This design comes from an exercise in tuning for small area, a short achievable clock period and few clock cycles on the open sky130 flow, not from production work. In this exercise RTL edits were held to simulation tests only and were not proved equivalent to the original. The series may have gaps, and a smaller design here may also do less where the tests do not look. No activity file was given, so power comes from the tool's default toggle rates.

--- design.v ---
module div_fsm#(
    parameter   DATAWIDTH = 10'd57
)
(
    input                         clk,
    input                         rst_n,
    input                         en,
    input     [DATAWIDTH-1:0]     dividend,
    input     [DATAWIDTH-1:0]     divisor,
    output                        ready,
    output    [DATAWIDTH-1:0]     quotient,
    output    [DATAWIDTH-1:0]     remainder,
    output                        vld_out
);
localparam W  = DATAWIDTH;
localparam K1 = 27;              
localparam K2 = 3;               
reg  [W-1:0] r_q;                
reg  [W-1:0] r_r;                
reg  [W-1:0] r_d;                
reg  [5:0]   r_cnt;              
reg          r_busy;
reg          r_vld;
assign ready     = ~r_busy;
assign vld_out   = r_vld;
assign quotient  = r_q;
assign remainder = r_r;
wire start = en & ~r_busy;
reg  [5:0]   r_wb;
reg  [5:0]   wb_in;
integer      wi;
always @(*) begin
    wb_in = 6'd0;
    for (wi = 0; wi < W; wi = wi + 1)
        if (divisor[wi]) wb_in = wi + 1;
end
wire [W-1:0] m;
genvar gi;
generate
    for (gi = 0; gi < W; gi = gi + 1) begin : g_m
        assign m[gi] = (r_wb <= gi + 1);
    end
endgenerate
wire d_nz = (r_wb != 6'd0);
wire [W+K1-1:0] x1 = {r_r, r_q[W-1:W-K1]};
wire [W+K2-1:0] x2 = {r_r, r_q[W-1:W-K2]};
wire sk1 = d_nz & (r_cnt >= K1) & ~|x1[W+K1-1:W] & ~|(x1[W-1:0] & m);
wire sk2 = d_nz & (r_cnt >= K2) & ~|x2[W+K2-1:W] & ~|(x2[W-1:0] & m);
wire [W:0]   x0   = {r_r, r_q[W-1]};
wire [W+1:0] diff = {1'b0, x0} - {2'b00, r_d};
wire         qb   = ~diff[W+1];
always @(posedge clk or negedge rst_n) begin
    if (!rst_n) begin
        r_busy <= 1'b0;
        r_vld  <= 1'b0;
        r_cnt  <= 6'd0;
    end else begin
        r_vld <= 1'b0;
        if (start) begin
            r_busy <= 1'b1;
            r_cnt  <= W;
        end else if (r_busy) begin
            if (sk1) begin
                r_cnt <= r_cnt - K1;
                if (r_cnt == K1) begin r_busy <= 1'b0; r_vld <= 1'b1; end
            end else if (sk2) begin
                r_cnt <= r_cnt - K2;
                if (r_cnt == K2) begin r_busy <= 1'b0; r_vld <= 1'b1; end
            end else begin
                r_cnt <= r_cnt - 1'b1;
                if (r_cnt == 6'd1) begin r_busy <= 1'b0; r_vld <= 1'b1; end
            end
        end
    end
end
always @(posedge clk) begin
    if (start) begin
        r_q <= dividend;
        r_d <= divisor;
        r_wb <= wb_in;
        r_r <= {W{1'b0}};
    end else if (r_busy) begin
        if (sk1) begin
            r_r <= x1[W-1:0];
            r_q <= {r_q[W-K1-1:0], {K1{1'b0}}};
        end else if (sk2) begin
            r_r <= x2[W-1:0];
            r_q <= {r_q[W-K2-1:0], {K2{1'b0}}};
        end else begin
            r_r <= qb ? diff[W-1:0] : x0[W-1:0];
            r_q <= {r_q[W-2:0], qb};
        end
    end
end
endmodule
--- flow/run.sh ---
#!/bin/bash
# The standard layout, with buf_1 as the port buffer cell instead of the
# cell buffer_ports picks by default.
set -euo pipefail
export BUFFER_PORTS_ARGS="-buffer_cell sky130_fd_sc_hd__buf_1"
bash standard.sh > standard.log 2>&1
--- standard.sh ---
#!/bin/bash
# synth_recipe.tcl (not shown) runs the flow's synth.tcl, then flattens the netlist and writes it again
# the make line also repeats each setting of config.mk as NAME=value (left out here)
make -C /OpenROAD-flow-scripts/flow DESIGN_CONFIG=/design/flow/config.mk WORK_HOME=/design/flow/orfs CLKGATE_MAP_FILE= SYNTH_SCRIPT=/design/flow/synth_recipe.tcl "${@:-finish}"
--- config.mk ---
export PLATFORM = sky130hd
export DESIGN_NAME = div_fsm
export DESIGN_NICKNAME = div_fsm
export VERILOG_FILES = /design/flow/design.v
export SDC_FILE = /design/flow/constraint.sdc
export NUM_CORES = 4
export LEC_CHECK = 0
export ABC_CLOCK_PERIOD_IN_PS = 3000
export CAP_MARGIN = 20
export CORE_MARGIN = 2
export CORE_UTILIZATION = 40
export SETUP_SLACK_MARGIN = 2.5
export SLEW_MARGIN = 20
--- constraint.sdc ---
create_clock -name core_clock -period 6.0 [get_ports {clk}]
set_input_delay 1.2000 -clock core_clock [delete_from_list [all_inputs] [get_ports {clk}]]
set_output_delay 1.2000 -clock core_clock [all_outputs]
set_load 0.01 [all_outputs]
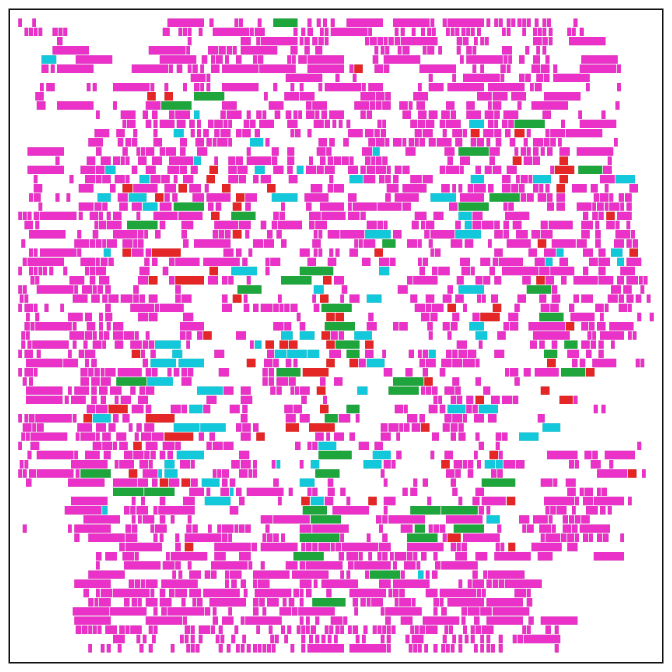
Fig. 1. Cell sizes after repair (run 1).
[x1 and smaller] magenta | cells: 1771 | share: 90%
[x3 and x4] red | cells: 81 | share: 4.1%
[x6 and larger] green | cells: 47 | share: 2.4%
[x2] cyan | cells: 79 | share: 4.0%

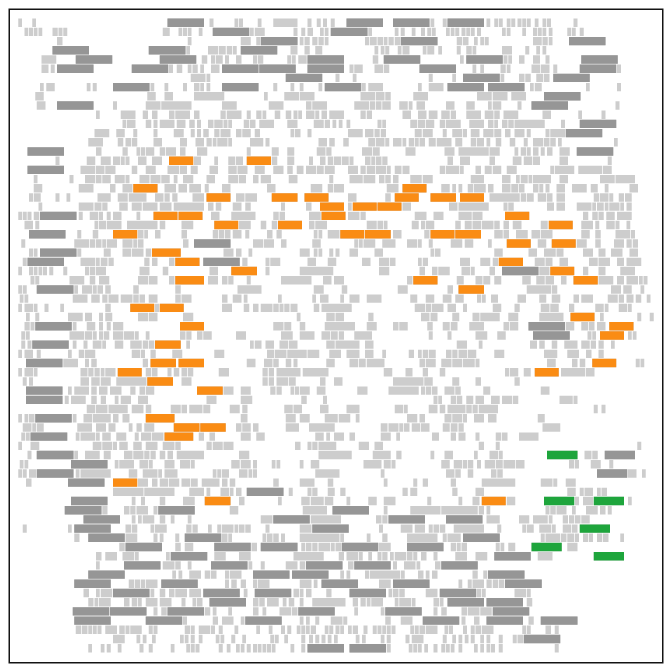
Fig. 2. Sequential cells colored by netlist name (run 1).
Other sequential cells in the stronger gray, the rest of the logic in the fainter gray.
[`r_cnt`] green | flops: 6 | where: lower right
[`r_r`] orange | flops: 57

==> results.py, run 1 <==
metrics = {
    "timing": {
        "rsz0062_at_grt": "true",
        "min_period_ns": 3.45,
        "skew_ns": 0.0172,
        "setup-tns-final_ns": 0,
        "finalSetupViolCount": 0,
        "fmax_mhz": 289,
        "hold_viol_final": 0,
        "slew_violations": 0,
        "worst_pin_slew_ns": 0.857,
        "relSlewSlack": 0.429,
        "final.period_utilization": 0.576,
    },
    "floorplanning": {
        "fp.dieH_um": 193,
        "dieArea_um2": 37200,
        "core_area_um2": 35300,
        "ioPinCount": 233,
        "rows": 69,
        "start_util": 0.404,
        "die_w_um": 193,
    },
    "setup_path": {
        "arrival_ns": 3.79,
        "r2r_slack_ns": 2.55,
        "start_kind": "register",
        "end_kind": "register",
        "r2r_end": "r_cnt[3]",
        "cp_max_fo": 16,
        "required_ns": 6.34,
        "r2r_start": "r_wb[2]",
        "critPathKind": "register to register",
        "reg2regPathDepth": 15,
    },
    "yosys": {
        "syn_area_um2": 14300,
        "synth_warnings": 1,
        "synth.most_common_cell": "a21oi_1",
        "avgSynthCellArea_um2": 8.30,
        "ys_top_cells_by_count": "a21oi_1 (189), o21ai_0 (172), nand2_1 (164), nor2_1 (138), edfxtp_1 (120)",
        "synth_cells": 1718,
        "ys.flop_type": "edfxtp_1",
        "synthTopCellsByArea": "edfxtp_1 (25%), dfxtp_1 (8.0%), a21oi_1 (6.6%), o21ai_0 (6.0%), mux2i_1 (5.5%)",
        "synth_edf_count": 120,
        "ys_ff_latch": 185,
        "yosys.cell_types.count": 79,
        "synth_top_area_share": 0.253,
        "syn-num-nets": 1896,
        "synth_top_cell_by_area": "edfxtp_1",
        "async_flop_share": 0.0432,
        "yosysSeqAreaShare": 0.347,
    },
    "routing": {
        "post_drt_wl_per_cell_um": 25.2,
        "routed_wl_mm": 61.3,
        "remaining_drc_errors": 0,
        "detail-route-antenna-nets": 0,
        "vias_per_cell": 6.29,
        "drt_iter0_markers": 1727,
        "via_count": 15334,
        "drtPass1Iterations": 7,
    },
    "global_route": {
        "grt_pass1_wl_mm": 87.4,
        "grt_usage": 0.316,
        "antenna_found_initial": 0,
        "overflow": 0,
        "use_met2": 0.494,
        "grt_pass1_vias": 13992,
        "grt_util_met1": 0.443,
        "grtUsageMet3": 0.0438,
        "grt_max_degree": 66,
        "grt_busiest_layer": "met2",
    },
    "pwr": {
        "power_leakage_nw": 6.45,
        "power_density_nw_per_um2": 540,
        "vdd_ir_drop_max_mv": 0.239,
    },
    "min_path": {
        "hold_start": "r_cnt[0]",
        "whs_endpoint": "r_cnt[0]",
        "worstHoldPathCells": 1,
        "hp-class": "register to register",
    },
    "finish": {
        "nets": 2143,
        "final_layout_size_suffix_gt1_frac": 0.105,
        "antenna_cells": 0,
        "fin_area_um2": 17200,
        "area_growth_pct": 20.3,
    },
    "placement": {
        "hpwl_mm": 42.9,
        "gp_congestion": 0.965,
        "port-buffer-count": 232,
        "dpl_cell_area_um2": 15600,
    },
    "cts": {
        "cts_buffers": 17,
        "clkTransAtPathRegs_ns": 0.08,
        "clock_sinks": 185,
        "htree_levels": 4,
        "tritoncts": "done",
        "clock_path_buffers": 2,
        "ctsRootBufferMaster": "clkbuf_16",
        "clk_latency_ns": 0.46,
    },
    "flow_run": {
        "maxCapViolations": 0,
    },
    "run_status": {
        "outcome": "timing/DRC/antenna clean",
    },
}
Testbench counts for the RTL of run 1, summed over its fixed seeds: cycles 33,212.
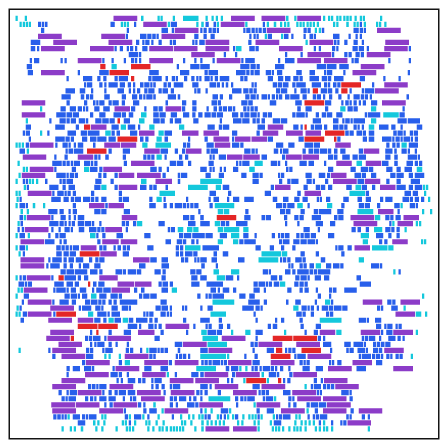
Fig. 3. Cells colored by class (run 1).
[remaining buffers and delay cells] cyan | cells: 320
[clock drivers and dummy loads] red | cells: 32
[registers] purple | cells: 185
[remaining logic cells] blue | cells: 1441

-- run 1: metal layers --
metal	routed length, um	vias to the layer above
met3	4930	120
met5	0	-
met2	27600	768
met1	26600	7509
li1	-	6937
met4	2150	0
-- run 1: area by class of cell --
cell class              instances  area (um2)
well taps                     461         577
clock buffers                  19         433
flip-flops and latches        185        4980
inverters                     109         423
multi-input cells            1332        8730
repair buffers                320        1900
clock inverters                13         105
fillers                      3475       18200
-- run 1: worst max-delay path by stage --
stage                     depth (start not counted)     from       end  slack, ns
final                                            15  r_wb[2]  r_cnt[3]       2.55
after global routing                             13  r_wb[2]    r_r[0]       2.42
after CTS                                        13  r_wb[1]   r_r[20]       2.50
after detailed placement                         11  r_wb[3]    r_r[0]       1.63
after global placement                           11  r_wb[3]    r_r[0]       1.43
after floorplan                                  14  r_q[56]   r_r[56]       2.62
-- run 1: timing repair --
item | 4_1_cts | 5_1_grt
hold buffers | 0 | 0
setup endpoints to repair | 121 | 118
gates resized for setup | 41 | 72
cloned | 3 | 6
setup buffers | 24 | 16
hold endpoints to repair | 0 | 0
pin swaps | 6 | 14
-- run 1: logic make-up (layout without fill, tap and decap cells) --
logic type,count (synthesis),after routing,share of synthesized area
fa+ha+maj,63,63,0.0555
compound gates,648,648,0.289
simple gates,489,489,0.161
xor+xnor,47,47,0.0289
mux,85,85,0.0603
flops,185,185,0.347
buf+inv,201,461,0.0589
-- run 1: report_power, final --
| group | internal [W] | switching [W] | total (W) |
|---|---|---|---|
| logic | 0.00210 | 0.00307 | 0.00516 |
| registers | 0.00194 | 0.00106 | 0.00300 |
| clock network | 0.000567 | 0.000523 | 0.00109 |
| total | 0.00460 | 0.00465 | 0.00925 |
-- run 1: per-stage QoR --
stage / worst slack (ns) / instances / hold slack (ns) / total power, W / utilization
after detailed placement: 1.63 / 2358 / 0.574 / 0.00765 / 0.443
after global placement: 1.43 / 2358 / 0.560 / 0.00762 / 0.443
after floorplan: 2.62 / 1718 / 0.520 / 0.00571 / -
after CTS: 2.50 / 2417 / 0.585 / 0.00892 / 0.471
after global routing: 2.42 / 2439 / 0.597 / 0.00978 / 0.486
final: 2.55 / 2439 / 0.580 / 0.00925 / 0.486
-- run 1: state kept, by name (all words and copies together) (netlist names) --
register / flops
r_q: 57
r_vld: 1
r_busy: 1
r_wb: 6
r_cnt: 6
r_d: 57
r_r: 57
-- run 1: worst max-delay path, stage by stage (launching register included) --
cell	delay, ns
edfxtp_1	0.52
buf_12	0.20
buf_4	0.16
a211oi_2	0.43
o21ai_0	0.14
a211oi_1	0.30
nor4_1	0.08
nand4_1	0.11
buf_4	0.15
nor3_4	0.05
buf_12	0.16
clkbuf_16	0.20
maj3_1	0.39
a21oi_1	0.19
xor2_1	0.17
a21oi_1	0.08
-- run 1: placed cells by master (no fill, tap or decap), types with 13 or more instances in the layout --
master / Yosys / final
buf_1: 0 / 232
xnor2_1: 30 / 30
a21oi_1: 189 / 184
dfxtp_2: 0 / 14
a21o_1: 37 / 37
ha_1: 60 / 59
a22o_1: 33 / 33
buf_4: 11 / 60
dfxtp_1: 57 / 39
inv_1: 107 / 102
o21a_1: 18 / 18
mux2i_1: 78 / 78
o211ai_1: 16 / 16
nor4_1: 23 / 22
a31oi_1: 16 / 16
nor2_1: 138 / 131
nand4_1: 19 / 19
edfxtp_1: 120 / 120
clkbuf_16: 0 / 23
and3_1: 13 / 13
nand3_1: 28 / 28
a22oi_1: 20 / 20
o21ai_0: 172 / 167
nand2b_1: 14 / 14
nand2_1: 164 / 162
nor3_1: 35 / 32
xor2_1: 17 / 17
Fig. 4: run 1, port wiring
Scale bar: 50 um.
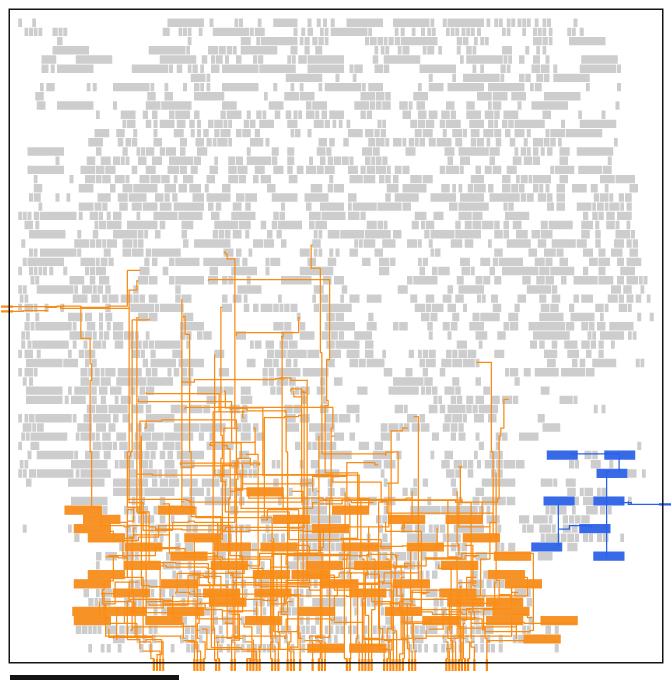

==> run 2, diff against run 1 <==
--- a/config.mk
+++ b/config.mk
@@ -11,3 +11,3 @@
 export CORE_UTILIZATION = 40
-export SETUP_SLACK_MARGIN = 2.5
+export SETUP_SLACK_MARGIN = 3.0
 export SLEW_MARGIN = 20
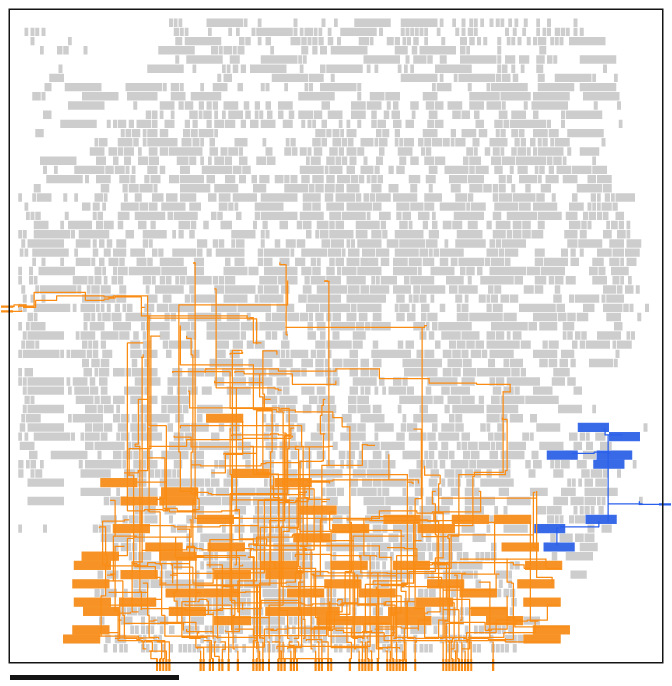
Fig. 5. Port wiring (run 2).
Scale bar: 50 um.
[`rst_n`] blue | direction: input | edge: right | end cells: 8 | buffers: 1 | wire: 80.5 um
[`quotient`] orange | direction: output | edge: 55 bottom, 2 left | end cells: 57 | buffers: 58 | wire: 6980 um

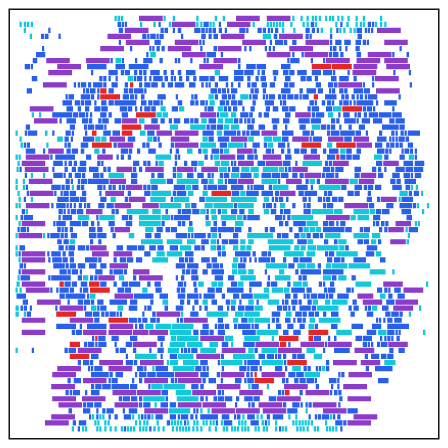
Fig. 6. Cells colored by class (run 2).
[registers] purple | cells: 185
[remaining logic cells] blue | cells: 1446
[clock drivers and dummy loads] red | cells: 32
[remaining buffers and delay cells] cyan | cells: 482

==> run 2 against run 1 <==
Compared with the run above: via count rose by 9.8%; critical path depth rose by 3; core utilization rose by 10 points; sequential power increased by 4%; die area unchanged; global-route usage is 5.0 points higher; wire length increased by 15%; register-to-register slack gained 0.03 ns; maximum frequency increased by 0.75%; clock skew is 0.0034 ns lower; highest routed layer unchanged.
==> results.py, run 2 <==
metrics = {
    "placement": {
        "gp_congestion": 1.00,
        "hpwl_mm": 42.9,
        "dp.cells": 2357,
        "dp_slack_ns": 1.50,
        "port-buffer-count": 232,
    },
    "timing": {
        "worst_pin_slew_ns": 0.868,
        "slew_violations": 0,
        "min_period_ns": 3.43,
        "skew_ns": 0.0138,
        "fin_ws_ns": 2.57,
        "fmax_mhz": 292,
        "final.period_utilization": 0.572,
        "finalSetupViolCount": 0,
        "relSlewSlack": 0.421,
        "rsz0062_at_grt": "true",
        "setup-tns-final_ns": 0,
        "hold_viol_final": 0,
    },
    "yosys": {
        "synth_top_area_share": 0.253,
        "yosys.cell_types.count": 79,
        "avgSynthCellArea_um2": 8.30,
        "syn_area_um2": 14300,
        "ys_ff_latch": 185,
        "synth_edf_count": 120,
        "ys_top_cells_by_count": "a21oi_1 (189), o21ai_0 (172), nand2_1 (164), nor2_1 (138), edfxtp_1 (120)",
        "yosysSeqAreaShare": 0.347,
        "synth_cells": 1718,
        "async_flop_share": 0.0432,
        "synthTopCellsByArea": "edfxtp_1 (25%), dfxtp_1 (8.0%), a21oi_1 (6.6%), o21ai_0 (6.0%), mux2i_1 (5.5%)",
        "synth_warnings": 1,
        "ys.flop_type": "edfxtp_1",
        "syn-num-nets": 1896,
        "synth.most_common_cell": "a21oi_1",
        "synth_top_cell_by_area": "edfxtp_1",
    },
    "cts": {
        "clock_sinks": 185,
        "cts_buffers": 17,
        "clock_path_buffers": 2,
        "ctsRootBufferMaster": "clkbuf_16",
        "tritoncts": "done",
        "clkTransAtPathRegs_ns": 0.08,
        "clk_latency_ns": 0.47,
        "hold_buffers": 0,
        "htree_levels": 4,
    },
    "finish": {
        "final_cell_mix": "buf_1 (228), nand2_1 (150), a21oi_1 (146), edfxtp_1 (120), buf_4 (116)",
        "nets": 2310,
        "final_layout_size_suffix_gt1_frac": 0.258,
        "antenna_cells": 0,
        "fill_cells": 3099,
        "area_growth_pct": 45.5,
        "reg_top3": "r_d: 57 flops, r_q: 57 flops, r_r: 57 flops",
        "layout_commonest_cell": "buf_1",
        "fin_cells": 2606,
    },
    "setup_path": {
        "critPathLaunch": "r_wb[2]",
        "end_kind": "register",
        "cp_top_family": "simple AND/OR/NAND/NOR gates",
        "required_ns": 6.39,
        "cp_num_buf_inv": 9,
        "path_common_cell": "buf_12",
        "r2r_start": "r_wb[2]",
        "cp_max_fo": 7,
        "arrival_ns": 3.82,
        "critPathKind": "register to register",
        "start_kind": "register",
        "cpMaxStageDelayCell": "or4_4",
        "max_stage_delay_ns": 0.53,
        "cp_cell_sequence": "buf_12, buf_12, clkinvlp_4, buf_6, a31o_2, nand2_1, nand3_1, or4_4, nor4_4, buf_4, buf_6, and2_4, buf_12, buf_12, buf_16, a22o_1, a21oi_1, o21ai_1",
        "r2r_slack_ns": 2.57,
    },
    "global_route": {
        "antenna_found_initial": 0,
        "overflow": 0,
        "grt_pass1_vias": 15447,
        "grt_pass1_wl_mm": 99.5,
        "grt_usage": 0.366,
        "grt_max_degree": 107,
    },
    "floorplanning": {
        "rows": 69,
        "dieArea_um2": 37200,
        "core_area_um2": 35300,
        "die_w_um": 193,
        "start_util": 0.404,
        "ioPinCount": 233,
    },
    "pwr": {
        "p_switching_w": 0.00532,
        "vdd_ir_drop_max_mv": 0.263,
        "power_w": 0.0107,
        "power_leakage_nw": 7.91,
        "p_sw_frac": 0.498,
        "intPower_w": 0.00537,
        "combPwrFrac": 0.602,
        "power.share.sequential": 0.292,
        "power_density_nw_per_um2": 515,
        "clkPwrFrac": 0.106,
    },
    "routing": {
        "detail-route-antenna-nets": 0,
        "drtPass1Iterations": 6,
        "routed_wl_mm": 70.5,
        "drt_iter0_markers": 2110,
        "post_drt_wl_per_cell_um": 27.1,
        "via_count": 16833,
        "remaining_drc_errors": 0,
        "vias_per_cell": 6.46,
    },
    "flow_run": {
        "maxCapViolations": 0,
    },
    "run_status": {
        "outcome": "timing/DRC/antenna clean",
    },
    "min_path": {
        "hp-class": "register to register",
        "hold_start": "r_cnt[0]",
    },
}
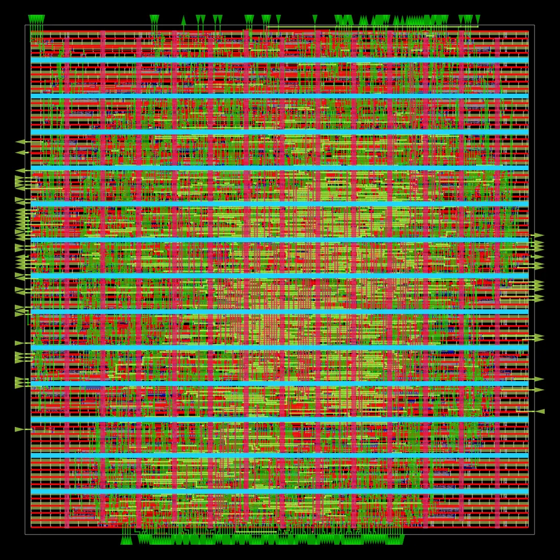
Fig. 7. Final layout (run 2).
utilization after layout: 0.587
die extent in y: 193 um

## run 2: worst paths after layout
kind,to,cells past startpoint
worst max register to register,r_r[15],18
worst min register to register,r_cnt[0],1
worst max-delay path,r_r[15],18
max in group asynchronous,r_busy,1
worst min-delay path,r_cnt[0],1
min in group asynchronous,r_cnt[4],1
## run 2: power by group through the flow
| stage | combinational [W] | sequential [W] | clock (W) |
|---|---|---|---|
| floorplan | 0.00314 | 0.00263 | 0 |
| global placement | 0.00469 | 0.00298 | 0 |
| detailed placement | 0.00473 | 0.00297 | 0 |
| CTS | 0.00583 | 0.00299 | 0.00113 |
| global route | 0.00685 | 0.00311 | 0.00118 |
| finish | 0.00644 | 0.00312 | 0.00113 |
## run 2: timing repair
item / CTS / global route
cloned: 39 / 4
endpoints found under the setup margin: 143 / 123
resized for setup: 427 / 153
pin swaps: 109 / 88
buffers inserted: 129 / 45
## run 2: layer usage
layer  share of wire  track usage  wire length (um)
met5               0            0                 0
met1            0.39        0.484             27300
met2            0.44        0.551             30800
met3            0.12        0.103              8510
met4           0.055        0.173              3900
## run 2: through the flow
stage	instance area (um2)	hold WS, ns
floorplan	14300	0.520
global placement	15600	0.549
detailed placement	15600	0.568
CTS	19700	0.568
global route	20700	0.632
finish	20700	0.581
## run 2: logic make-up (layout without fill, tap and decap cells)
logic type      Yosys count  count (layout)  synth area share
mux                      85              85            0.0603
buf+inv                 201             625            0.0589
xor+xnor                 47              47            0.0289
flops                   185             185             0.347
simple gates            489             489             0.161
compound gates          648             651             0.289
fa+ha+maj                63              63            0.0555
## run 2: layout make-up
type | instances | area, um2 | share of cell area
Timing Repair Buffer | 482 | 4260 | 0.205
Multi-Input combinational cell | 1335 | 9910 | 0.478
Timing Repair inverter | 2 | 12.5 | 0.000603
Clock buffer | 23 | 499 | 0.0241
Tap cell | 461 | 577 | 0.0278
Sequential cell | 185 | 5000 | 0.241
Clock inverter | 9 | 58.8 | 0.00284
Inverter | 109 | 433 | 0.0209
Fig. 8: run 2, cell sizes after repair
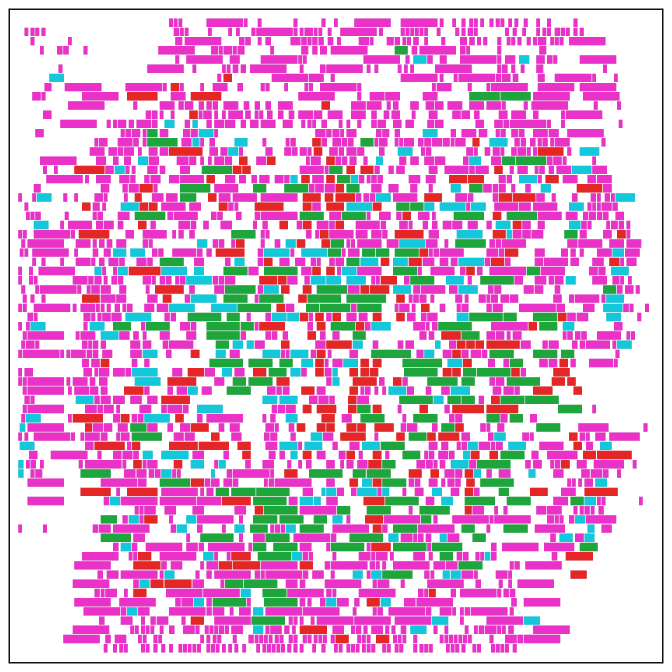

==> run 3, diff against run 2 <==
--- a/config.mk
+++ b/config.mk
@@ -11,3 +11,4 @@
 export CORE_UTILIZATION = 40
-export SETUP_SLACK_MARGIN = 3.0
+export CTS_BUF_LIST = sky130_fd_sc_hd__clkbuf_4 sky130_fd_sc_hd__clkbuf_8
+export SETUP_SLACK_MARGIN = 2.5
 export SLEW_MARGIN = 20
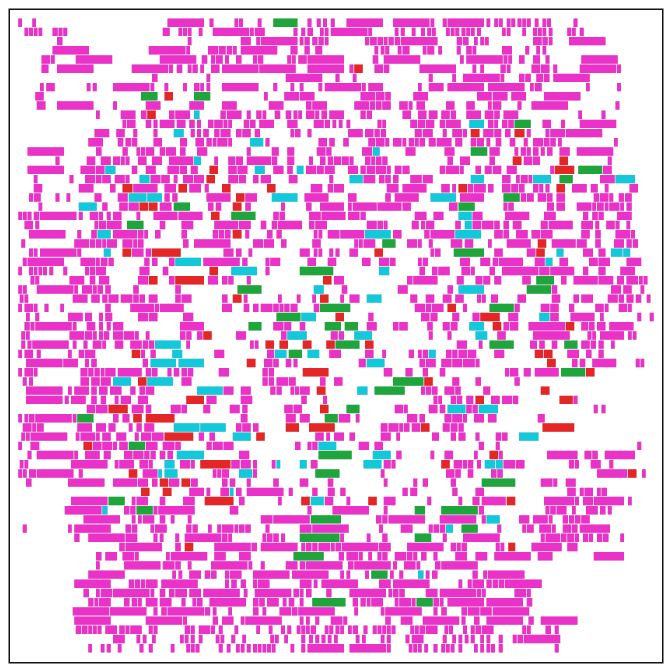
Fig. 9. Cell sizes after repair (run 3).
[x1 and smaller] magenta | cells: 1768 | share: 89%
[x3 and x4] red | cells: 84 | share: 4.2%
[x6 and larger] green | cells: 50 | share: 2.5%
[x2] cyan | cells: 77 | share: 3.9%

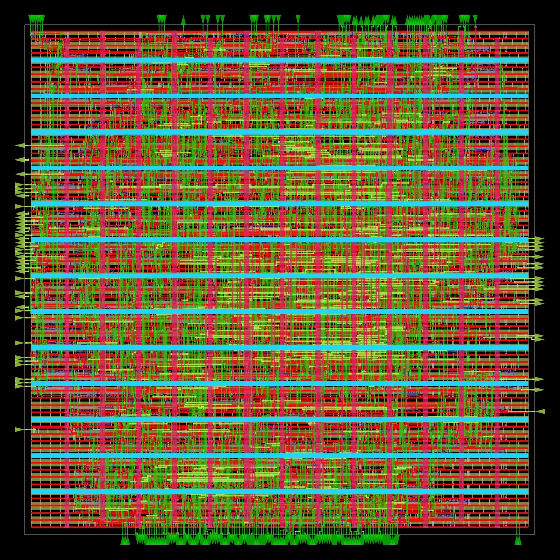
Fig. 10. Final layout (run 3).
Site Rows: 69
fin cells: 2440
utilization after layout: 0.482
Die X: 193 um

==> run 3 against run 2 <==
Compared with the run above: global-route usage is 4.9 points lower; critical path type unchanged; via count decreased by 8.9%; sequential share of layout area increased by 5.2 points; still clean on timing, DRC and antenna; synthesized cell count unchanged; final cell count is 6.4% lower; largest cell class unchanged; clock skew up 0.0087 ns; clock power is 27% lower; core utilization down 11 points; largest power group unchanged; critical path depth decreased by 7.
==> results.py, run 3 <==
metrics = {
    "setup_path": {
        "required_ns": 6.42,
        "r2r_end": "r_r[54]",
        "reg2regPathDepth": 11,
        "max_stage_delay_ns": 0.58,
        "end_kind": "register",
        "cpMaxStageDelayCell": "dfxtp_1",
        "r2r_start": "r_r[39]",
        "start_kind": "register",
        "cp_top_family": "compound AO/OA/AOI/OAI gates",
        "cp_num_buf_inv": 0,
        "cp_max_fo": 6,
        "r2r_slack_ns": 2.56,
        "arrival_ns": 3.86,
        "cp_cell_sequence": "ha_1, a21o_1, a21o_1, a31oi_1, o21ai_0, a21oi_1, a31oi_1, o21a_1, or2_2, xor2_1, a221o_1",
        "worst-path-stages": 11,
        "critPathKind": "register to register",
    },
    "global_route": {
        "antenna_found_initial": 0,
        "grt_usage": 0.317,
        "grt_pass1_vias": 13979,
        "grt_pass1_wl_mm": 87.6,
        "overflow": 0,
        "grt_max_degree": 66,
    },
    "yosys": {
        "synth.most_common_cell": "a21oi_1",
        "synth_warnings": 1,
        "ys_ff_latch": 185,
        "yosys.cell_types.count": 79,
        "async_flop_share": 0.0432,
        "yosysSeqAreaShare": 0.347,
        "synth_top_cell_by_area": "edfxtp_1",
        "ys.flop_type": "edfxtp_1",
        "ys_top_cells_by_count": "a21oi_1 (189), o21ai_0 (172), nand2_1 (164), nor2_1 (138), edfxtp_1 (120)",
        "syn_area_um2": 14300,
        "synth_edf_count": 120,
        "avgSynthCellArea_um2": 8.30,
        "synth_top_area_share": 0.253,
        "synth_cells": 1718,
        "synthTopCellsByArea": "edfxtp_1 (25%), dfxtp_1 (8.0%), a21oi_1 (6.6%), o21ai_0 (6.0%), mux2i_1 (5.5%)",
        "syn-num-nets": 1896,
    },
    "routing": {
        "routed_wl_mm": 61.6,
        "drtPass1Iterations": 8,
        "remaining_drc_errors": 0,
        "vias_per_cell": 6.29,
        "detail-route-antenna-nets": 0,
        "via_count": 15337,
        "drt_iter0_markers": 1593,
        "post_drt_wl_per_cell_um": 25.2,
    },
    "finish": {
        "layout_commonest_cell": "buf_1",
        "nets": 2144,
        "final_layout_size_suffix_gt1_frac": 0.107,
        "reg_top3": "r_d: 57 flops, r_q: 57 flops, r_r: 57 flops",
        "area_growth_pct": 19.3,
        "final_cell_mix": "buf_1 (232), a21oi_1 (184), o21ai_0 (166), nand2_1 (161), nor2_1 (132)",
        "antenna_cells": 0,
    },
    "timing": {
        "final.period_utilization": 0.573,
        "rsz0062_at_grt": "false",
        "setup-tns-final_ns": 0,
        "fin_ws_ns": 2.56,
        "min_period_ns": 3.44,
        "finalSetupViolCount": 0,
        "relSlewSlack": 0.442,
        "skew_ns": 0.0225,
        "slew_violations": 0,
        "fmax_mhz": 291,
        "hold_viol_final": 0,
        "worst_pin_slew_ns": 0.837,
    },
    "placement": {
        "port-buffer-count": 232,
        "dp.cells": 2358,
        "gp_congestion": 0.965,
        "hpwl_mm": 42.9,
        "dp_slack_ns": 1.63,
    },
    "pwr": {
        "power_leakage_nw": 6.39,
        "power_density_nw_per_um2": 537,
        "power_w": 0.00914,
        "vdd_ir_drop_max_mv": 0.232,
    },
    "cts": {
        "tritoncts": "done",
        "htree_levels": 4,
        "clk_latency_ns": 0.53,
        "clock_sinks": 185,
        "clock_path_buffers": 2,
        "hold_buffers": 0,
        "ctsRootBufferMaster": "clkbuf_8",
        "clkTransAtPathRegs_ns": 0.11,
    },
    "floorplanning": {
        "core_area_um2": 35300,
        "ioPinCount": 233,
        "start_util": 0.404,
        "dieArea_um2": 37200,
    },
    "min_path": {
        "hp-class": "input port to asynchronous set/reset pin",
    },
    "run_status": {
        "outcome": "timing/DRC/antenna clean",
    },
    "flow_run": {
        "maxCapViolations": 0,
    },
}
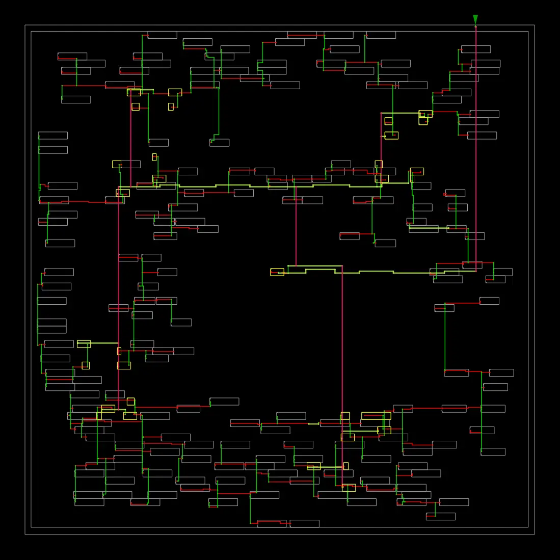
Fig. 11. Clock routing (run 3).
Layout clock buffers: 19
CTS Buf Count: 17
seq_cells: 185

[run 3: cell count changes in the layout (fill, tap and decap cells not counted), moves of 11 or more]
cell / delta
buf_16: -27
clkbuf_8: +14
buf_6: -38
nand2_1: +11
a21oi_2: -34
buf_4: -58
o21ai_0: +106
o21ai_1: -98
nor2_1: +18
clkbuf_16: -16
a21oi_1: +38
buf_12: -29
nor2_4: -18
[run 3: cell type report]
cell class                      count  area, um2
Fill cell                        3506      18300
Multi-Input combinational cell   1332       8750
Sequential cell                   185       4980
Timing Repair Buffer              321       1920
Tap cell                          461        577
Inverter                          109        423
Clock buffer                       19        249
Clock inverter                     13        105
[run 3: repair_timing]
action / 4_1_cts / 5_1_grt
buffers inserted: 24 / 16
gates cloned: 3 / 7
setup endpoints to repair: 121 / 121
pin swaps: 6 / 14
resized for setup: 43 / 77
[run 3: worst max-delay path by stage]
stage | startpoint | to | slack, ns
6_report | r_r[39] | r_r[54] | 2.56
3_3_place_gp | r_wb[3] | r_r[0] | 1.43
2_1_floorplan | r_q[56] | r_r[56] | 2.62
3_5_place_dp | r_wb[3] | r_r[0] | 1.63
5_1_grt | r_r[42] | r_r[54] | 2.48
4_1_cts | r_q[56] | r_r[4] | 2.51
[run 3: report_power, final]
| part | switching, W | internal [W] |
|---|---|---|
| logic | 0.00314 | 0.00217 |
| registers | 0.00107 | 0.00194 |
| clock network | 0.000493 | 0.000332 |
[run 3: metal layers]
layer	global-route usage	wire length (um)	up-vias
met2	0.494	27700	760
met3	0.0486	4940	137
met5	0	0	-
li1	-	-	6950
met1	0.442	26700	7490
met4	0.118	2250	0
[run 3: logic make-up (layout without fill, tap and decap cells)]
family	after synthesis	after routing	share of synthesized area
multiplexers	85	85	0.0603
buffers and inverters	201	462	0.0589
XOR/XNOR	47	47	0.0289
AO/OA/AOI/OAI	648	648	0.289
flip-flops	185	185	0.347
adder cells (fa/ha/maj)	63	63	0.0555
AND/OR/NAND/NOR	489	489	0.161
[run 3: per-stage QoR]
stage,util,instance area (um2),hold WS [ns]
final,0.482,17000,0.580
after global routing,0.482,17000,0.602
after CTS,0.466,16500,0.572
after detailed placement,0.443,15600,0.574
after global placement,0.443,15600,0.560
after floorplan,-,14300,0.520
Fig. 12: run 3, cells colored by class
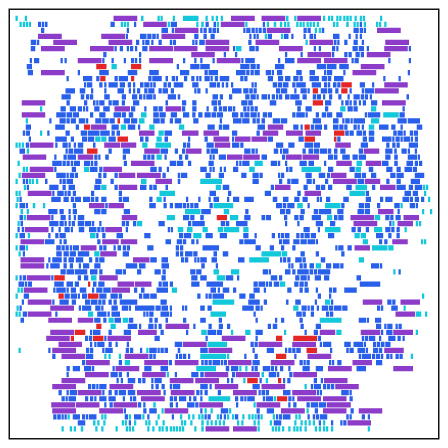

==> run 4, diff against run 3 <==
--- a/config.mk
+++ b/config.mk
@@ -12,2 +12,3 @@
 export CTS_BUF_LIST = sky130_fd_sc_hd__clkbuf_4 sky130_fd_sc_hd__clkbuf_8
+export PLACE_DENSITY = 0.5
 export SETUP_SLACK_MARGIN = 2.5
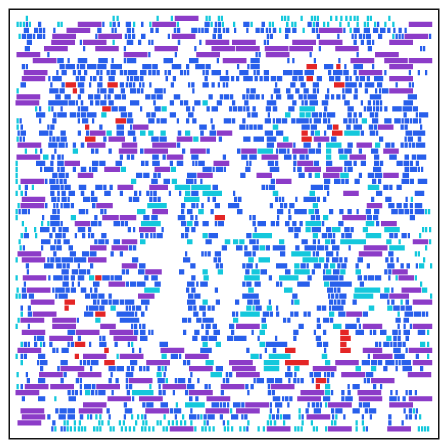
Fig. 13. Cells colored by class (run 4).
[registers] purple | cells: 185
[remaining buffers and delay cells] cyan | cells: 366
[remaining logic cells] blue | cells: 1442
[clock drivers and dummy loads] red | cells: 32

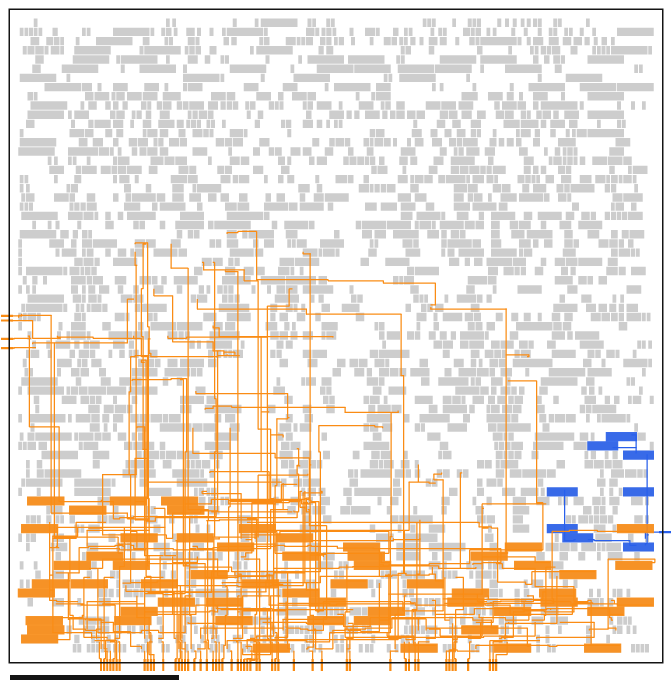
Fig. 14. Port wiring (run 4).
Scale bar: 50 um.
[`quotient`] orange | direction: output | edge: 53 bottom, 4 left | end cells: 57 | buffers: 58 | wire: 7620 um
[`rst_n`] blue | direction: input | edge: right | end cells: 8 | buffers: 1 | wire: 82.3 um

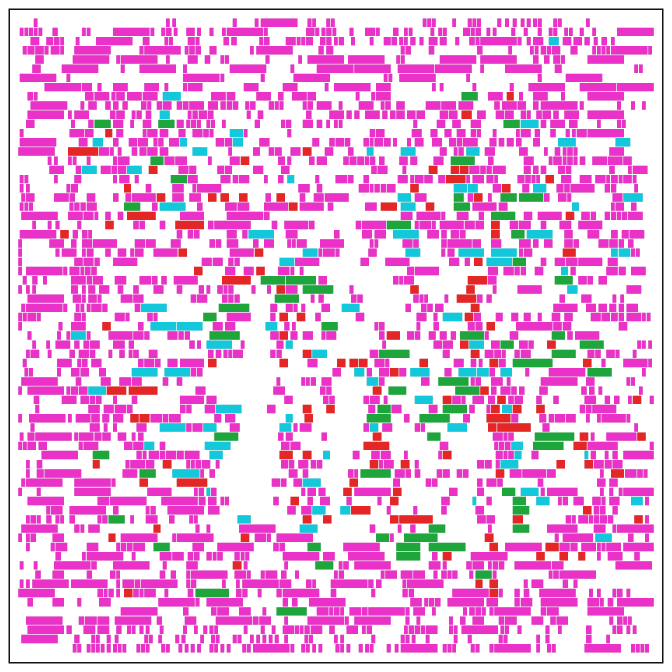
Fig. 15. Cell sizes after repair (run 4).
[x2] cyan | cells: 87 | share: 4.3%
[x3 and x4] red | cells: 128 | share: 6.3%
[x6 and larger] green | cells: 64 | share: 3.2%
[x1 and smaller] magenta | cells: 1746 | share: 86%

==> run 4 against run 3 <==
Compared with the run above: still clean; sequential power grew 2%; clock power grew 5.8%; sequential cell count is the same; largest cell class unchanged; highest routed layer unchanged.
==> results.py, run 4 <==
metrics = {
    "run_status": {
        "outcome": "timing/DRC/antenna clean",
    },
    "finish": {
        "final_cell_mix": "buf_1 (232), a21oi_1 (184), nand2_1 (161), o21ai_0 (160), nor2_1 (131)",
        "area_growth_pct": 23.8,
        "nets": 2190,
        "antenna_cells": 0,
        "reg_top3": "r_d: 57 flops, r_q: 57 flops, r_r: 57 flops",
        "final_layout_size_suffix_gt1_frac": 0.138,
        "final_core_util": 0.500,
        "fill_cells": 3543,
    },
    "setup_path": {
        "critPathKind": "register to register",
        "cp_num_buf_inv": 6,
        "cpMaxStageDelayCell": "edfxtp_1",
        "arrival_ns": 3.97,
        "worst-path-stages": 14,
        "cp_cell_sequence": "buf_12, inv_1, buf_6, or3_1, a32oi_1, o2111ai_2, buf_4, nor4_2, buf_4, nor2b_4, clkbuf_16, a22o_1, a21oi_1, o21ai_0",
        "critical_path.endpoint": "r_r[9]",
        "path_common_cell": "buf_4",
        "end_kind": "register",
        "max_stage_delay_ns": 0.47,
        "required_ns": 6.45,
        "reg2regPathDepth": 14,
        "start_kind": "register",
        "r2r_end": "r_r[9]",
        "critPathLaunch": "r_wb[5]",
    },
    "cts": {
        "tritoncts": "done",
        "htree_levels": 4,
        "hold_buffers": 0,
        "clock_path_buffers": 2,
        "clkTransAtPathRegs_ns": 0.12,
        "clock_sinks": 185,
    },
    "timing": {
        "relSlewSlack": 0.405,
        "setup-tns-final_ns": 0,
        "hold_viol_final": 0,
        "rsz0062_at_grt": "true",
        "fin_ws_ns": 2.48,
        "final.period_utilization": 0.586,
        "min_period_ns": 3.52,
        "fmax_mhz": 284,
        "worst_pin_slew_ns": 0.892,
    },
    "yosys": {
        "synth_edf_count": 120,
        "synth_top_area_share": 0.253,
        "yosys.cell_types.count": 79,
        "ys_ff_latch": 185,
        "ys.flop_type": "edfxtp_1",
        "synth_top_cell_by_area": "edfxtp_1",
        "synthTopCellsByArea": "edfxtp_1 (25%), dfxtp_1 (8.0%), a21oi_1 (6.6%), o21ai_0 (6.0%), mux2i_1 (5.5%)",
        "syn-num-nets": 1896,
        "ys_top_cells_by_count": "a21oi_1 (189), o21ai_0 (172), nand2_1 (164), nor2_1 (138), edfxtp_1 (120)",
        "syn_area_um2": 14300,
        "avgSynthCellArea_um2": 8.30,
        "synth.most_common_cell": "a21oi_1",
        "yosysSeqAreaShare": 0.347,
        "synth_cells": 1718,
    },
    "placement": {
        "hpwl_mm": 44.4,
        "port-buffer-count": 232,
        "dp_slack_ns": 1.52,
    },
    "global_route": {
        "overflow": 0,
        "grt_pass1_vias": 13782,
        "grt_pass1_wl_mm": 89.2,
        "grt_usage": 0.327,
        "grt_max_degree": 71,
    },
    "flow_run": {
        "maxCapViolations": 0,
    },
    "pwr": {
        "power_density_nw_per_um2": 528,
        "vdd_ir_drop_max_mv": 0.284,
        "power_leakage_nw": 6.70,
    },
    "routing": {
        "drt_iter0_markers": 1489,
        "vias_per_cell": 6.20,
        "post_drt_wl_per_cell_um": 25.9,
        "via_count": 15403,
        "routed_wl_mm": 64.3,
    },
    "floorplanning": {
        "die_w_um": 193,
        "core_area_um2": 35300,
        "ioPinCount": 233,
        "start_util": 0.404,
        "dieArea_um2": 37200,
    },
    "min_path": {
        "hp-class": "input port to asynchronous set/reset pin",
    },
}
run 4: cell types whose count changed in the layout (fill, tap and decap cells not counted), sizes merged:
| cell | change |
|---|---|
| buf | +40 |
| bufbuf | +1 |
| inv | +9 |
| clkbuf | +2 |
| a21oi | +1 |
| clkinv | -5 |
| clkinvlp | -2 |
run 4: worst min-delay path by stage:
stage / startpoint / to / slack (ns) / cells past startpoint
finish: rst_n / r_busy / 0.57 / 1
global route: rst_n / r_busy / 0.58 / 1
CTS: rst_n / r_vld / 0.55 / 1
detailed placement: r_cnt[0] / r_cnt[0] / 0.57 / 1
global placement: r_cnt[0] / r_cnt[0] / 0.56 / 1
floorplan: r_cnt[0] / r_cnt[0] / 0.52 / 1
run 4: report_power, final:
part | internal [W] | leakage (nW) | switching, W | total (W)
Sequential | 0.00193 | 1.76 | 0.00114 | 0.00307
Clock | 0.000337 | 0.197 | 0.000535 | 0.000873
Combinational | 0.00222 | 4.74 | 0.00314 | 0.00537
Total | 0.00449 | 6.70 | 0.00482 | 0.00931
run 4: cell families (layout without fill, tap and decap cells):
family | Yosys count | in the layout | synth area share
AND/OR/NAND/NOR | 489 | 489 | 0.161
buffers and inverters | 201 | 507 | 0.0589
flip-flops | 185 | 185 | 0.347
XOR/XNOR | 47 | 47 | 0.0289
AO/OA/AOI/OAI | 648 | 649 | 0.289
adder cells (fa/ha/maj) | 63 | 63 | 0.0555
multiplexers | 85 | 85 | 0.0603
run 4: area by class of cell:
type	count	area, um2	share of cell area
well taps	461	577	0.0327
clock inverters	15	139	0.00787
inverters	109	423	0.0240
flip-flops and latches	185	4980	0.282
repair buffers	366	2400	0.136
clock buffers	17	234	0.0133
multi-input cells	1333	8890	0.504
run 4: metrics by stage:
| step | hold WS (ns) | total power [W] | cell area, um2 | std cells |
|---|---|---|---|---|
| after floorplan | 0.520 | 0.00571 | 14300 | 1718 |
| after global placement | 0.555 | 0.00782 | 15700 | 2361 |
| after detailed placement | 0.568 | 0.00779 | 15700 | 2361 |
| after CTS | 0.554 | 0.00904 | 16700 | 2436 |
| after global routing | 0.578 | 0.00985 | 17600 | 2486 |
| final | 0.572 | 0.00931 | 17600 | 2486 |
run 4: what timing repair did:
| action | CTS | global route |
|---|---|---|
| setup buffers | 39 | 38 |
| gates cloned | 4 | 12 |
| gates resized for setup | 59 | 98 |
| pin swaps | 10 | 24 |
| setup endpoints to repair | 119 | 115 |
run 4: per-layer routing:
metal / share of wire / up-vias / routed length [um] / GRT usage
li1: - / 7031 / - / -
met1: 0.44 / 7511 / 28600 / 0.462
met2: 0.44 / 742 / 28600 / 0.497
met3: 0.077 / 119 / 4960 / 0.0549
met4: 0.034 / 0 / 2200 / 0.123
met5: 0 / - / 0 / 0
Fig. 16: run 4, clock routing
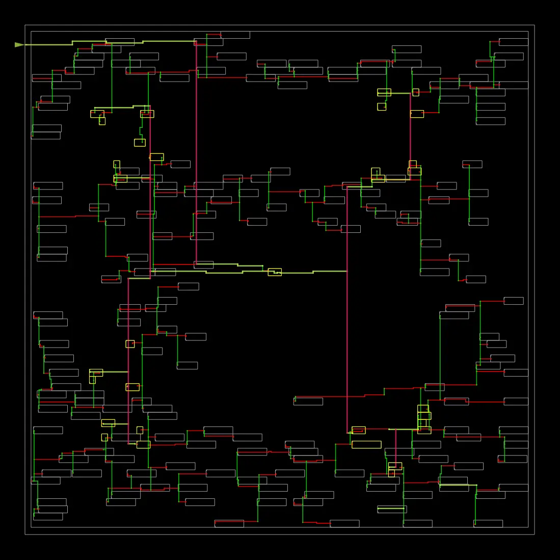

==> run 5, diff against run 4 <==
--- a/config.mk
+++ b/config.mk
@@ -12,4 +12,3 @@
 export CTS_BUF_LIST = sky130_fd_sc_hd__clkbuf_4 sky130_fd_sc_hd__clkbuf_8
-export PLACE_DENSITY = 0.5
-export SETUP_SLACK_MARGIN = 2.5
+export SETUP_SLACK_MARGIN = 2.2
 export SLEW_MARGIN = 20
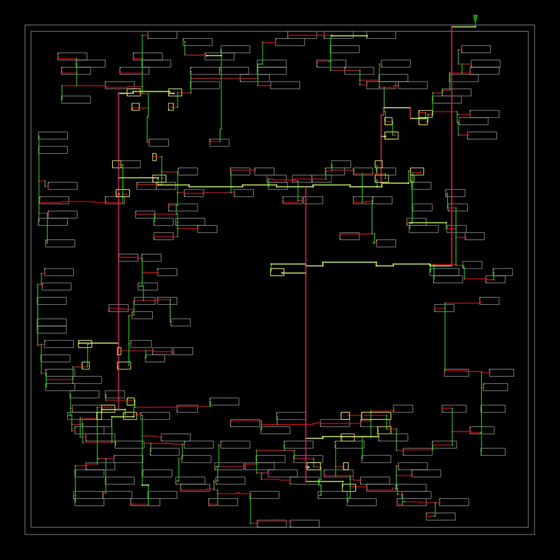
Fig. 17. Clock routing (run 5).
clock network power: 0.000828 W
clk latency of the worst-skew pair: 0.53 ns
worst clock skew: 0.0223 ns
CTS Sinks: 185

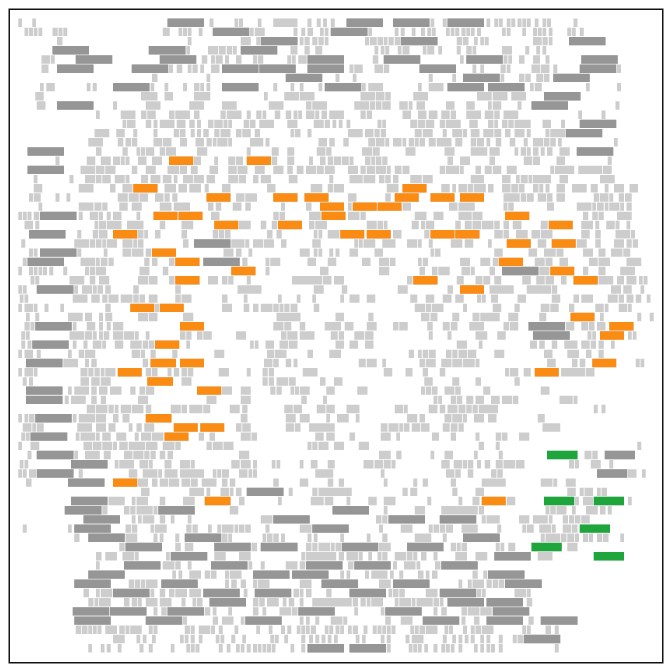
Fig. 18. Sequential cells colored by netlist name (run 5).
Other sequential cells in the stronger gray, the rest of the logic in the fainter gray.
[`r_cnt`] green | flops: 6 | where: lower right
[`r_r`] orange | flops: 57

==> run 5 against run 4 <==
Compared with the run above: still clean on timing, DRC and antenna; sequential share of layout area grew 1.9 points; core utilization shrank 3.4 points; synthesized cell count is the same; total power is 6.0% lower; via count down 1.9%; worst setup slack worse by 0.27 ns; combinational power down 7.8%; critical path type unchanged; highest routed layer unchanged.
==> results.py, run 5 <==
metrics = {
    "run_status": {
        "outcome": "timing/DRC/antenna clean",
    },
    "routing": {
        "via_count": 15103,
        "drtPass1Iterations": 5,
        "remaining_drc_errors": 0,
        "detail-route-antenna-nets": 0,
        "wl_met3_mm": 4.41,
        "post_drt_wl_per_cell_um": 24.8,
        "top_layer": "met4",
        "routed_wl_mm": 59.9,
        "vias_per_cell": 6.25,
        "wl_met1_mm": 26.3,
        "wl_met2_mm": 27.4,
        "drt_iter0_markers": 1388,
    },
    "yosys": {
        "syn-num-nets": 1896,
        "synth_top_cell_by_area": "edfxtp_1",
        "async_flop_share": 0.0432,
        "synth_warnings": 1,
        "avgSynthCellArea_um2": 8.30,
        "synth_cells": 1718,
        "ys_ff_latch": 185,
        "synth.most_common_cell": "a21oi_1",
        "ys.flop_type": "edfxtp_1",
        "ys_top_cells_by_count": "a21oi_1 (189), o21ai_0 (172), nand2_1 (164), nor2_1 (138), edfxtp_1 (120)",
        "synth_top_area_share": 0.253,
        "yosysSeqAreaShare": 0.347,
        "synth_edf_count": 120,
        "syn_area_um2": 14300,
        "yosys.cell_types.count": 79,
        "synthTopCellsByArea": "edfxtp_1 (25%), dfxtp_1 (8.0%), a21oi_1 (6.6%), o21ai_0 (6.0%), mux2i_1 (5.5%)",
    },
    "setup_path": {
        "end_kind": "register",
        "arrival_ns": 4.21,
        "start_kind": "register",
        "critPathKind": "register to register",
        "cp_max_fo": 24,
        "required_ns": 6.42,
    },
    "global_route": {
        "grt_usage": 0.312,
        "grt_pass1_wl_mm": 86.3,
        "overflow": 0,
        "antenna_found_initial": 0,
        "grt_pass1_vias": 13869,
        "grt_max_degree": 71,
    },
    "cts": {
        "cts_buffers": 17,
        "ctsRootBufferMaster": "clkbuf_8",
        "htree_levels": 4,
        "clkTransAtPathRegs_ns": 0.11,
        "tritoncts": "done",
        "hold_buffers": 0,
        "clock_path_buffers": 2,
    },
    "floorplanning": {
        "start_util": 0.404,
        "ioPinCount": 233,
        "rows": 69,
        "dieArea_um2": 37200,
        "die_w_um": 193,
        "core_area_um2": 35300,
        "fp.dieH_um": 193,
    },
    "finish": {
        "seqCellArea_um2": 4950,
        "final_core_util": 0.466,
        "multi_input_area_um2": 8560,
        "layout_commonest_cell": "buf_1",
        "final_layout_size_suffix_gt1_frac": 0.0720,
        "antenna_cells": 0,
        "area_growth_pct": 15.3,
        "final_cell_mix": "buf_1 (232), a21oi_1 (187), o21ai_0 (170), nand2_1 (162), nor2_1 (133)",
        "reg_top3": "r_d: 57 flops, r_q: 57 flops, r_r: 57 flops",
        "nets": 2122,
        "fin_cells": 2418,
        "fill_cells": 3538,
    },
    "min_path": {
        "hp-class": "input port to asynchronous set/reset pin",
    },
    "timing": {
        "rsz0062_at_grt": "true",
        "fmax_mhz": 264,
        "slew_violations": 0,
        "relSlewSlack": 0.433,
        "worst_pin_slew_ns": 0.838,
        "timing.hold.ws_ns": 0.580,
        "setup-tns-final_ns": 0,
        "hold_viol_final": 0,
        "finalSetupViolCount": 0,
        "final.period_utilization": 0.631,
        "min_period_ns": 3.79,
    },
    "pwr": {
        "vdd_ir_drop_max_mv": 0.271,
        "power_density_nw_per_um2": 532,
        "power_leakage_nw": 6.18,
        "power_w": 0.00875,
    },
    "flow_run": {
        "maxCapViolations": 0,
    },
    "placement": {
        "port-buffer-count": 232,
        "gp_congestion": 0.965,
        "dp.cells": 2358,
        "hpwl_mm": 42.9,
    },
}
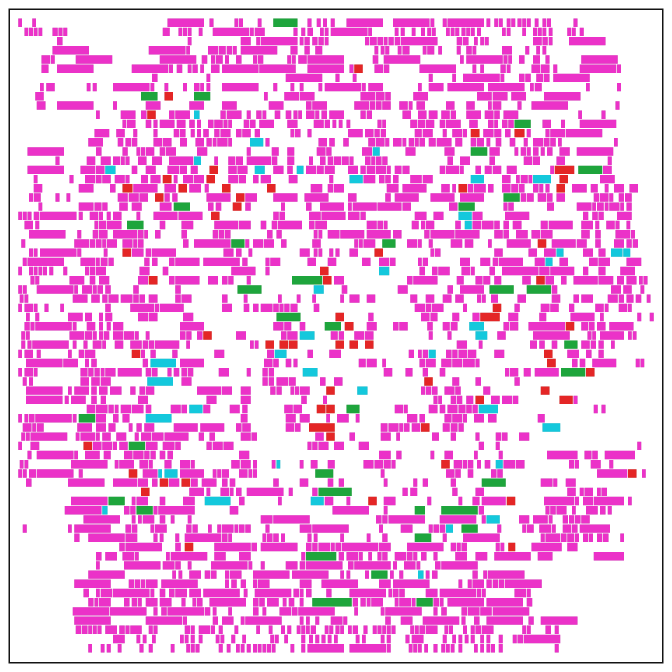
Fig. 19. Cell sizes after repair (run 5).
[x3 and x4] red | cells: 64 | share: 3.3%
[x2] cyan | cells: 41 | share: 2.1%
[x6 and larger] green | cells: 36 | share: 1.8%
[x1 and smaller] magenta | cells: 1816 | share: 93%

-- run 5: worst max-delay path: stages (launching register included) --
cell and delay, ns:
dfxtp_1 0.72, ha_1 0.41, a21oi_1 0.25, o211ai_1 0.12
a21oi_1 0.33, nand3b_1 0.26, o211ai_1 0.46, a21oi_4 0.12
buf_12 0.18, o21ai_0 0.45, o21ai_0 0.15, a21o_1 0.20
-- run 5: layout make-up --
type / instances / area share
Sequential cell: 185 / 0.301
Clock buffer: 19 / 0.0151
Clock inverter: 13 / 0.00639
Timing Repair Buffer: 299 / 0.0959
Inverter: 109 / 0.0255
Tap cell: 461 / 0.0351
Multi-Input combinational cell: 1332 / 0.521
-- run 5: cell families after synthesis --
family	count (synthesis)	share of synthesized area
AOI/OAI and AO/OA	648	0.289
and+or+nand+nor	489	0.161
buffers and inverters	201	0.0589
DFF	185	0.347
muxes	85	0.0603
adders and majority gates	63	0.0555
xor gates and xnor gates	47	0.0289
-- run 5: per-layer routing --
metal  vias to the layer above  global-route usage
li1                       6906                   -
met1                      7401               0.434
met2                       689               0.490
met3                       107              0.0498
met4                         0               0.111
met5                         -                   0
-- run 5: metrics by stage --
| stage | instance area, um2 | worst slack, ns |
|---|---|---|
| after global placement | 15600 | 1.43 |
| final | 16400 | 2.21 |
| after detailed placement | 15600 | 1.63 |
| after global routing | 16400 | 2.13 |
| after floorplan | 14300 | 2.62 |
| after CTS | 16200 | 2.15 |
-- run 5: power by group --
| group | total (W) | internal (W) | switching [W] |
|---|---|---|---|
| clock network | 0.000828 | 0.000332 | 0.000496 |
| logic | 0.00495 | 0.00199 | 0.00296 |
| registers | 0.00297 | 0.00191 | 0.00106 |
| total | 0.00875 | 0.00423 | 0.00452 |
-- run 5: worst paths after layout --
path	startpoint	to	slack, ns	cells after the start
hold / removal	rst_n	r_cnt[2]	0.58	1
min in group core_clock	r_cnt[0]	r_cnt[0]	0.59	1
max in group asynchronous	rst_n	r_cnt[1]	5.10	1
setup / recovery	r_r[18]	r_r[1]	2.21	11
setup reg to reg	r_r[18]	r_r[1]	2.21	11
hold reg to reg	r_cnt[0]	r_cnt[0]	0.59	1
-- run 5: timing repair --
| item | in CTS | in global routing |
|---|---|---|
| gates resized for setup | 11 | 26 |
| buffers inserted | 18 | 7 |
| pin swaps | 1 | 5 |
| endpoints found under the setup margin | 118 | 113 |
| endpoints found under the hold margin | 0 | 0 |
| cloned | 1 | 2 |
Fig. 20: run 5, cells colored by class
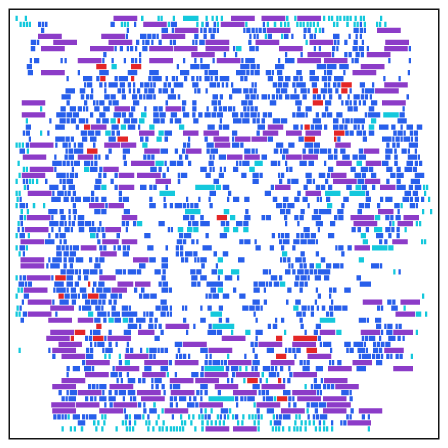

==> run 6, diff against run 5 <==
--- a/config.mk
+++ b/config.mk
@@ -12,3 +12,3 @@
 export CTS_BUF_LIST = sky130_fd_sc_hd__clkbuf_4 sky130_fd_sc_hd__clkbuf_8
-export SETUP_SLACK_MARGIN = 2.2
+export SETUP_SLACK_MARGIN = 2.7
 export SLEW_MARGIN = 20
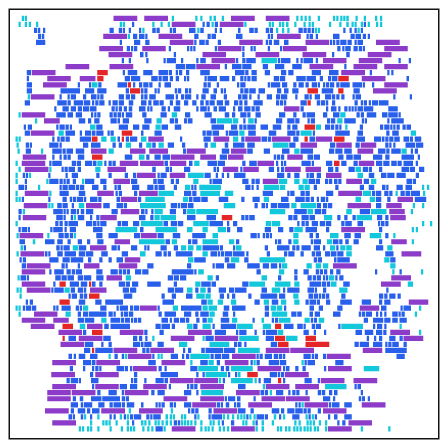
Fig. 21. Cells colored by class (run 6).
[remaining buffers and delay cells] cyan | cells: 406
[clock drivers and dummy loads] red | cells: 32
[registers] purple | cells: 185
[remaining logic cells] blue | cells: 1442

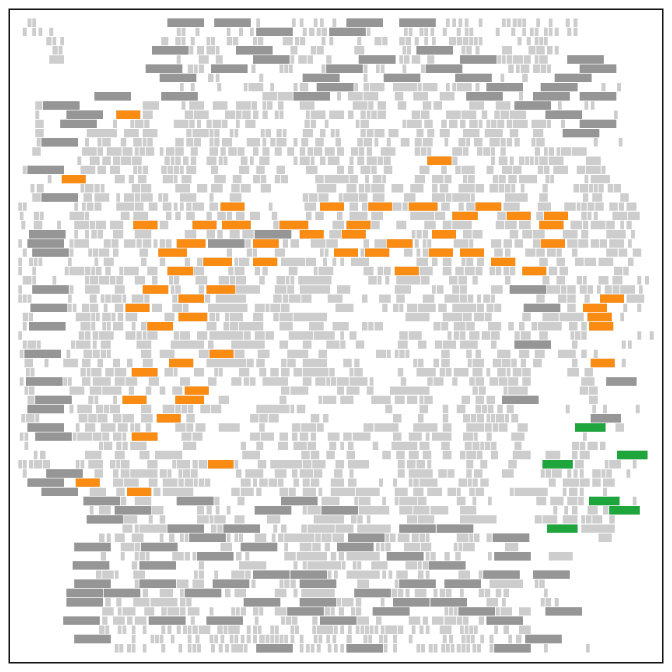
Fig. 22. Sequential cells colored by netlist name (run 6).
Other sequential cells in the stronger gray, the rest of the logic in the fainter gray.
[`r_cnt`] green | flops: 6 | where: lower right
[`r_r`] orange | flops: 57
not colored: 122

==> run 6 against run 5 <==
Compared with the run above: sequential cell count stayed put; synthesized area unchanged; die area is the same; global-route usage increased by 1.5 points; sequential power grew 5%; maximum frequency is 11% higher.
==> results.py, run 6 <==
metrics = {
    "run_status": {
        "outcome": "timing/DRC/antenna clean",
    },
    "timing": {
        "setup-tns-final_ns": 0,
        "fmax_mhz": 292,
        "final.period_utilization": 0.571,
        "relSlewSlack": 0.368,
        "min_period_ns": 3.42,
        "timing.hold.ws_ns": 0.586,
        "rsz0062_at_grt": "true",
        "finalSetupViolCount": 0,
        "slew_violations": 0,
    },
    "yosys": {
        "yosys.cell_types.count": 79,
        "synth_warnings": 1,
        "synth_edf_count": 120,
        "syn-num-nets": 1896,
        "ys_top_cells_by_count": "a21oi_1 (189), o21ai_0 (172), nand2_1 (164), nor2_1 (138), edfxtp_1 (120)",
        "ys.flop_type": "edfxtp_1",
        "yosysSeqAreaShare": 0.347,
        "synth_top_area_share": 0.253,
        "synth.most_common_cell": "a21oi_1",
        "synthTopCellsByArea": "edfxtp_1 (25%), dfxtp_1 (8.0%), a21oi_1 (6.6%), o21ai_0 (6.0%), mux2i_1 (5.5%)",
    },
    "min_path": {
        "worstHoldPathCells": 1,
        "whs_endpoint": "r_cnt[0]",
        "hp-class": "register to register",
        "hold_start": "r_cnt[0]",
    },
    "floorplanning": {
        "ioPinCount": 233,
        "fp.dieH_um": 193,
        "rows": 69,
        "start_util": 0.404,
        "core_area_um2": 35300,
    },
    "setup_path": {
        "r2r_slack_ns": 2.58,
        "cp_max_fo": 9,
        "required_ns": 6.37,
        "start_kind": "register",
        "max_stage_delay_ns": 0.52,
        "critPathKind": "register to register",
        "end_kind": "register",
    },
    "cts": {
        "hold_buffers": 0,
        "cts_buffers": 17,
        "htree_levels": 4,
        "clock_sinks": 185,
    },
    "finish": {
        "layout_commonest_cell": "buf_1",
        "fill_cells": 3428,
        "reg_top3": "r_d: 57 flops, r_q: 57 flops, r_r: 57 flops",
        "nets": 2230,
        "final_layout_size_suffix_gt1_frac": 0.193,
        "area_growth_pct": 30.9,
    },
    "placement": {
        "port-buffer-count": 232,
        "hpwl_mm": 43.2,
        "gp_congestion": 0.971,
        "dp_slack_ns": 1.64,
    },
    "global_route": {
        "overflow": 0,
        "grt_pass1_wl_mm": 89.9,
        "antenna_found_initial": 0,
        "grt_max_degree": 110,
        "grt_pass1_vias": 14468,
    },
    "pwr": {
        "power.share.sequential": 0.325,
        "intPower_w": 0.00471,
        "p_switching_w": 0.00488,
        "vdd_ir_drop_max_mv": 0.245,
        "power_w": 0.00959,
        "power_leakage_nw": 7.07,
        "combPwrFrac": 0.589,
    },
    "flow_run": {
        "maxCapViolations": 0,
    },
    "routing": {
        "routed_wl_mm": 64.3,
        "drt_iter0_markers": 1994,
        "drtPass1Iterations": 6,
        "vias_per_cell": 6.31,
        "via_count": 15943,
        "post_drt_wl_per_cell_um": 25.4,
        "detail-route-antenna-nets": 0,
    },
}
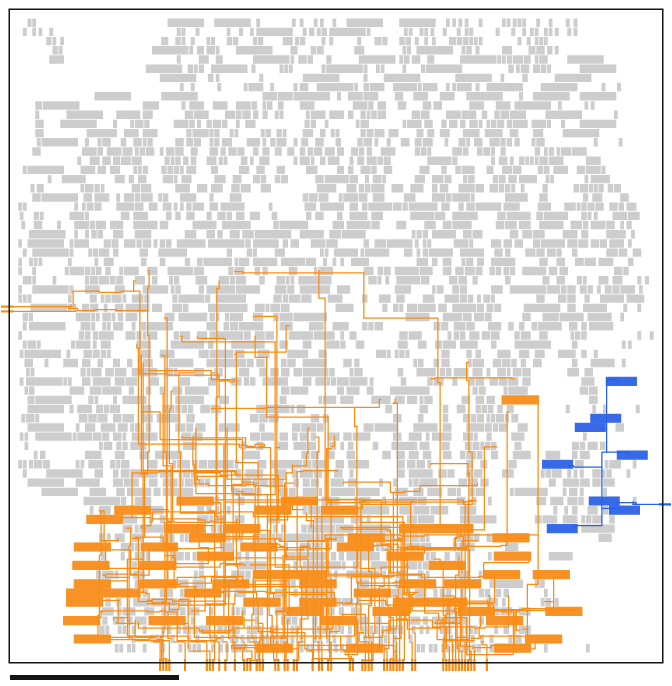
Fig. 23. Port wiring (run 6).
Scale bar: 50 um.
[`quotient`] orange | direction: output | edge: 55 bottom, 2 left | end cells: 57 | buffers: 59 | wire: 6830 um
[`rst_n`] blue | direction: input | edge: right | end cells: 8 | buffers: 1 | wire: 98.6 um

==> run 6: cell types whose count changed in the layout (fill, tap and decap cells not counted), sizes merged <==
cell / previous run / this run
inv: 108 / 106
clkinvlp: 5 / 8
a21o: 37 / 38
clkbuf: 21 / 24
buf: 296 / 397
bufbuf: 1 / 3
==> run 6: worst max-delay path: cells and delay by family (launching register included) <==
kind / cells / cell delay, ns
simple gates: 5 / 1.16
buf+inv: 5 / 0.73
flops: 1 / 0.47
compound gates: 4 / 0.91
==> run 6: cells by family after synthesis <==
logic type / after synthesis / synth area share
buffers and inverters: 201 / 0.0589
XOR/XNOR: 47 / 0.0289
AO/OA/AOI/OAI: 648 / 0.289
AND/OR/NAND/NOR: 489 / 0.161
adder cells (fa/ha/maj): 63 / 0.0555
multiplexers: 85 / 0.0603
flip-flops: 185 / 0.347
==> run 6: how the worst max path moves through the flow <==
stage | from | endpoint | slack (ns) | cells past startpoint
5_1_grt | r_wb[4] | r_r[32] | 2.51 | 15
3_5_place_dp | r_wb[3] | r_q[15] | 1.64 | 9
3_3_place_gp | r_wb[4] | r_q[15] | 1.51 | 8
2_1_floorplan | r_q[56] | r_r[44] | 2.74 | 13
4_1_cts | r_wb[4] | r_q[29] | 2.65 | 15
6_report | r_wb[4] | r_r[20] | 2.58 | 14
==> run 6: stage by stage <==
step,area (um2),utilization,instances
after floorplan,14300,-,1718
after global placement,15700,0.444,2361
after detailed placement,15700,0.444,2361
after CTS,17500,0.497,2481
after global routing,18700,0.528,2526
final,18700,0.528,2526
==> run 6: power by group through the flow <==
stage | Combinational, W | Sequential [W] | Clock (W)
floorplan | 0.00309 | 0.00263 | 0
global placement | 0.00465 | 0.00300 | 0
detailed placement | 0.00470 | 0.00299 | 0
CTS | 0.00507 | 0.00298 | 0.000833
global route | 0.00609 | 0.00311 | 0.000874
finish | 0.00565 | 0.00311 | 0.000826
==> run 6: layer usage <==
metal,global-route usage,share of wire,vias up
met5,0,0,-
met4,0.137,0.039,0
met1,0.450,0.42,7742
li1,-,-,7134
met2,0.496,0.45,917
met3,0.0695,0.095,150
==> run 6: final cells by class <==
cell class | count | area [um2] | share of cell area
Clock inverter | 14 | 106 | 0.00570
Sequential cell | 185 | 4990 | 0.268
Tap cell | 461 | 577 | 0.0309
Timing Repair Buffer | 406 | 2930 | 0.157
Inverter | 109 | 433 | 0.0232
Clock buffer | 18 | 241 | 0.0129
Multi-Input combinational cell | 1333 | 9380 | 0.503
==> run 6: repair_timing <==
| item | in CTS | in global routing |
|---|---|---|
| pin swaps | 34 | 84 |
| setup buffers | 76 | 36 |
| setup endpoints to repair | 122 | 119 |
| hold endpoints to repair | 0 | 0 |
| gates cloned | 12 | 8 |
| gates resized for setup | 160 | 187 |
Fig. 24: run 6, final layout
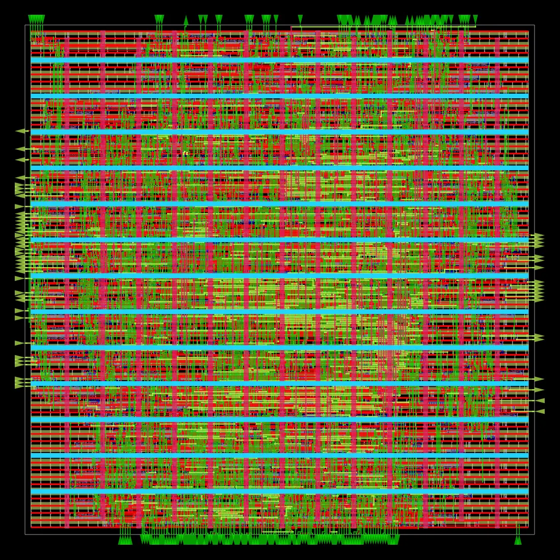

==> run 7, diff against run 6 <==
--- a/config.mk
+++ b/config.mk
@@ -12,3 +12,3 @@
 export CTS_BUF_LIST = sky130_fd_sc_hd__clkbuf_4 sky130_fd_sc_hd__clkbuf_8
-export SETUP_SLACK_MARGIN = 2.7
+export SETUP_SLACK_MARGIN = 2.4
 export SLEW_MARGIN = 20
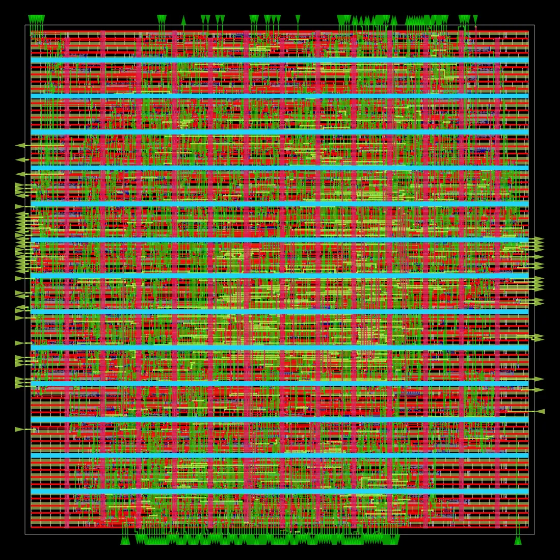
Fig. 25. Final layout (run 7).
Top Ports: 233
final instance area: 16800 um2
utilization after layout: 0.475
area of the die: 37200 um2

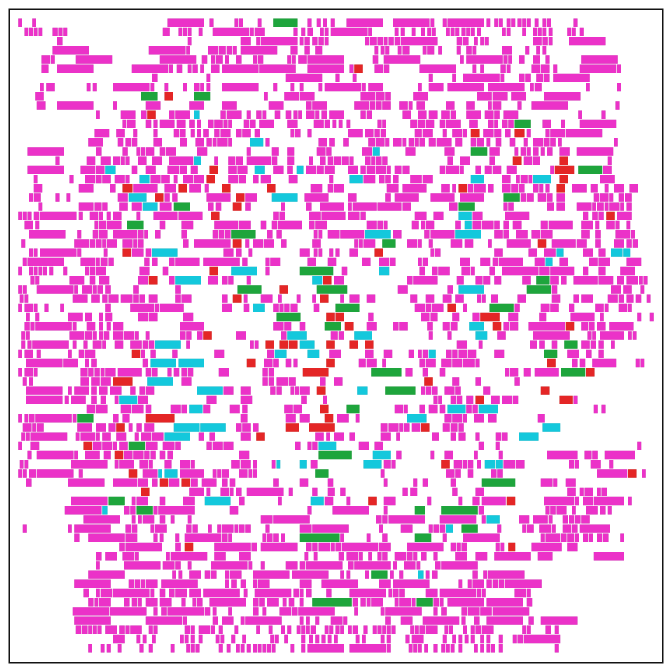
Fig. 26. Cell sizes after repair (run 7).
[x6 and larger] green | cells: 42 | share: 2.1%
[x3 and x4] red | cells: 78 | share: 4.0%
[x1 and smaller] magenta | cells: 1784 | share: 90%
[x2] cyan | cells: 68 | share: 3.4%

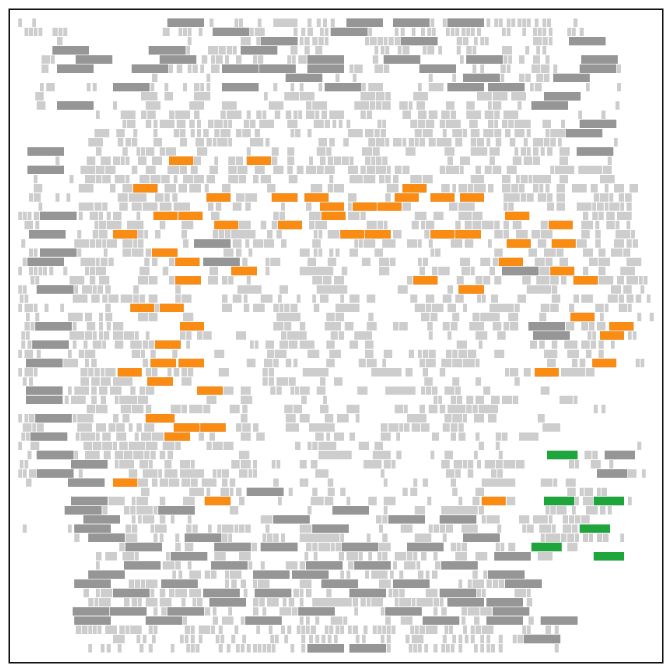
Fig. 27. Sequential cells colored by netlist name (run 7).
Other sequential cells in the stronger gray, the rest of the logic in the fainter gray.
[`r_r`] orange | flops: 57
[`r_cnt`] green | flops: 6 | where: lower right

==> run 7 against run 6 <==
Compared with the run above: non-clock buffer count decreased by 92; combinational power down 8.8%; hold slack lost 0.012 ns; clock power hardly changed; sequential cell count stayed put; sequential power is 4% lower; critical path type unchanged; highest routed layer unchanged.
==> results.py, run 7 <==
metrics = {
    "setup_path": {
        "critPathKind": "register to register",
        "required_ns": 6.43,
        "arrival_ns": 3.96,
        "r2r_slack_ns": 2.46,
        "critical_path.endpoint": "r_r[54]",
        "reg2regPathDepth": 11,
        "worst-path-stages": 11,
        "end_kind": "register",
        "start_kind": "register",
        "cp_num_buf_inv": 0,
        "cpMaxStageDelayCell": "dfxtp_2",
        "r2r_end": "r_r[54]",
        "r2r_start": "r_r[18]",
        "cp_cell_sequence": "ha_1, a21oi_1, o211ai_1, a21oi_1, nand3b_1, o211ai_1, a31oi_1, o21a_1, or2_2, xor2_1, a221o_1",
        "max_stage_delay_ns": 0.56,
        "cp_top_family": "compound AO/OA/AOI/OAI gates",
        "critPathLaunch": "r_r[18]",
        "cp_max_fo": 7,
    },
    "floorplanning": {
        "fp.dieH_um": 193,
        "die_w_um": 193,
        "core_area_um2": 35300,
        "start_util": 0.404,
        "rows": 69,
    },
    "finish": {
        "final_layout_size_suffix_gt1_frac": 0.0953,
        "nets": 2137,
        "reg_top3": "r_d: 57 flops, r_q: 57 flops, r_r: 57 flops",
        "area_growth_pct": 17.7,
        "antenna_cells": 0,
        "layout_commonest_cell": "buf_1",
        "final_cell_mix": "buf_1 (232), a21oi_1 (186), o21ai_0 (168), nand2_1 (161), nor2_1 (133)",
        "fin_cells": 2433,
    },
    "cts": {
        "clkTransAtPathRegs_ns": 0.11,
        "tritoncts": "done",
        "htree_levels": 4,
        "hold_buffers": 0,
        "clock_sinks": 185,
        "ctsRootBufferMaster": "clkbuf_8",
        "clock_path_buffers": 2,
        "clk_latency_ns": 0.54,
        "cts_buffers": 17,
    },
    "yosys": {
        "synth_top_cell_by_area": "edfxtp_1",
        "yosysSeqAreaShare": 0.347,
        "ys.flop_type": "edfxtp_1",
        "yosys.cell_types.count": 79,
        "synth_warnings": 1,
        "avgSynthCellArea_um2": 8.30,
        "synth_top_area_share": 0.253,
        "ys_ff_latch": 185,
        "synthTopCellsByArea": "edfxtp_1 (25%), dfxtp_1 (8.0%), a21oi_1 (6.6%), o21ai_0 (6.0%), mux2i_1 (5.5%)",
        "ys_top_cells_by_count": "a21oi_1 (189), o21ai_0 (172), nand2_1 (164), nor2_1 (138), edfxtp_1 (120)",
        "syn_area_um2": 14300,
        "syn-num-nets": 1896,
        "synth_cells": 1718,
        "synth_edf_count": 120,
        "async_flop_share": 0.0432,
        "synth.most_common_cell": "a21oi_1",
    },
    "placement": {
        "dp.cells": 2358,
        "gp_congestion": 0.965,
        "hpwl_mm": 42.9,
        "port-buffer-count": 232,
    },
    "pwr": {
        "power_density_nw_per_um2": 535,
        "power_leakage_nw": 6.31,
        "vdd_ir_drop_max_mv": 0.238,
        "power_w": 0.00897,
    },
    "min_path": {
        "hp-class": "input port to asynchronous set/reset pin",
    },
    "timing": {
        "rsz0062_at_grt": "true",
        "min_period_ns": 3.54,
        "final.period_utilization": 0.589,
        "relSlewSlack": 0.440,
        "slew_violations": 0,
        "hold_viol_final": 0,
        "setup-tns-final_ns": 0,
        "skew_ns": 0.0236,
        "fmax_mhz": 283,
        "finalSetupViolCount": 0,
        "worst_pin_slew_ns": 0.841,
    },
    "global_route": {
        "overflow": 0,
        "grt_usage": 0.317,
        "grt_max_degree": 66,
        "grt_pass1_wl_mm": 87.5,
        "grt_pass1_vias": 13983,
        "antenna_found_initial": 0,
    },
    "routing": {
        "post_drt_wl_per_cell_um": 25.1,
        "vias_per_cell": 6.26,
        "remaining_drc_errors": 0,
        "drt_iter0_markers": 1585,
        "drtPass1Iterations": 7,
        "via_count": 15241,
        "routed_wl_mm": 61.0,
        "detail-route-antenna-nets": 0,
    },
    "flow_run": {
        "maxCapViolations": 0,
    },
    "run_status": {
        "outcome": "timing/DRC/antenna clean",
    },
}
[run 7: changes by cell type in the layout (fill, tap and decap cells not counted), sizes merged]
| cell | delta |
|---|---|
| clkbuf | -2 |
| buf | -88 |
| bufbuf | -1 |
| clkinvlp | -2 |
| inv | +1 |
| a21o | -1 |
[run 7: layer usage]
metal / part of all wire / vias to the layer above / global-route usage / routed length, um
met3: 0.077 / 128 / 0.0500 / 4700
met5: 0 / - / 0 / 0
met4: 0.034 / 0 / 0.117 / 2060
met2: 0.45 / 705 / 0.496 / 27500
met1: 0.44 / 7471 / 0.441 / 26700
li1: - / 6937 / - / -
[run 7: where the power goes]
part	internal, W	total, W	switching [W]
registers	0.00193	0.00299	0.00106
logic	0.00208	0.00515	0.00307
clock network	0.000332	0.000829	0.000497
total	0.00434	0.00897	0.00463
[run 7: worst min path at each step]
stage / startpoint / end / slack [ns]
floorplan: r_cnt[0] / r_cnt[0] / 0.52
global placement: r_cnt[0] / r_cnt[0] / 0.56
detailed placement: r_cnt[0] / r_cnt[0] / 0.57
CTS: rst_n / r_busy / 0.57
global route: r_r[43] / r_r[43] / 0.60
finish: rst_n / r_cnt[2] / 0.57
[run 7: repair_timing]
action                                 in CTS  in global routing
pin swaps                                   4                  8
gates cloned                                3                  3
gates resized for setup                    30                 56
endpoints found under the hold margin       0                  0
setup endpoints to repair                 121                117
buffers inserted                           23                 14
[run 7: final cells by class]
type / instances / area (um2)
fillers: 3529 / 18500
multi-input cells: 1332 / 8680
well taps: 461 / 577
flip-flops and latches: 185 / 4970
inverters: 109 / 423
repair buffers: 314 / 1780
clock buffers: 19 / 249
clock inverters: 13 / 105
[run 7: metrics by stage]
step	hold slack (ns)	utilization	worst slack (ns)	area, um2
after floorplan	0.520	-	2.62	14300
after CTS	0.572	0.465	2.40	16400
after global routing	0.602	0.475	2.34	16800
after detailed placement	0.574	0.443	1.63	15600
after global placement	0.560	0.443	1.43	15600
final	0.575	0.475	2.46	16800
[run 7: kinds of logic after synthesis]
| kind of cell | share of synthesized area |
|---|---|
| buffers and inverters | 0.0589 |
| AO/OA/AOI/OAI | 0.289 |
| multiplexers | 0.0603 |
| AND/OR/NAND/NOR | 0.161 |
| flip-flops | 0.347 |
| XOR/XNOR | 0.0289 |
| adder cells (fa/ha/maj) | 0.0555 |
Fig. 28: run 7, port wiring
Scale bar: 50 um.
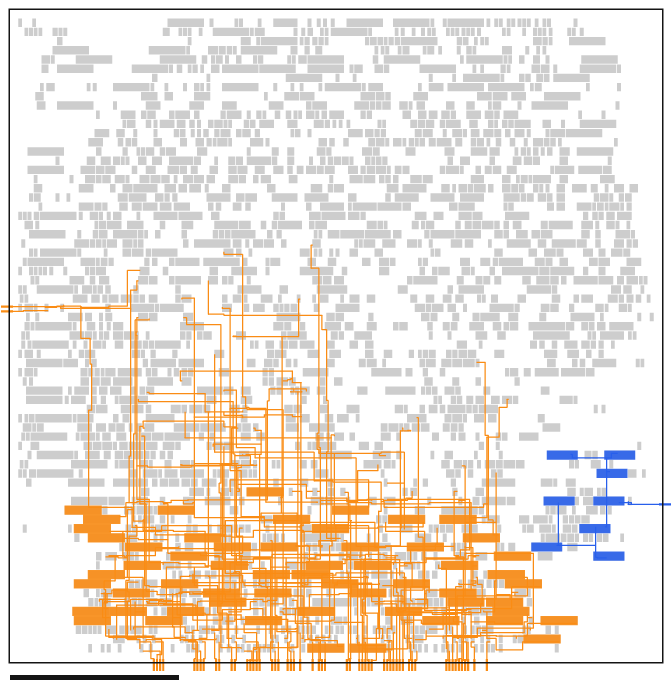

==> run 8, diff against run 7 <==
--- a/config.mk
+++ b/config.mk
@@ -7,3 +7,3 @@
 export LEC_CHECK = 0
-export ABC_CLOCK_PERIOD_IN_PS = 3000
+export ABC_CLOCK_PERIOD_IN_PS = 2000
 export CAP_MARGIN = 20
@@ -12,3 +12,3 @@
 export CTS_BUF_LIST = sky130_fd_sc_hd__clkbuf_4 sky130_fd_sc_hd__clkbuf_8
-export SETUP_SLACK_MARGIN = 2.4
+export SETUP_SLACK_MARGIN = 2.5
 export SLEW_MARGIN = 20
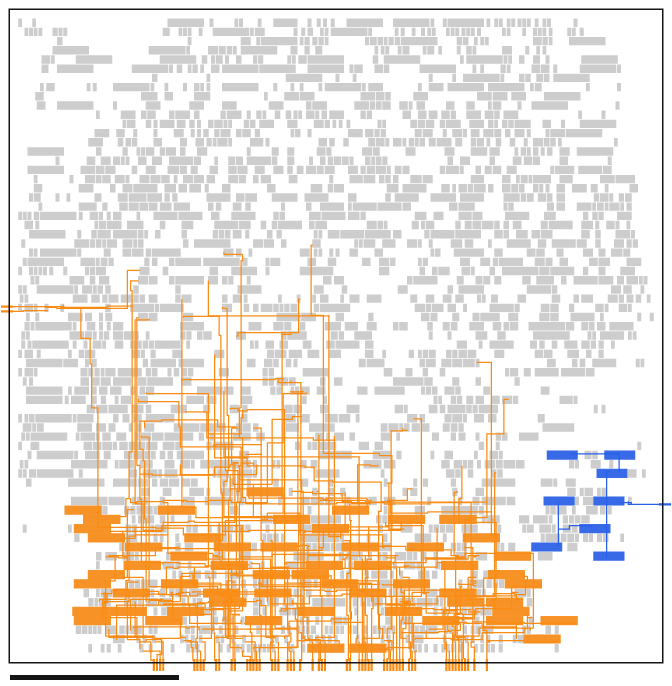
Fig. 29. Port wiring (run 8).
Scale bar: 50 um.
[`quotient`] orange | direction: output | edge: 55 bottom, 2 left | end cells: 57 | buffers: 58 | wire: 6670 um
[`rst_n`] blue | direction: input | edge: right | end cells: 8 | buffers: 1 | wire: 85.7 um

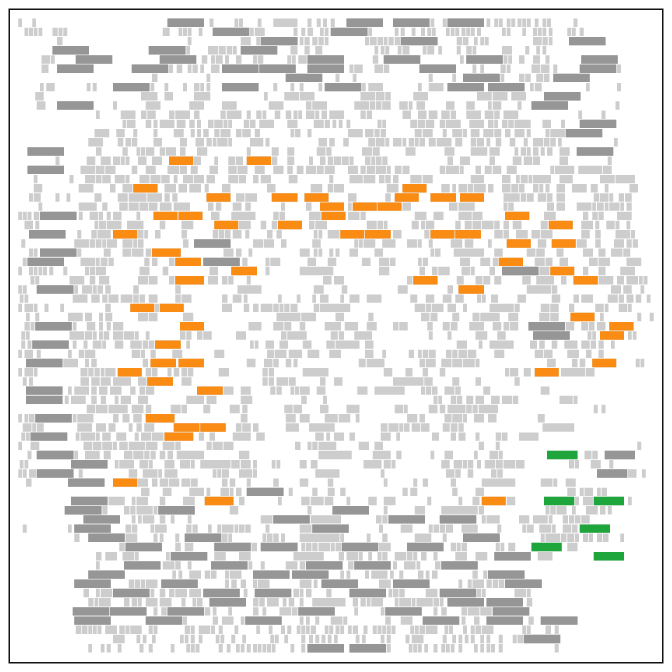
Fig. 30. Sequential cells colored by netlist name (run 8).
Other sequential cells in the stronger gray, the rest of the logic in the fainter gray.
[`r_cnt`] green | flops: 6 | where: lower right
[`r_r`] orange | flops: 57
not colored: 122

==> run 8 against run 7 <==
Compared with the run above: total power up 1.8%; synthesized cell count unchanged; non-clock buffer count up 7; clock skew down 0.0012 ns; final cell count up 0.29%; design area up 1.3%; clock power down 0.5%; sequential share of layout area down 0.32 points; register-to-register slack better by 0.096 ns; critical path type unchanged; largest cell class unchanged; highest routed layer unchanged.
==> results.py, run 8 <==
metrics = {
    "pwr": {
        "power_leakage_nw": 6.39,
        "combPwrFrac": 0.581,
        "power_density_nw_per_um2": 537,
        "p_switching_w": 0.00470,
        "vdd_ir_drop_max_mv": 0.232,
        "clkPwrFrac": 0.090,
        "p_sw_frac": 0.514,
    },
    "cts": {
        "cts_buffers": 17,
        "clock_path_buffers": 2,
        "clk_latency_ns": 0.53,
        "clock_sinks": 185,
        "ctsRootBufferMaster": "clkbuf_8",
        "tritoncts": "done",
        "clkTransAtPathRegs_ns": 0.11,
        "htree_levels": 4,
    },
    "floorplanning": {
        "ioPinCount": 233,
        "die_w_um": 193,
        "start_util": 0.404,
        "fp.dieH_um": 193,
        "rows": 69,
    },
    "timing": {
        "slew_violations": 0,
        "hold_viol_final": 0,
        "setup-tns-final_ns": 0,
        "skew_ns": 0.0225,
        "worst_pin_slew_ns": 0.837,
        "timing.hold.ws_ns": 0.580,
        "rsz0062_at_grt": "false",
        "fmax_mhz": 291,
        "final.period_utilization": 0.573,
        "relSlewSlack": 0.442,
        "finalSetupViolCount": 0,
    },
    "finish": {
        "area_growth_pct": 19.3,
        "layout_commonest_cell": "buf_1",
        "fill_cells": 3506,
        "final_layout_size_suffix_gt1_frac": 0.107,
        "antenna_cells": 0,
        "final_cell_mix": "buf_1 (232), a21oi_1 (184), o21ai_0 (166), nand2_1 (161), nor2_1 (132)",
        "nets": 2144,
        "reg_top3": "r_d: 57 flops, r_q: 57 flops, r_r: 57 flops",
    },
    "yosys": {
        "synth_edf_count": 120,
        "syn-num-nets": 1896,
        "ys_ff_latch": 185,
        "avgSynthCellArea_um2": 8.30,
        "ys_top_cells_by_count": "a21oi_1 (189), o21ai_0 (172), nand2_1 (164), nor2_1 (138), edfxtp_1 (120)",
        "synthTopCellsByArea": "edfxtp_1 (25%), dfxtp_1 (8.0%), a21oi_1 (6.6%), o21ai_0 (6.0%), mux2i_1 (5.5%)",
        "syn_area_um2": 14300,
        "yosys.cell_types.count": 79,
        "synth_cells": 1718,
        "async_flop_share": 0.0432,
        "ys.flop_type": "edfxtp_1",
        "synth_top_area_share": 0.253,
    },
    "setup_path": {
        "end_kind": "register",
        "cp_num_buf_inv": 0,
        "required_ns": 6.42,
        "start_kind": "register",
        "arrival_ns": 3.86,
        "cp_max_fo": 6,
        "cp_cell_sequence": "ha_1, a21o_1, a21o_1, a31oi_1, o21ai_0, a21oi_1, a31oi_1, o21a_1, or2_2, xor2_1, a221o_1",
        "max_stage_delay_ns": 0.58,
        "cp_top_family": "compound AO/OA/AOI/OAI gates",
    },
    "global_route": {
        "overflow": 0,
        "grt_pass1_vias": 13979,
        "grt_max_degree": 66,
        "grt_pass1_wl_mm": 87.6,
        "grt_usage": 0.317,
    },
    "placement": {
        "hpwl_mm": 42.9,
        "gp_congestion": 0.965,
        "port-buffer-count": 232,
    },
    "routing": {
        "drtPass1Iterations": 8,
        "via_count": 15337,
        "drt_iter0_markers": 1593,
        "routed_wl_mm": 61.6,
        "post_drt_wl_per_cell_um": 25.2,
    },
    "min_path": {
        "hp-class": "input port to asynchronous set/reset pin",
    },
    "flow_run": {
        "maxCapViolations": 0,
    },
    "run_status": {
        "outcome": "timing/DRC/antenna clean",
    },
}
==> run 8: kinds of logic (layout without fill, tap and decap cells) <==
family                   count (synthesis)  after routing  share of synthesized area
adder cells (fa/ha/maj)                 63             63                     0.0555
AO/OA/AOI/OAI                          648            648                      0.289
flip-flops                             185            185                      0.347
multiplexers                            85             85                     0.0603
AND/OR/NAND/NOR                        489            489                      0.161
XOR/XNOR                                47             47                     0.0289
buffers and inverters                  201            462                     0.0589
==> run 8: area by class of cell <==
cell class	count	area, um2	share of cell area
Clock inverter	13	105	0.00618
Inverter	109	423	0.0249
Multi-Input combinational cell	1332	8750	0.514
Clock buffer	19	249	0.0146
Timing Repair Buffer	321	1920	0.113
Sequential cell	185	4980	0.293
Tap cell	461	577	0.0339
==> run 8: through the flow <==
step           std cells  power, W  area (um2)   util  setup WS, ns
5_1_grt             2440   0.00966       17000  0.482          2.48
4_1_cts             2417   0.00866       16500  0.466          2.51
2_1_floorplan       1718   0.00571       14300      -          2.62
3_5_place_dp        2358   0.00765       15600  0.443          1.63
3_3_place_gp        2358   0.00762       15600  0.443          1.43
6_report            2440   0.00914       17000  0.482          2.56
==> run 8: power by group through the flow <==
stage	Clock (W)	Combinational (W)	Sequential (W)
global placement	0	0.00466	0.00296
global route	0.000887	0.00576	0.00301
floorplan	0	0.00308	0.00263
CTS	0.000836	0.00489	0.00293
detailed placement	0	0.00470	0.00295
finish	0.000825	0.00531	0.00300
==> run 8: per-layer routing <==
metal / track usage / up-vias / part of all wire / routed length (um)
li1: - / 6950 / - / -
met1: 0.442 / 7490 / 0.43 / 26700
met2: 0.494 / 760 / 0.45 / 27700
met3: 0.0486 / 137 / 0.080 / 4940
met4: 0.118 / 0 / 0.037 / 2250
met5: 0 / - / 0 / 0
==> run 8: worst paths after layout <==
path | start | endpoint | slack, ns | cells after the start
max in group asynchronous | rst_n | r_cnt[1] | 5.11 | 1
min in group core_clock | r_r[43] | r_r[43] | 0.58 | 2
max reg2reg | r_r[39] | r_r[54] | 2.56 | 11
min | rst_n | r_cnt[2] | 0.58 | 1
max | r_r[39] | r_r[54] | 2.56 | 11
min reg2reg | r_r[43] | r_r[43] | 0.58 | 2
==> run 8: timing repair <==
| item | CTS | global route |
|---|---|---|
| pin swaps | 6 | 14 |
| buffers inserted | 24 | 16 |
| resized for setup | 43 | 77 |
| gates cloned | 3 | 7 |
| endpoints found under the hold margin | 0 | 0 |
| endpoints found under the setup margin | 121 | 121 |
| hold buffers | 0 | 0 |
==> run 9, diff against run 8 <==
--- a/config.mk
+++ b/config.mk
@@ -7,7 +7,7 @@
 export LEC_CHECK = 0
-export ABC_CLOCK_PERIOD_IN_PS = 2000
+export ABC_CLOCK_PERIOD_IN_PS = 3000
 export CAP_MARGIN = 20
 export CORE_MARGIN = 2
-export CORE_UTILIZATION = 40
-export CTS_BUF_LIST = sky130_fd_sc_hd__clkbuf_4 sky130_fd_sc_hd__clkbuf_8
+export CORE_UTILIZATION = 60
+export PLACE_DENSITY = 0.75
 export SETUP_SLACK_MARGIN = 2.5
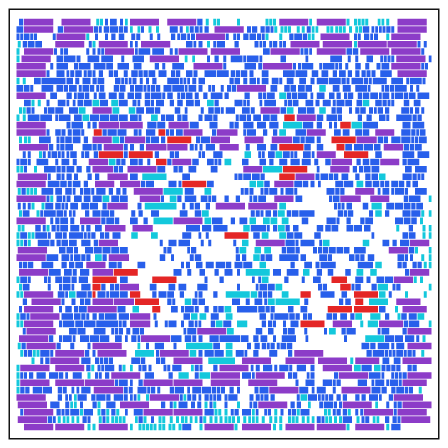
Fig. 31. Cells colored by class (run 9).
[registers] purple | cells: 185
[remaining buffers and delay cells] cyan | cells: 332
[remaining logic cells] blue | cells: 1441
[clock drivers and dummy loads] red | cells: 32

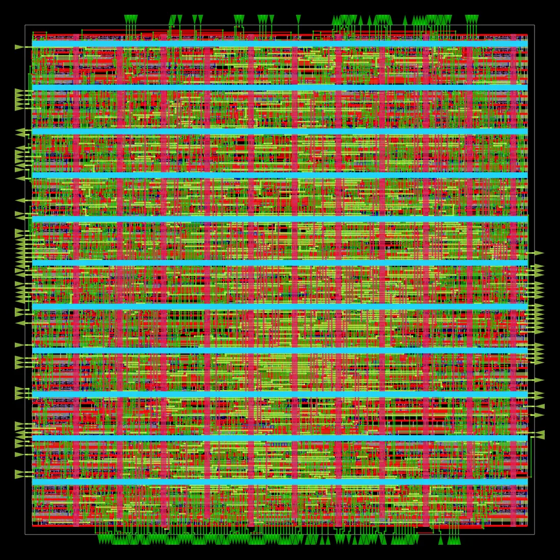
Fig. 32. Final layout (run 9).
utilization after layout: 0.726
Site Rows: 56

==> run 9 against run 8 <==
Compared with the run above: die area is 33% lower; sequential share of layout area about the same; still clean; core utilization grew 24 points; non-clock buffer count grew 11; critical path depth is 2 higher; largest power group unchanged; synthesized area did not move; clock power up 41%; hold slack got worse by 0.0010 ns.
==> results.py, run 9 <==
metrics = {
    "yosys": {
        "ys.flop_type": "edfxtp_1",
        "synth_top_cell_by_area": "edfxtp_1",
        "synthXorXnorAreaFrac": 0.0289,
        "synth_cells": 1718,
        "synth_fa_ha_area_frac": 0.0555,
        "ys_top_cells_by_count": "a21oi_1 (189), o21ai_0 (172), nand2_1 (164), nor2_1 (138), edfxtp_1 (120)",
        "synth_edf_count": 120,
        "synth_compound_area_frac": 0.289,
        "synth_warnings": 1,
        "syn-num-nets": 1896,
        "synth_top_area_share": 0.253,
        "avgSynthCellArea_um2": 8.30,
        "async_flop_share": 0.0432,
        "synth_top_family_by_area": "compound AO/OA/AOI/OAI gates",
        "ys_ff_latch": 185,
        "yosysSeqAreaShare": 0.347,
        "synth_mux_area_frac": 0.0603,
        "synthSimpleGateAreaFrac": 0.161,
        "syn_area_um2": 14300,
    },
    "global_route": {
        "grt_pass1_vias": 14282,
        "use_met2": 0.646,
        "grt_max_degree": 83,
        "grt_util_met1": 0.572,
        "grt_busiest_layer": "met2",
        "grt_pass1_wl_mm": 82.0,
        "overflow": 0,
    },
    "setup_path": {
        "arrival_ns": 3.85,
        "start_kind": "register",
        "max_stage_delay_ns": 0.48,
        "cp_max_fo": 16,
        "cpMaxStageDelayCell": "nor2_1",
        "required_ns": 6.33,
        "end_kind": "register",
        "cp_cell_sequence": "buf_4, nor2_1, o21ai_0, a21o_1, a311oi_1, or4_4, nor4_4, buf_6, buf_4, a22o_1, a211o_1, a31oi_2, nor2_1",
        "critPathKind": "register to register",
    },
    "timing": {
        "worst_pin_slew_ns": 0.920,
        "fmax_mhz": 284,
        "hold_viol_final": 0,
        "slew_violations": 0,
        "min_period_ns": 3.52,
        "setup-tns-final_ns": 0,
        "fin_ws_ns": 2.48,
        "rsz0062_at_grt": "true",
        "finalSetupViolCount": 0,
        "relSlewSlack": 0.386,
        "timing.hold.ws_ns": 0.579,
    },
    "routing": {
        "post_drt_wl_per_cell_um": 24.8,
        "detail-route-antenna-nets": 0,
        "drtPass1Iterations": 7,
        "via_count": 15914,
        "remaining_drc_errors": 0,
        "routed_wl_mm": 57.2,
        "vias_per_cell": 6.89,
        "drt_iter0_markers": 2571,
    },
    "flow_run": {
        "maxCapViolations": 0,
    },
    "floorplanning": {
        "fp.dieH_um": 158,
        "ioPinCount": 233,
        "dieArea_um2": 25000,
        "core_area_um2": 23400,
    },
    "cts": {
        "htree_levels": 4,
        "clock_sinks": 185,
        "clk_latency_ns": 0.44,
        "clock_path_buffers": 2,
        "hold_buffers": 0,
        "ctsRootBufferMaster": "clkbuf_16",
        "clkTransAtPathRegs_ns": 0.08,
    },
    "finish": {
        "final_layout_size_suffix_gt1_frac": 0.114,
        "layout_commonest_cell": "buf_1",
        "antenna_cells": 0,
        "area_growth_pct": 19.2,
        "fin_area_um2": 17000,
        "fin_cells": 2309,
        "fill_cells": 1860,
        "nets": 2155,
    },
    "run_status": {
        "outcome": "timing/DRC/antenna clean",
    },
    "placement": {
        "hpwl_mm": 39.4,
        "port-buffer-count": 232,
        "dp.cells": 2208,
        "gp_congestion": 1.02,
        "dp_slack_ns": 1.82,
    },
    "pwr": {
        "power_density_nw_per_um2": 555,
        "vdd_ir_drop_max_mv": 0.305,
        "power_leakage_nw": 6.51,
    },
    "min_path": {
        "hp-class": "register to register",
    },
}
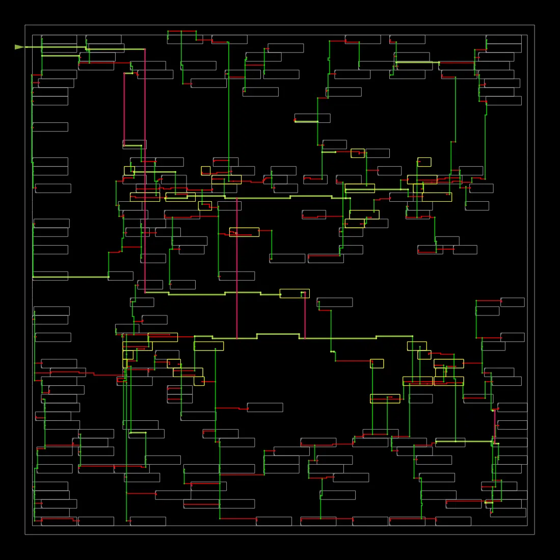
Fig. 33. Clock routing (run 9).
worst clock skew: 0.0174 ns
clock network power: 0.00116 W

==> run 9: what timing repair did <==
| item | 4_1_cts | 5_1_grt |
|---|---|---|
| buffers inserted | 28 | 33 |
| gates cloned | 3 | 5 |
| pin swaps | 7 | 14 |
| resized for setup | 54 | 62 |
| setup endpoints to repair | 120 | 108 |
==> run 9: metal layers <==
metal | wire length (um) | vias up
li1 | - | 6964
met3 | 7490 | 250
met5 | 0 | -
met2 | 24700 | 1233
met4 | 3080 | 0
met1 | 21900 | 7467
==> run 9: final timing paths <==
kind                            slack [ns]  endpoint  cells after the start     from
worst max-delay path                  2.48   r_r[53]                     13  r_wb[1]
worst min-delay path                  0.58   r_r[43]                      2  r_r[43]
worst max register to register        2.48   r_r[53]                     13  r_wb[1]
worst min register to register        0.58   r_r[43]                      2  r_r[43]
max in group asynchronous             5.02  r_cnt[5]                      1    rst_n
min in group asynchronous             0.67  r_cnt[3]                      1    rst_n
==> run 9: critical path, delay by kind of cell, from the launching register on <==
kind | cells | cell delay [ns]
flip-flops | 1 | 0.44
buffers and inverters | 3 | 0.54
AO/OA/AOI/OAI | 6 | 1.55
AND/OR/NAND/NOR | 4 | 0.86
==> run 9: layout make-up <==
| type | count | area, um2 | area share |
|---|---|---|---|
| Clock buffer | 18 | 429 | 0.0252 |
| Clock inverter | 14 | 151 | 0.00890 |
| Inverter | 109 | 422 | 0.0248 |
| Timing Repair Buffer | 332 | 1870 | 0.110 |
| Sequential cell | 185 | 4980 | 0.293 |
| Tap cell | 319 | 399 | 0.0235 |
| Multi-Input combinational cell | 1332 | 8750 | 0.514 |
==> run 9: through the flow <==
step           utilization  total power, W
3_3_place_gp         0.657         0.00743
5_1_grt              0.726         0.00986
2_1_floorplan            -         0.00571
4_1_cts              0.702         0.00885
3_5_place_dp         0.657         0.00751
6_report             0.726         0.00944
==> run 9: power by group <==
| group | total (W) | internal (W) | switching [W] |
|---|---|---|---|
| clock network | 0.00116 | 0.000563 | 0.000597 |
| registers | 0.00315 | 0.00194 | 0.00121 |
| logic | 0.00513 | 0.00218 | 0.00295 |
| total | 0.00944 | 0.00468 | 0.00476 |
==> run 9: cells by family (layout without fill, tap and decap cells) <==
group | Yosys count | count (layout)
AND/OR/NAND/NOR | 489 | 489
buffers and inverters | 201 | 473
multiplexers | 85 | 85
XOR/XNOR | 47 | 47
adder cells (fa/ha/maj) | 63 | 63
flip-flops | 185 | 185
AO/OA/AOI/OAI | 648 | 648
Fig. 34: run 9, cell sizes after repair
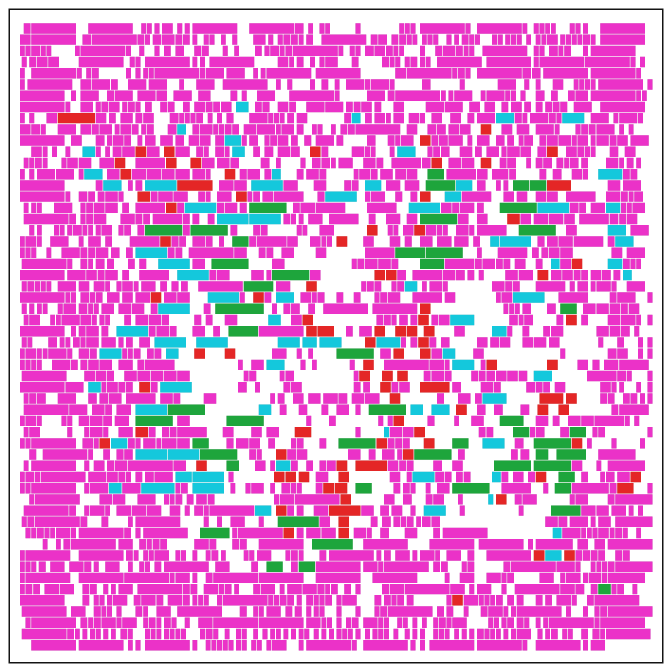

==> run 10, diff against run 9 <==
==> flow/run.sh (replaced) <==
#!/bin/bash
# The standard layout, with buf_1 as the port buffer cell instead of the
# cell buffer_ports picks by default, and sizing not held to cell footprints.
set -euo pipefail
export BUFFER_PORTS_ARGS="-buffer_cell sky130_fd_sc_hd__buf_1"
bash standard.sh MATCH_CELL_FOOTPRINT=0 finish > standard.log 2>&1
--- a/config.mk
+++ b/config.mk
@@ -10,4 +10,3 @@
 export CORE_MARGIN = 2
-export CORE_UTILIZATION = 60
-export PLACE_DENSITY = 0.75
+export CORE_UTILIZATION = 40
 export SETUP_SLACK_MARGIN = 2.5
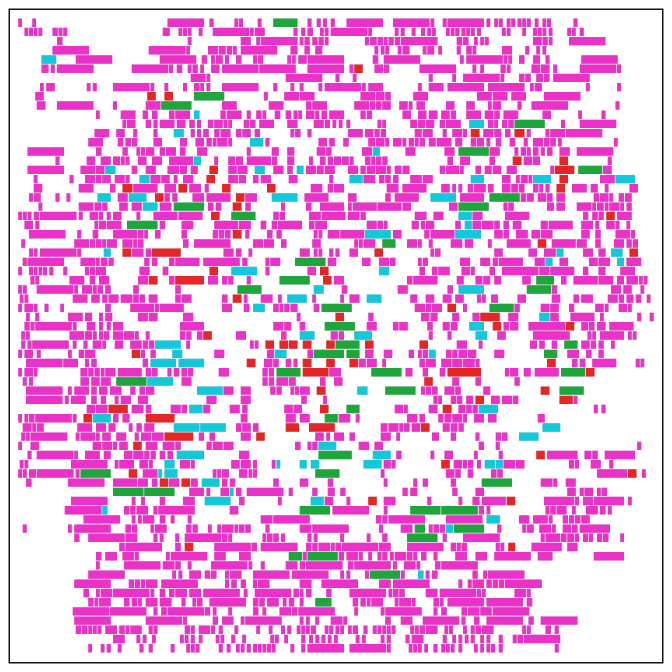
Fig. 35. Cell sizes after repair (run 10).
[x2] cyan | cells: 77 | share: 3.9%
[x1 and smaller] magenta | cells: 1773 | share: 90%
[x3 and x4] red | cells: 81 | share: 4.1%
[x6 and larger] green | cells: 49 | share: 2.5%

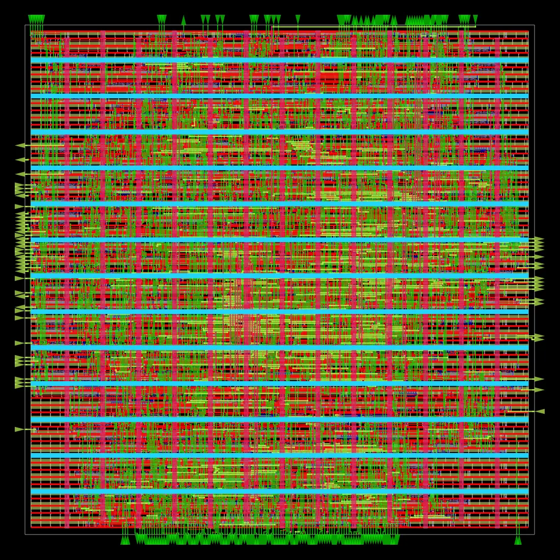
Fig. 36. Final layout (run 10).
Site Rows: 69
utilization after layout: 0.485
fin cells: 2441
drt total wl: 61.5 mm
final instance area: 17100 um2

==> run 10 against run 9 <==
Compared with the run above: synthesized area unchanged; clock-buffer cell count up 1; sequential share of layout area down 0.25 points; via count down 4.2%; critical path depth up 2; sequential power down 5%; global-route usage down 12 points; synthesized cell count unchanged; worst setup slack better by 0.084 ns; non-clock buffer count down 10; sequential cell count unchanged; die area up 49%; critical path type unchanged; largest cell class unchanged.
==> results.py, run 10 <==
metrics = {
    "run_status": {
        "outcome": "timing/DRC/antenna clean",
    },
    "timing": {
        "hold_viol_final": 0,
        "rsz0062_at_grt": "true",
        "worst_pin_slew_ns": 0.850,
        "finalSetupViolCount": 0,
        "setup-tns-final_ns": 0,
        "slew_violations": 0,
        "relSlewSlack": 0.433,
        "min_period_ns": 3.44,
        "fmax_mhz": 291,
        "timing.hold.ws_ns": 0.574,
        "final.period_utilization": 0.573,
    },
    "global_route": {
        "antenna_found_initial": 1,
        "grt_usage": 0.316,
        "grtUsageMet3": 0.0464,
        "grt_max_degree": 66,
        "grt_util_met1": 0.442,
        "grt_pass1_wl_mm": 87.4,
        "use_met2": 0.495,
        "overflow": 0,
        "grt_pass1_vias": 13968,
        "grt_busiest_layer": "met2",
    },
    "finish": {
        "fill_cells": 3489,
        "antenna_cells": 0,
        "reg_top3": "r_d: 57 flops, r_q: 57 flops, r_r: 57 flops",
        "final_layout_size_suffix_gt1_frac": 0.105,
        "final_cell_mix": "buf_1 (232), a21oi_1 (184), o21ai_0 (166), nand2_1 (161), nor2_1 (132)",
        "area_growth_pct": 20.2,
        "nets": 2145,
        "layout_commonest_cell": "buf_1",
    },
    "placement": {
        "gp_congestion": 0.965,
        "hpwl_mm": 42.9,
        "port-buffer-count": 232,
        "dpl_cell_area_um2": 15600,
    },
    "setup_path": {
        "cp_max_fo": 16,
        "start_kind": "register",
        "end_kind": "register",
        "critPathLaunch": "r_wb[3]",
        "required_ns": 6.34,
        "max_stage_delay_ns": 0.48,
        "cp_cell_sequence": "buf_12, buf_4, a211oi_2, o21ai_0, a211oi_1, nor4_1, nand4_1, buf_4, nor3_4, buf_12, buf_6, maj3_1, a21oi_1, xor2_1, a21oi_1",
        "r2r_end": "r_cnt[3]",
        "critPathKind": "register to register",
        "r2r_slack_ns": 2.56,
        "r2r_start": "r_wb[3]",
        "reg2regPathDepth": 15,
        "cp_num_buf_inv": 5,
        "arrival_ns": 3.77,
        "cp_top_family": "compound AO/OA/AOI/OAI gates",
        "cpMaxStageDelayCell": "a211oi_2",
    },
    "pwr": {
        "p_sw_frac": 0.503,
        "intPower_w": 0.00460,
        "power.share.sequential": 0.324,
        "clkPwrFrac": 0.118,
        "combPwrFrac": 0.558,
        "vdd_ir_drop_max_mv": 0.243,
        "power_leakage_nw": 6.45,
        "power_w": 0.00925,
        "p_switching_w": 0.00466,
        "power_density_nw_per_um2": 540,
    },
    "min_path": {
        "hold_start": "r_r[43]",
        "worstHoldPathCells": 2,
        "whs_endpoint": "r_r[43]",
        "hp-class": "register to register",
    },
    "cts": {
        "hold_buffers": 0,
        "clock_path_buffers": 2,
        "clkTransAtPathRegs_ns": 0.08,
        "tritoncts": "done",
        "clock_sinks": 185,
        "htree_levels": 4,
        "cts_buffers": 17,
        "ctsRootBufferMaster": "clkbuf_16",
    },
    "yosys": {
        "syn_area_um2": 14300,
        "synthTopCellsByArea": "edfxtp_1 (25%), dfxtp_1 (8.0%), a21oi_1 (6.6%), o21ai_0 (6.0%), mux2i_1 (5.5%)",
        "synth_warnings": 1,
        "avgSynthCellArea_um2": 8.30,
        "synth_top_area_share": 0.253,
        "yosys.cell_types.count": 79,
        "ys_ff_latch": 185,
        "syn-num-nets": 1896,
        "yosysSeqAreaShare": 0.347,
        "synth_cells": 1718,
        "synth.most_common_cell": "a21oi_1",
        "synth_top_cell_by_area": "edfxtp_1",
        "ys.flop_type": "edfxtp_1",
        "async_flop_share": 0.0432,
        "ys_top_cells_by_count": "a21oi_1 (189), o21ai_0 (172), nand2_1 (164), nor2_1 (138), edfxtp_1 (120)",
        "synth_edf_count": 120,
    },
    "floorplanning": {
        "dieArea_um2": 37200,
        "start_util": 0.404,
        "core_area_um2": 35300,
        "ioPinCount": 233,
        "fp.dieH_um": 193,
        "die_w_um": 193,
    },
    "routing": {
        "detail-route-antenna-nets": 0,
        "post_drt_wl_per_cell_um": 25.2,
        "via_count": 15241,
        "vias_per_cell": 6.24,
        "drt_iter0_markers": 1500,
        "remaining_drc_errors": 0,
        "drtPass1Iterations": 6,
    },
    "flow_run": {
        "maxCapViolations": 0,
    },
}
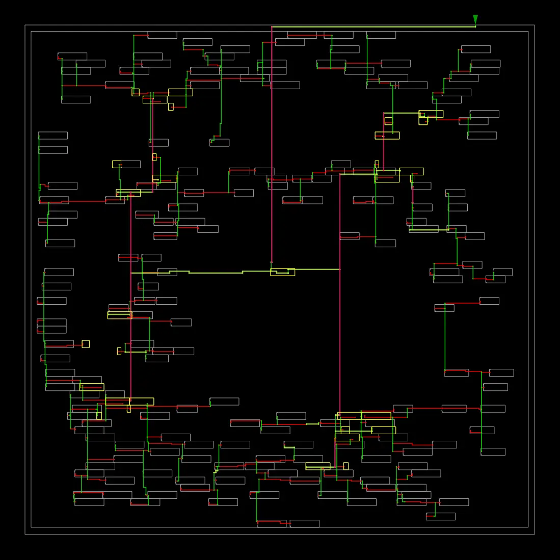
Fig. 37. Clock routing (run 10).
clk latency of the worst-skew pair: 0.46 ns
worst clock skew: 0.0155 ns
clock network power: 0.00109 W

## run 10: cell counts after synthesis
No cell type changed its count.
## run 10: cells by family after synthesis
| logic type | after synthesis | share of synthesized area |
|---|---|---|
| AND/OR/NAND/NOR | 489 | 0.161 |
| AO/OA/AOI/OAI | 648 | 0.289 |
| flip-flops | 185 | 0.347 |
| adder cells (fa/ha/maj) | 63 | 0.0555 |
| XOR/XNOR | 47 | 0.0289 |
| buffers and inverters | 201 | 0.0589 |
| multiplexers | 85 | 0.0603 |
## run 10: worst min-delay path: stages, from the launching register on
cell     delay [ns]
dfxtp_2        0.39
nand2_1        0.07
a22oi_1        0.07
## run 10: worst max path at each step
stage               cells past startpoint  slack, ns       end
CTS                                    14       2.50    r_r[0]
floorplan                              14       2.62   r_r[56]
finish                                 15       2.56  r_cnt[3]
global placement                       11       1.43    r_r[0]
global route                           14       2.46    r_r[0]
detailed placement                     11       1.63    r_r[0]
## run 10: layer usage
metal	vias up	wire, um
met5	-	0
met4	0	2220
met3	130	4930
met2	726	27700
met1	7441	26600
li1	6944	-
## run 10: power groups by stage
stage	clock network (W)	logic [W]	registers (W)
2_1_floorplan	0	0.00308	0.00263
3_3_place_gp	0	0.00466	0.00296
3_5_place_dp	0	0.00470	0.00295
4_1_cts	0.00110	0.00486	0.00293
5_1_grt	0.00116	0.00560	0.00301
6_report	0.00109	0.00516	0.00300
## run 10: layout make-up
class	instances	area, um2	area share
well taps	461	577	0.0336
multi-input cells	1332	8720	0.509
clock buffers	19	433	0.0253
repair buffers	322	1900	0.111
flip-flops and latches	185	4980	0.290
inverters	109	423	0.0247
clock inverters	13	105	0.00613
## run 10: timing repair
item / in CTS / in global routing
setup buffers: 24 / 17
gates resized for setup: 48 / 64
gates cloned: 3 / 7
pin swaps: 6 / 18
endpoints found under the hold margin: 0 / 0
endpoints found under the setup margin: 121 / 118
## run 10: per-stage QoR
| step | instances | utilization | setup slack, ns |
|---|---|---|---|
| global placement | 2358 | 0.443 | 1.43 |
| floorplan | 1718 | - | 2.62 |
| detailed placement | 2358 | 0.443 | 1.63 |
| CTS | 2417 | 0.471 | 2.50 |
| finish | 2441 | 0.485 | 2.56 |
| global route | 2441 | 0.485 | 2.46 |
Fig. 38: run 10, sequential cells colored by netlist name
Other sequential cells in the stronger gray, the rest of the logic in the fainter gray.
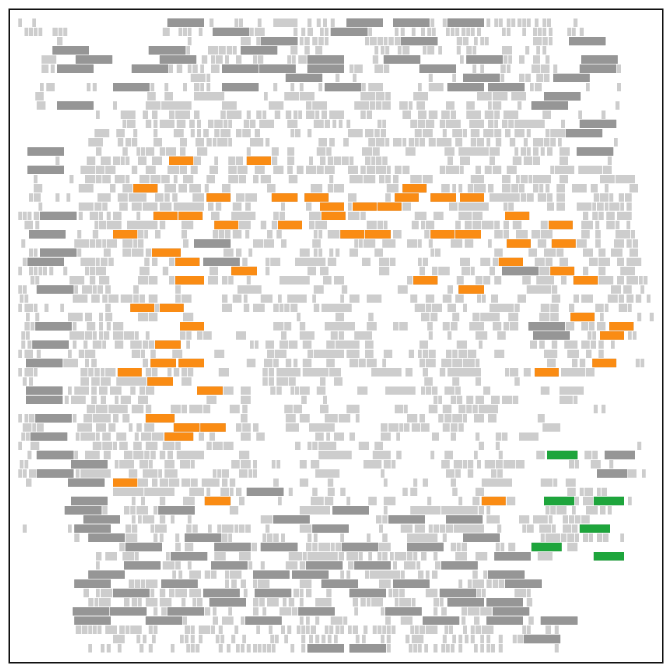

==> run 11, diff against run 10 <==
==> flow/run.sh (replaced) <==
#!/bin/bash
# The standard layout, with buf_1 as the port buffer cell instead of the
# cell buffer_ports picks by default, and power recovery after global route.
set -euo pipefail
export BUFFER_PORTS_ARGS="-buffer_cell sky130_fd_sc_hd__buf_1"
bash standard.sh RECOVER_POWER=100 finish > standard.log 2>&1
--- a/config.mk
+++ b/config.mk
@@ -11,2 +11,3 @@
 export CORE_UTILIZATION = 40
+export CTS_BUF_LIST = sky130_fd_sc_hd__clkbuf_4 sky130_fd_sc_hd__clkbuf_8
 export SETUP_SLACK_MARGIN = 2.5
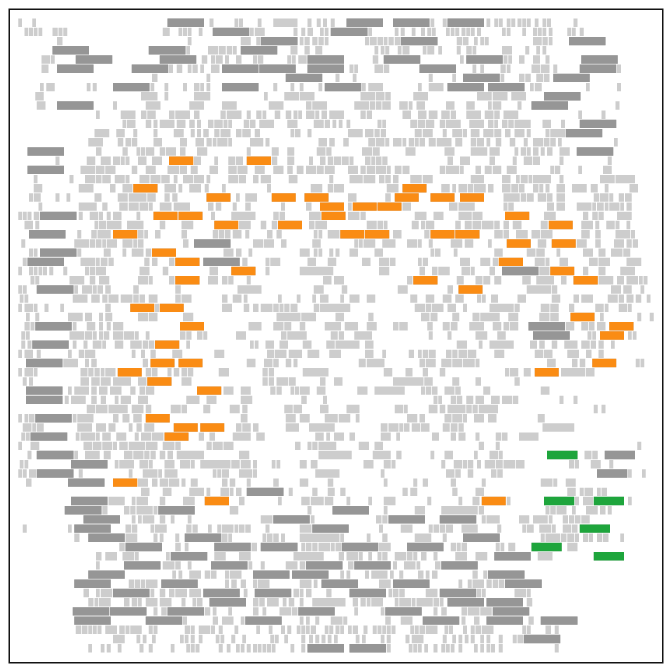
Fig. 39. Sequential cells colored by netlist name (run 11).
Other sequential cells in the stronger gray, the rest of the logic in the fainter gray.
[`r_cnt`] green | flops: 6 | where: lower right
[`r_r`] orange | flops: 57

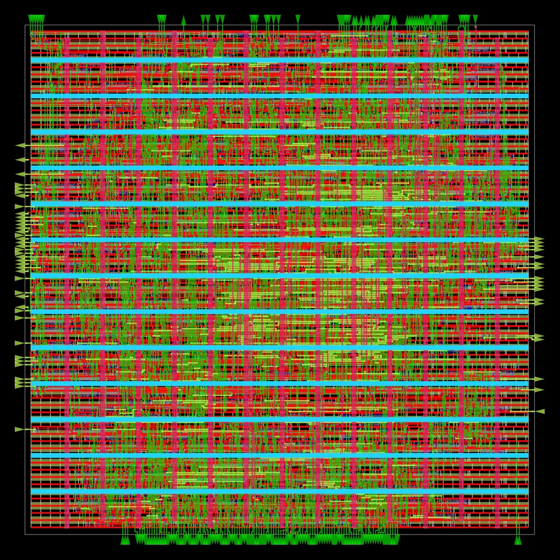
Fig. 40. Final layout (run 11).
final instance area: 16800 um2
drt total wl: 61.7 mm

==> run 11 against run 10 <==
Compared with the run above: now fails the layout checks on capacitance limit, slew limit; die area did not move; critical path depth fell by 1; design area fell by 2.3%; global-route usage rose by 0.089 points; hold slack improved by 0.0058 ns; maximum frequency fell by 25%; combinational power barely moved; register-to-register slack got worse by 1.1 ns.
==> results.py, run 11 <==
metrics = {
    "run_status": {
        "outcome": "complete, but fails checks",
        "violatedChecks": "capacitance limit, slew limit",
    },
    "global_route": {
        "overflow": 0,
        "grt_max_degree": 66,
        "grt_pass1_vias": 13979,
        "grt_pass1_wl_mm": 87.6,
        "antenna_found_initial": 0,
        "grt_usage": 0.317,
    },
    "finish": {
        "area_growth_pct": 17.5,
        "layout_commonest_cell": "buf_1",
        "fill_cells": 3550,
        "final_layout_size_suffix_gt1_frac": 0.0783,
        "nets": 2144,
        "final_cell_mix": "buf_1 (226), a21oi_1 (185), o21ai_0 (167), nand2_1 (161), nor2_1 (135)",
        "reg_top3": "r_d: 57 flops, r_q: 57 flops, r_r: 57 flops",
        "antenna_cells": 0,
        "seqCellArea_um2": 4940,
        "multi_input_area_um2": 8710,
    },
    "timing": {
        "slew_violations": 71,
        "skew_ns": 0.0246,
        "relSlewSlack": -0.330,
        "finalSetupViolCount": 0,
        "final.period_utilization": 0.762,
        "min_period_ns": 4.57,
        "fmax_mhz": 219,
        "setup-tns-final_ns": 0,
        "worst_pin_slew_ns": 1.99,
        "rsz0062_at_grt": "false",
        "hold_viol_final": 0,
    },
    "cts": {
        "ctsRootBufferMaster": "clkbuf_8",
        "clock_sinks": 185,
        "clock_path_buffers": 2,
        "clkTransAtPathRegs_ns": 0.11,
        "htree_levels": 4,
        "clk_latency_ns": 0.53,
        "tritoncts": "done",
        "cts_buffers": 17,
    },
    "setup_path": {
        "end_kind": "register",
        "critPathKind": "register to register",
        "cp_num_buf_inv": 5,
        "max_stage_delay_ns": 0.63,
        "arrival_ns": 4.97,
        "required_ns": 6.40,
        "cp_cell_sequence": "clkbuf_1, ha_1, nand4_1, or4_1, a211oi_1, clkbuf_1, o211ai_1, clkbuf_1, a21oi_1, clkbuf_1, buf_4, nor2_1, a222oi_1, o31ai_1",
        "cpMaxStageDelayCell": "clkbuf_1",
        "cp_max_fo": 9,
        "cp_top_family": "buffers and inverters",
        "start_kind": "register",
        "path_common_cell": "clkbuf_1",
    },
    "routing": {
        "post_drt_wl_per_cell_um": 25.3,
        "remaining_drc_errors": 0,
        "drtPass1Iterations": 6,
        "via_count": 15343,
        "detail-route-antenna-nets": 0,
        "vias_per_cell": 6.29,
        "drt_iter0_markers": 1502,
    },
    "yosys": {
        "synth.most_common_cell": "a21oi_1",
        "synthTopCellsByArea": "edfxtp_1 (25%), dfxtp_1 (8.0%), a21oi_1 (6.6%), o21ai_0 (6.0%), mux2i_1 (5.5%)",
        "async_flop_share": 0.0432,
        "ys_ff_latch": 185,
        "synth_edf_count": 120,
        "ys_top_cells_by_count": "a21oi_1 (189), o21ai_0 (172), nand2_1 (164), nor2_1 (138), edfxtp_1 (120)",
        "syn-num-nets": 1896,
        "synth_top_area_share": 0.253,
        "synth_warnings": 1,
        "synth_top_cell_by_area": "edfxtp_1",
        "synth_cells": 1718,
        "yosys.cell_types.count": 79,
        "ys.flop_type": "edfxtp_1",
        "syn_area_um2": 14300,
        "avgSynthCellArea_um2": 8.30,
        "yosysSeqAreaShare": 0.347,
    },
    "pwr": {
        "vdd_ir_drop_max_mv": 0.222,
        "power_w": 0.00894,
        "power_leakage_nw": 6.24,
        "power_density_nw_per_um2": 534,
    },
    "floorplanning": {
        "die_w_um": 193,
        "fp.dieH_um": 193,
        "dieArea_um2": 37200,
        "ioPinCount": 233,
        "rows": 69,
        "core_area_um2": 35300,
        "start_util": 0.404,
    },
    "placement": {
        "port-buffer-count": 232,
        "dpl_cell_area_um2": 15600,
        "hpwl_mm": 42.9,
        "gp_congestion": 0.965,
    },
    "min_path": {
        "hp-class": "input port to asynchronous set/reset pin",
    },
    "flow_run": {
        "maxCapViolations": 2,
    },
}
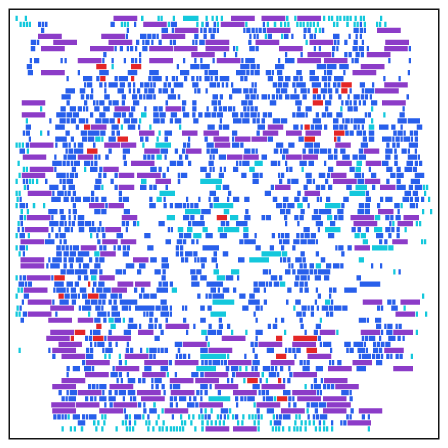
Fig. 41. Cells colored by class (run 11).
[registers] purple | cells: 185
[remaining logic cells] blue | cells: 1441
[clock drivers and dummy loads] red | cells: 32
[remaining buffers and delay cells] cyan | cells: 321

-- run 11: cell counts after synthesis --
No cell type changed its count.
-- run 11: path summary, 6_finish.rpt --
check	start	endpoint	slack [ns]	cells past startpoint
min in group core_clock	r_cnt[0]	r_cnt[0]	0.59	1
worst min-delay path	rst_n	r_cnt[2]	0.58	1
worst max-delay path	r_r[19]	r_r[48]	1.43	14
max in group asynchronous	rst_n	r_cnt[1]	5.11	1
worst min register to register	r_cnt[0]	r_cnt[0]	0.59	1
worst max register to register	r_r[19]	r_r[48]	1.43	14
-- run 11: power by group --
group | internal (W) | switching, W
Clock | 0.000332 | 0.000492
Sequential | 0.00191 | 0.00107
Combinational | 0.00203 | 0.00311
Total | 0.00427 | 0.00467
-- run 11: repair_timing --
| action | CTS | global route |
|---|---|---|
| pin swaps | 6 | 14 |
| endpoints found under the setup margin | 121 | 121 |
| gates resized for setup | 43 | 77 |
| hold buffers | 0 | 0 |
| buffers inserted | 24 | 16 |
| gates cloned | 3 | 7 |
| hold endpoints to repair | 0 | 0 |
-- run 11: through the flow --
step	utilization	std cells	setup WS, ns	hold WS [ns]
floorplan	-	1718	2.62	0.520
global placement	0.443	2358	1.43	0.560
detailed placement	0.443	2358	1.63	0.574
CTS	0.466	2417	2.51	0.572
global route	0.474	2440	1.29	0.613
finish	0.474	2440	1.43	0.580
-- run 11: area by class of cell --
class                           count  area share
Multi-Input combinational cell   1332       0.520
Sequential cell                   185       0.295
Timing Repair Buffer              321       0.104
Tap cell                          461      0.0344
Inverter                          109      0.0252
Clock buffer                       19      0.0149
Clock inverter                     13     0.00627
-- run 11: cell families after synthesis --
group / count (synthesis) / synth area share
AO/OA/AOI/OAI: 648 / 0.289
XOR/XNOR: 47 / 0.0289
adder cells (fa/ha/maj): 63 / 0.0555
buffers and inverters: 201 / 0.0589
flip-flops: 185 / 0.347
multiplexers: 85 / 0.0603
AND/OR/NAND/NOR: 489 / 0.161
-- run 11: metal layers --
layer,part of all wire,GRT usage
met3,0.077,0.0486
met4,0.037,0.118
met1,0.43,0.442
met5,0,0
met2,0.45,0.494

==> port drivers added, routing unchanged <==
The results above use ideal ports. As a check the final layouts listed here were re-extracted and re-timed, cells and wires unchanged.
Step 1 assumes that a clkbuf_16 drives the clock port and a buf_2 every other input.
Step 2 moves the port delays by t, midway between the first and last clock arrival at a register: inputs arrive t later, outputs are due t later. That takes back most of the time a late clock gives input paths.
Three values: ideal, step 1, step 2; two values: the first two.
| run | t, ns | setup slack, ns | slew at the worst register clock pin (ns) |
|---|---|---|---|
| run 1 | 0.510 | 2.545 / 2.545 / 2.281 | 0.08 / 0.08 |
| run 2 | 0.512 | 2.571 / 2.571 / 2.509 | 0.08 / 0.08 |
| run 3 | 0.569 | 2.560 / 2.560 / 2.163 | 0.11 / 0.11 |
| run 4 | 0.573 | 2.484 / 2.484 / 2.031 | 0.12 / 0.12 |
| run 5 | 0.571 | 2.213 / 2.213 / 2.032 | 0.11 / 0.11 |
| run 6 | 0.551 | 2.576 / 2.576 / 2.351 | 0.11 / 0.11 |
| run 7 | 0.575 | 2.465 / 2.465 / 2.088 | 0.11 / 0.11 |
| run 8 | 0.569 | 2.560 / 2.560 / 2.163 | 0.11 / 0.11 |
| run 9 | 0.490 | 2.479 / 2.479 / 2.226 | 0.08 / 0.08 |
| run 10 | 0.502 | 2.563 / 2.563 / 2.246 | 0.08 / 0.08 |
| run 11 | 0.570 | 1.425 / 1.425 / 1.051 | 0.11 / 0.11 |
For run 4, which loses most, drivers alone change the setup slack by 0.000 ns; drivers and shift together by -0.453 ns.
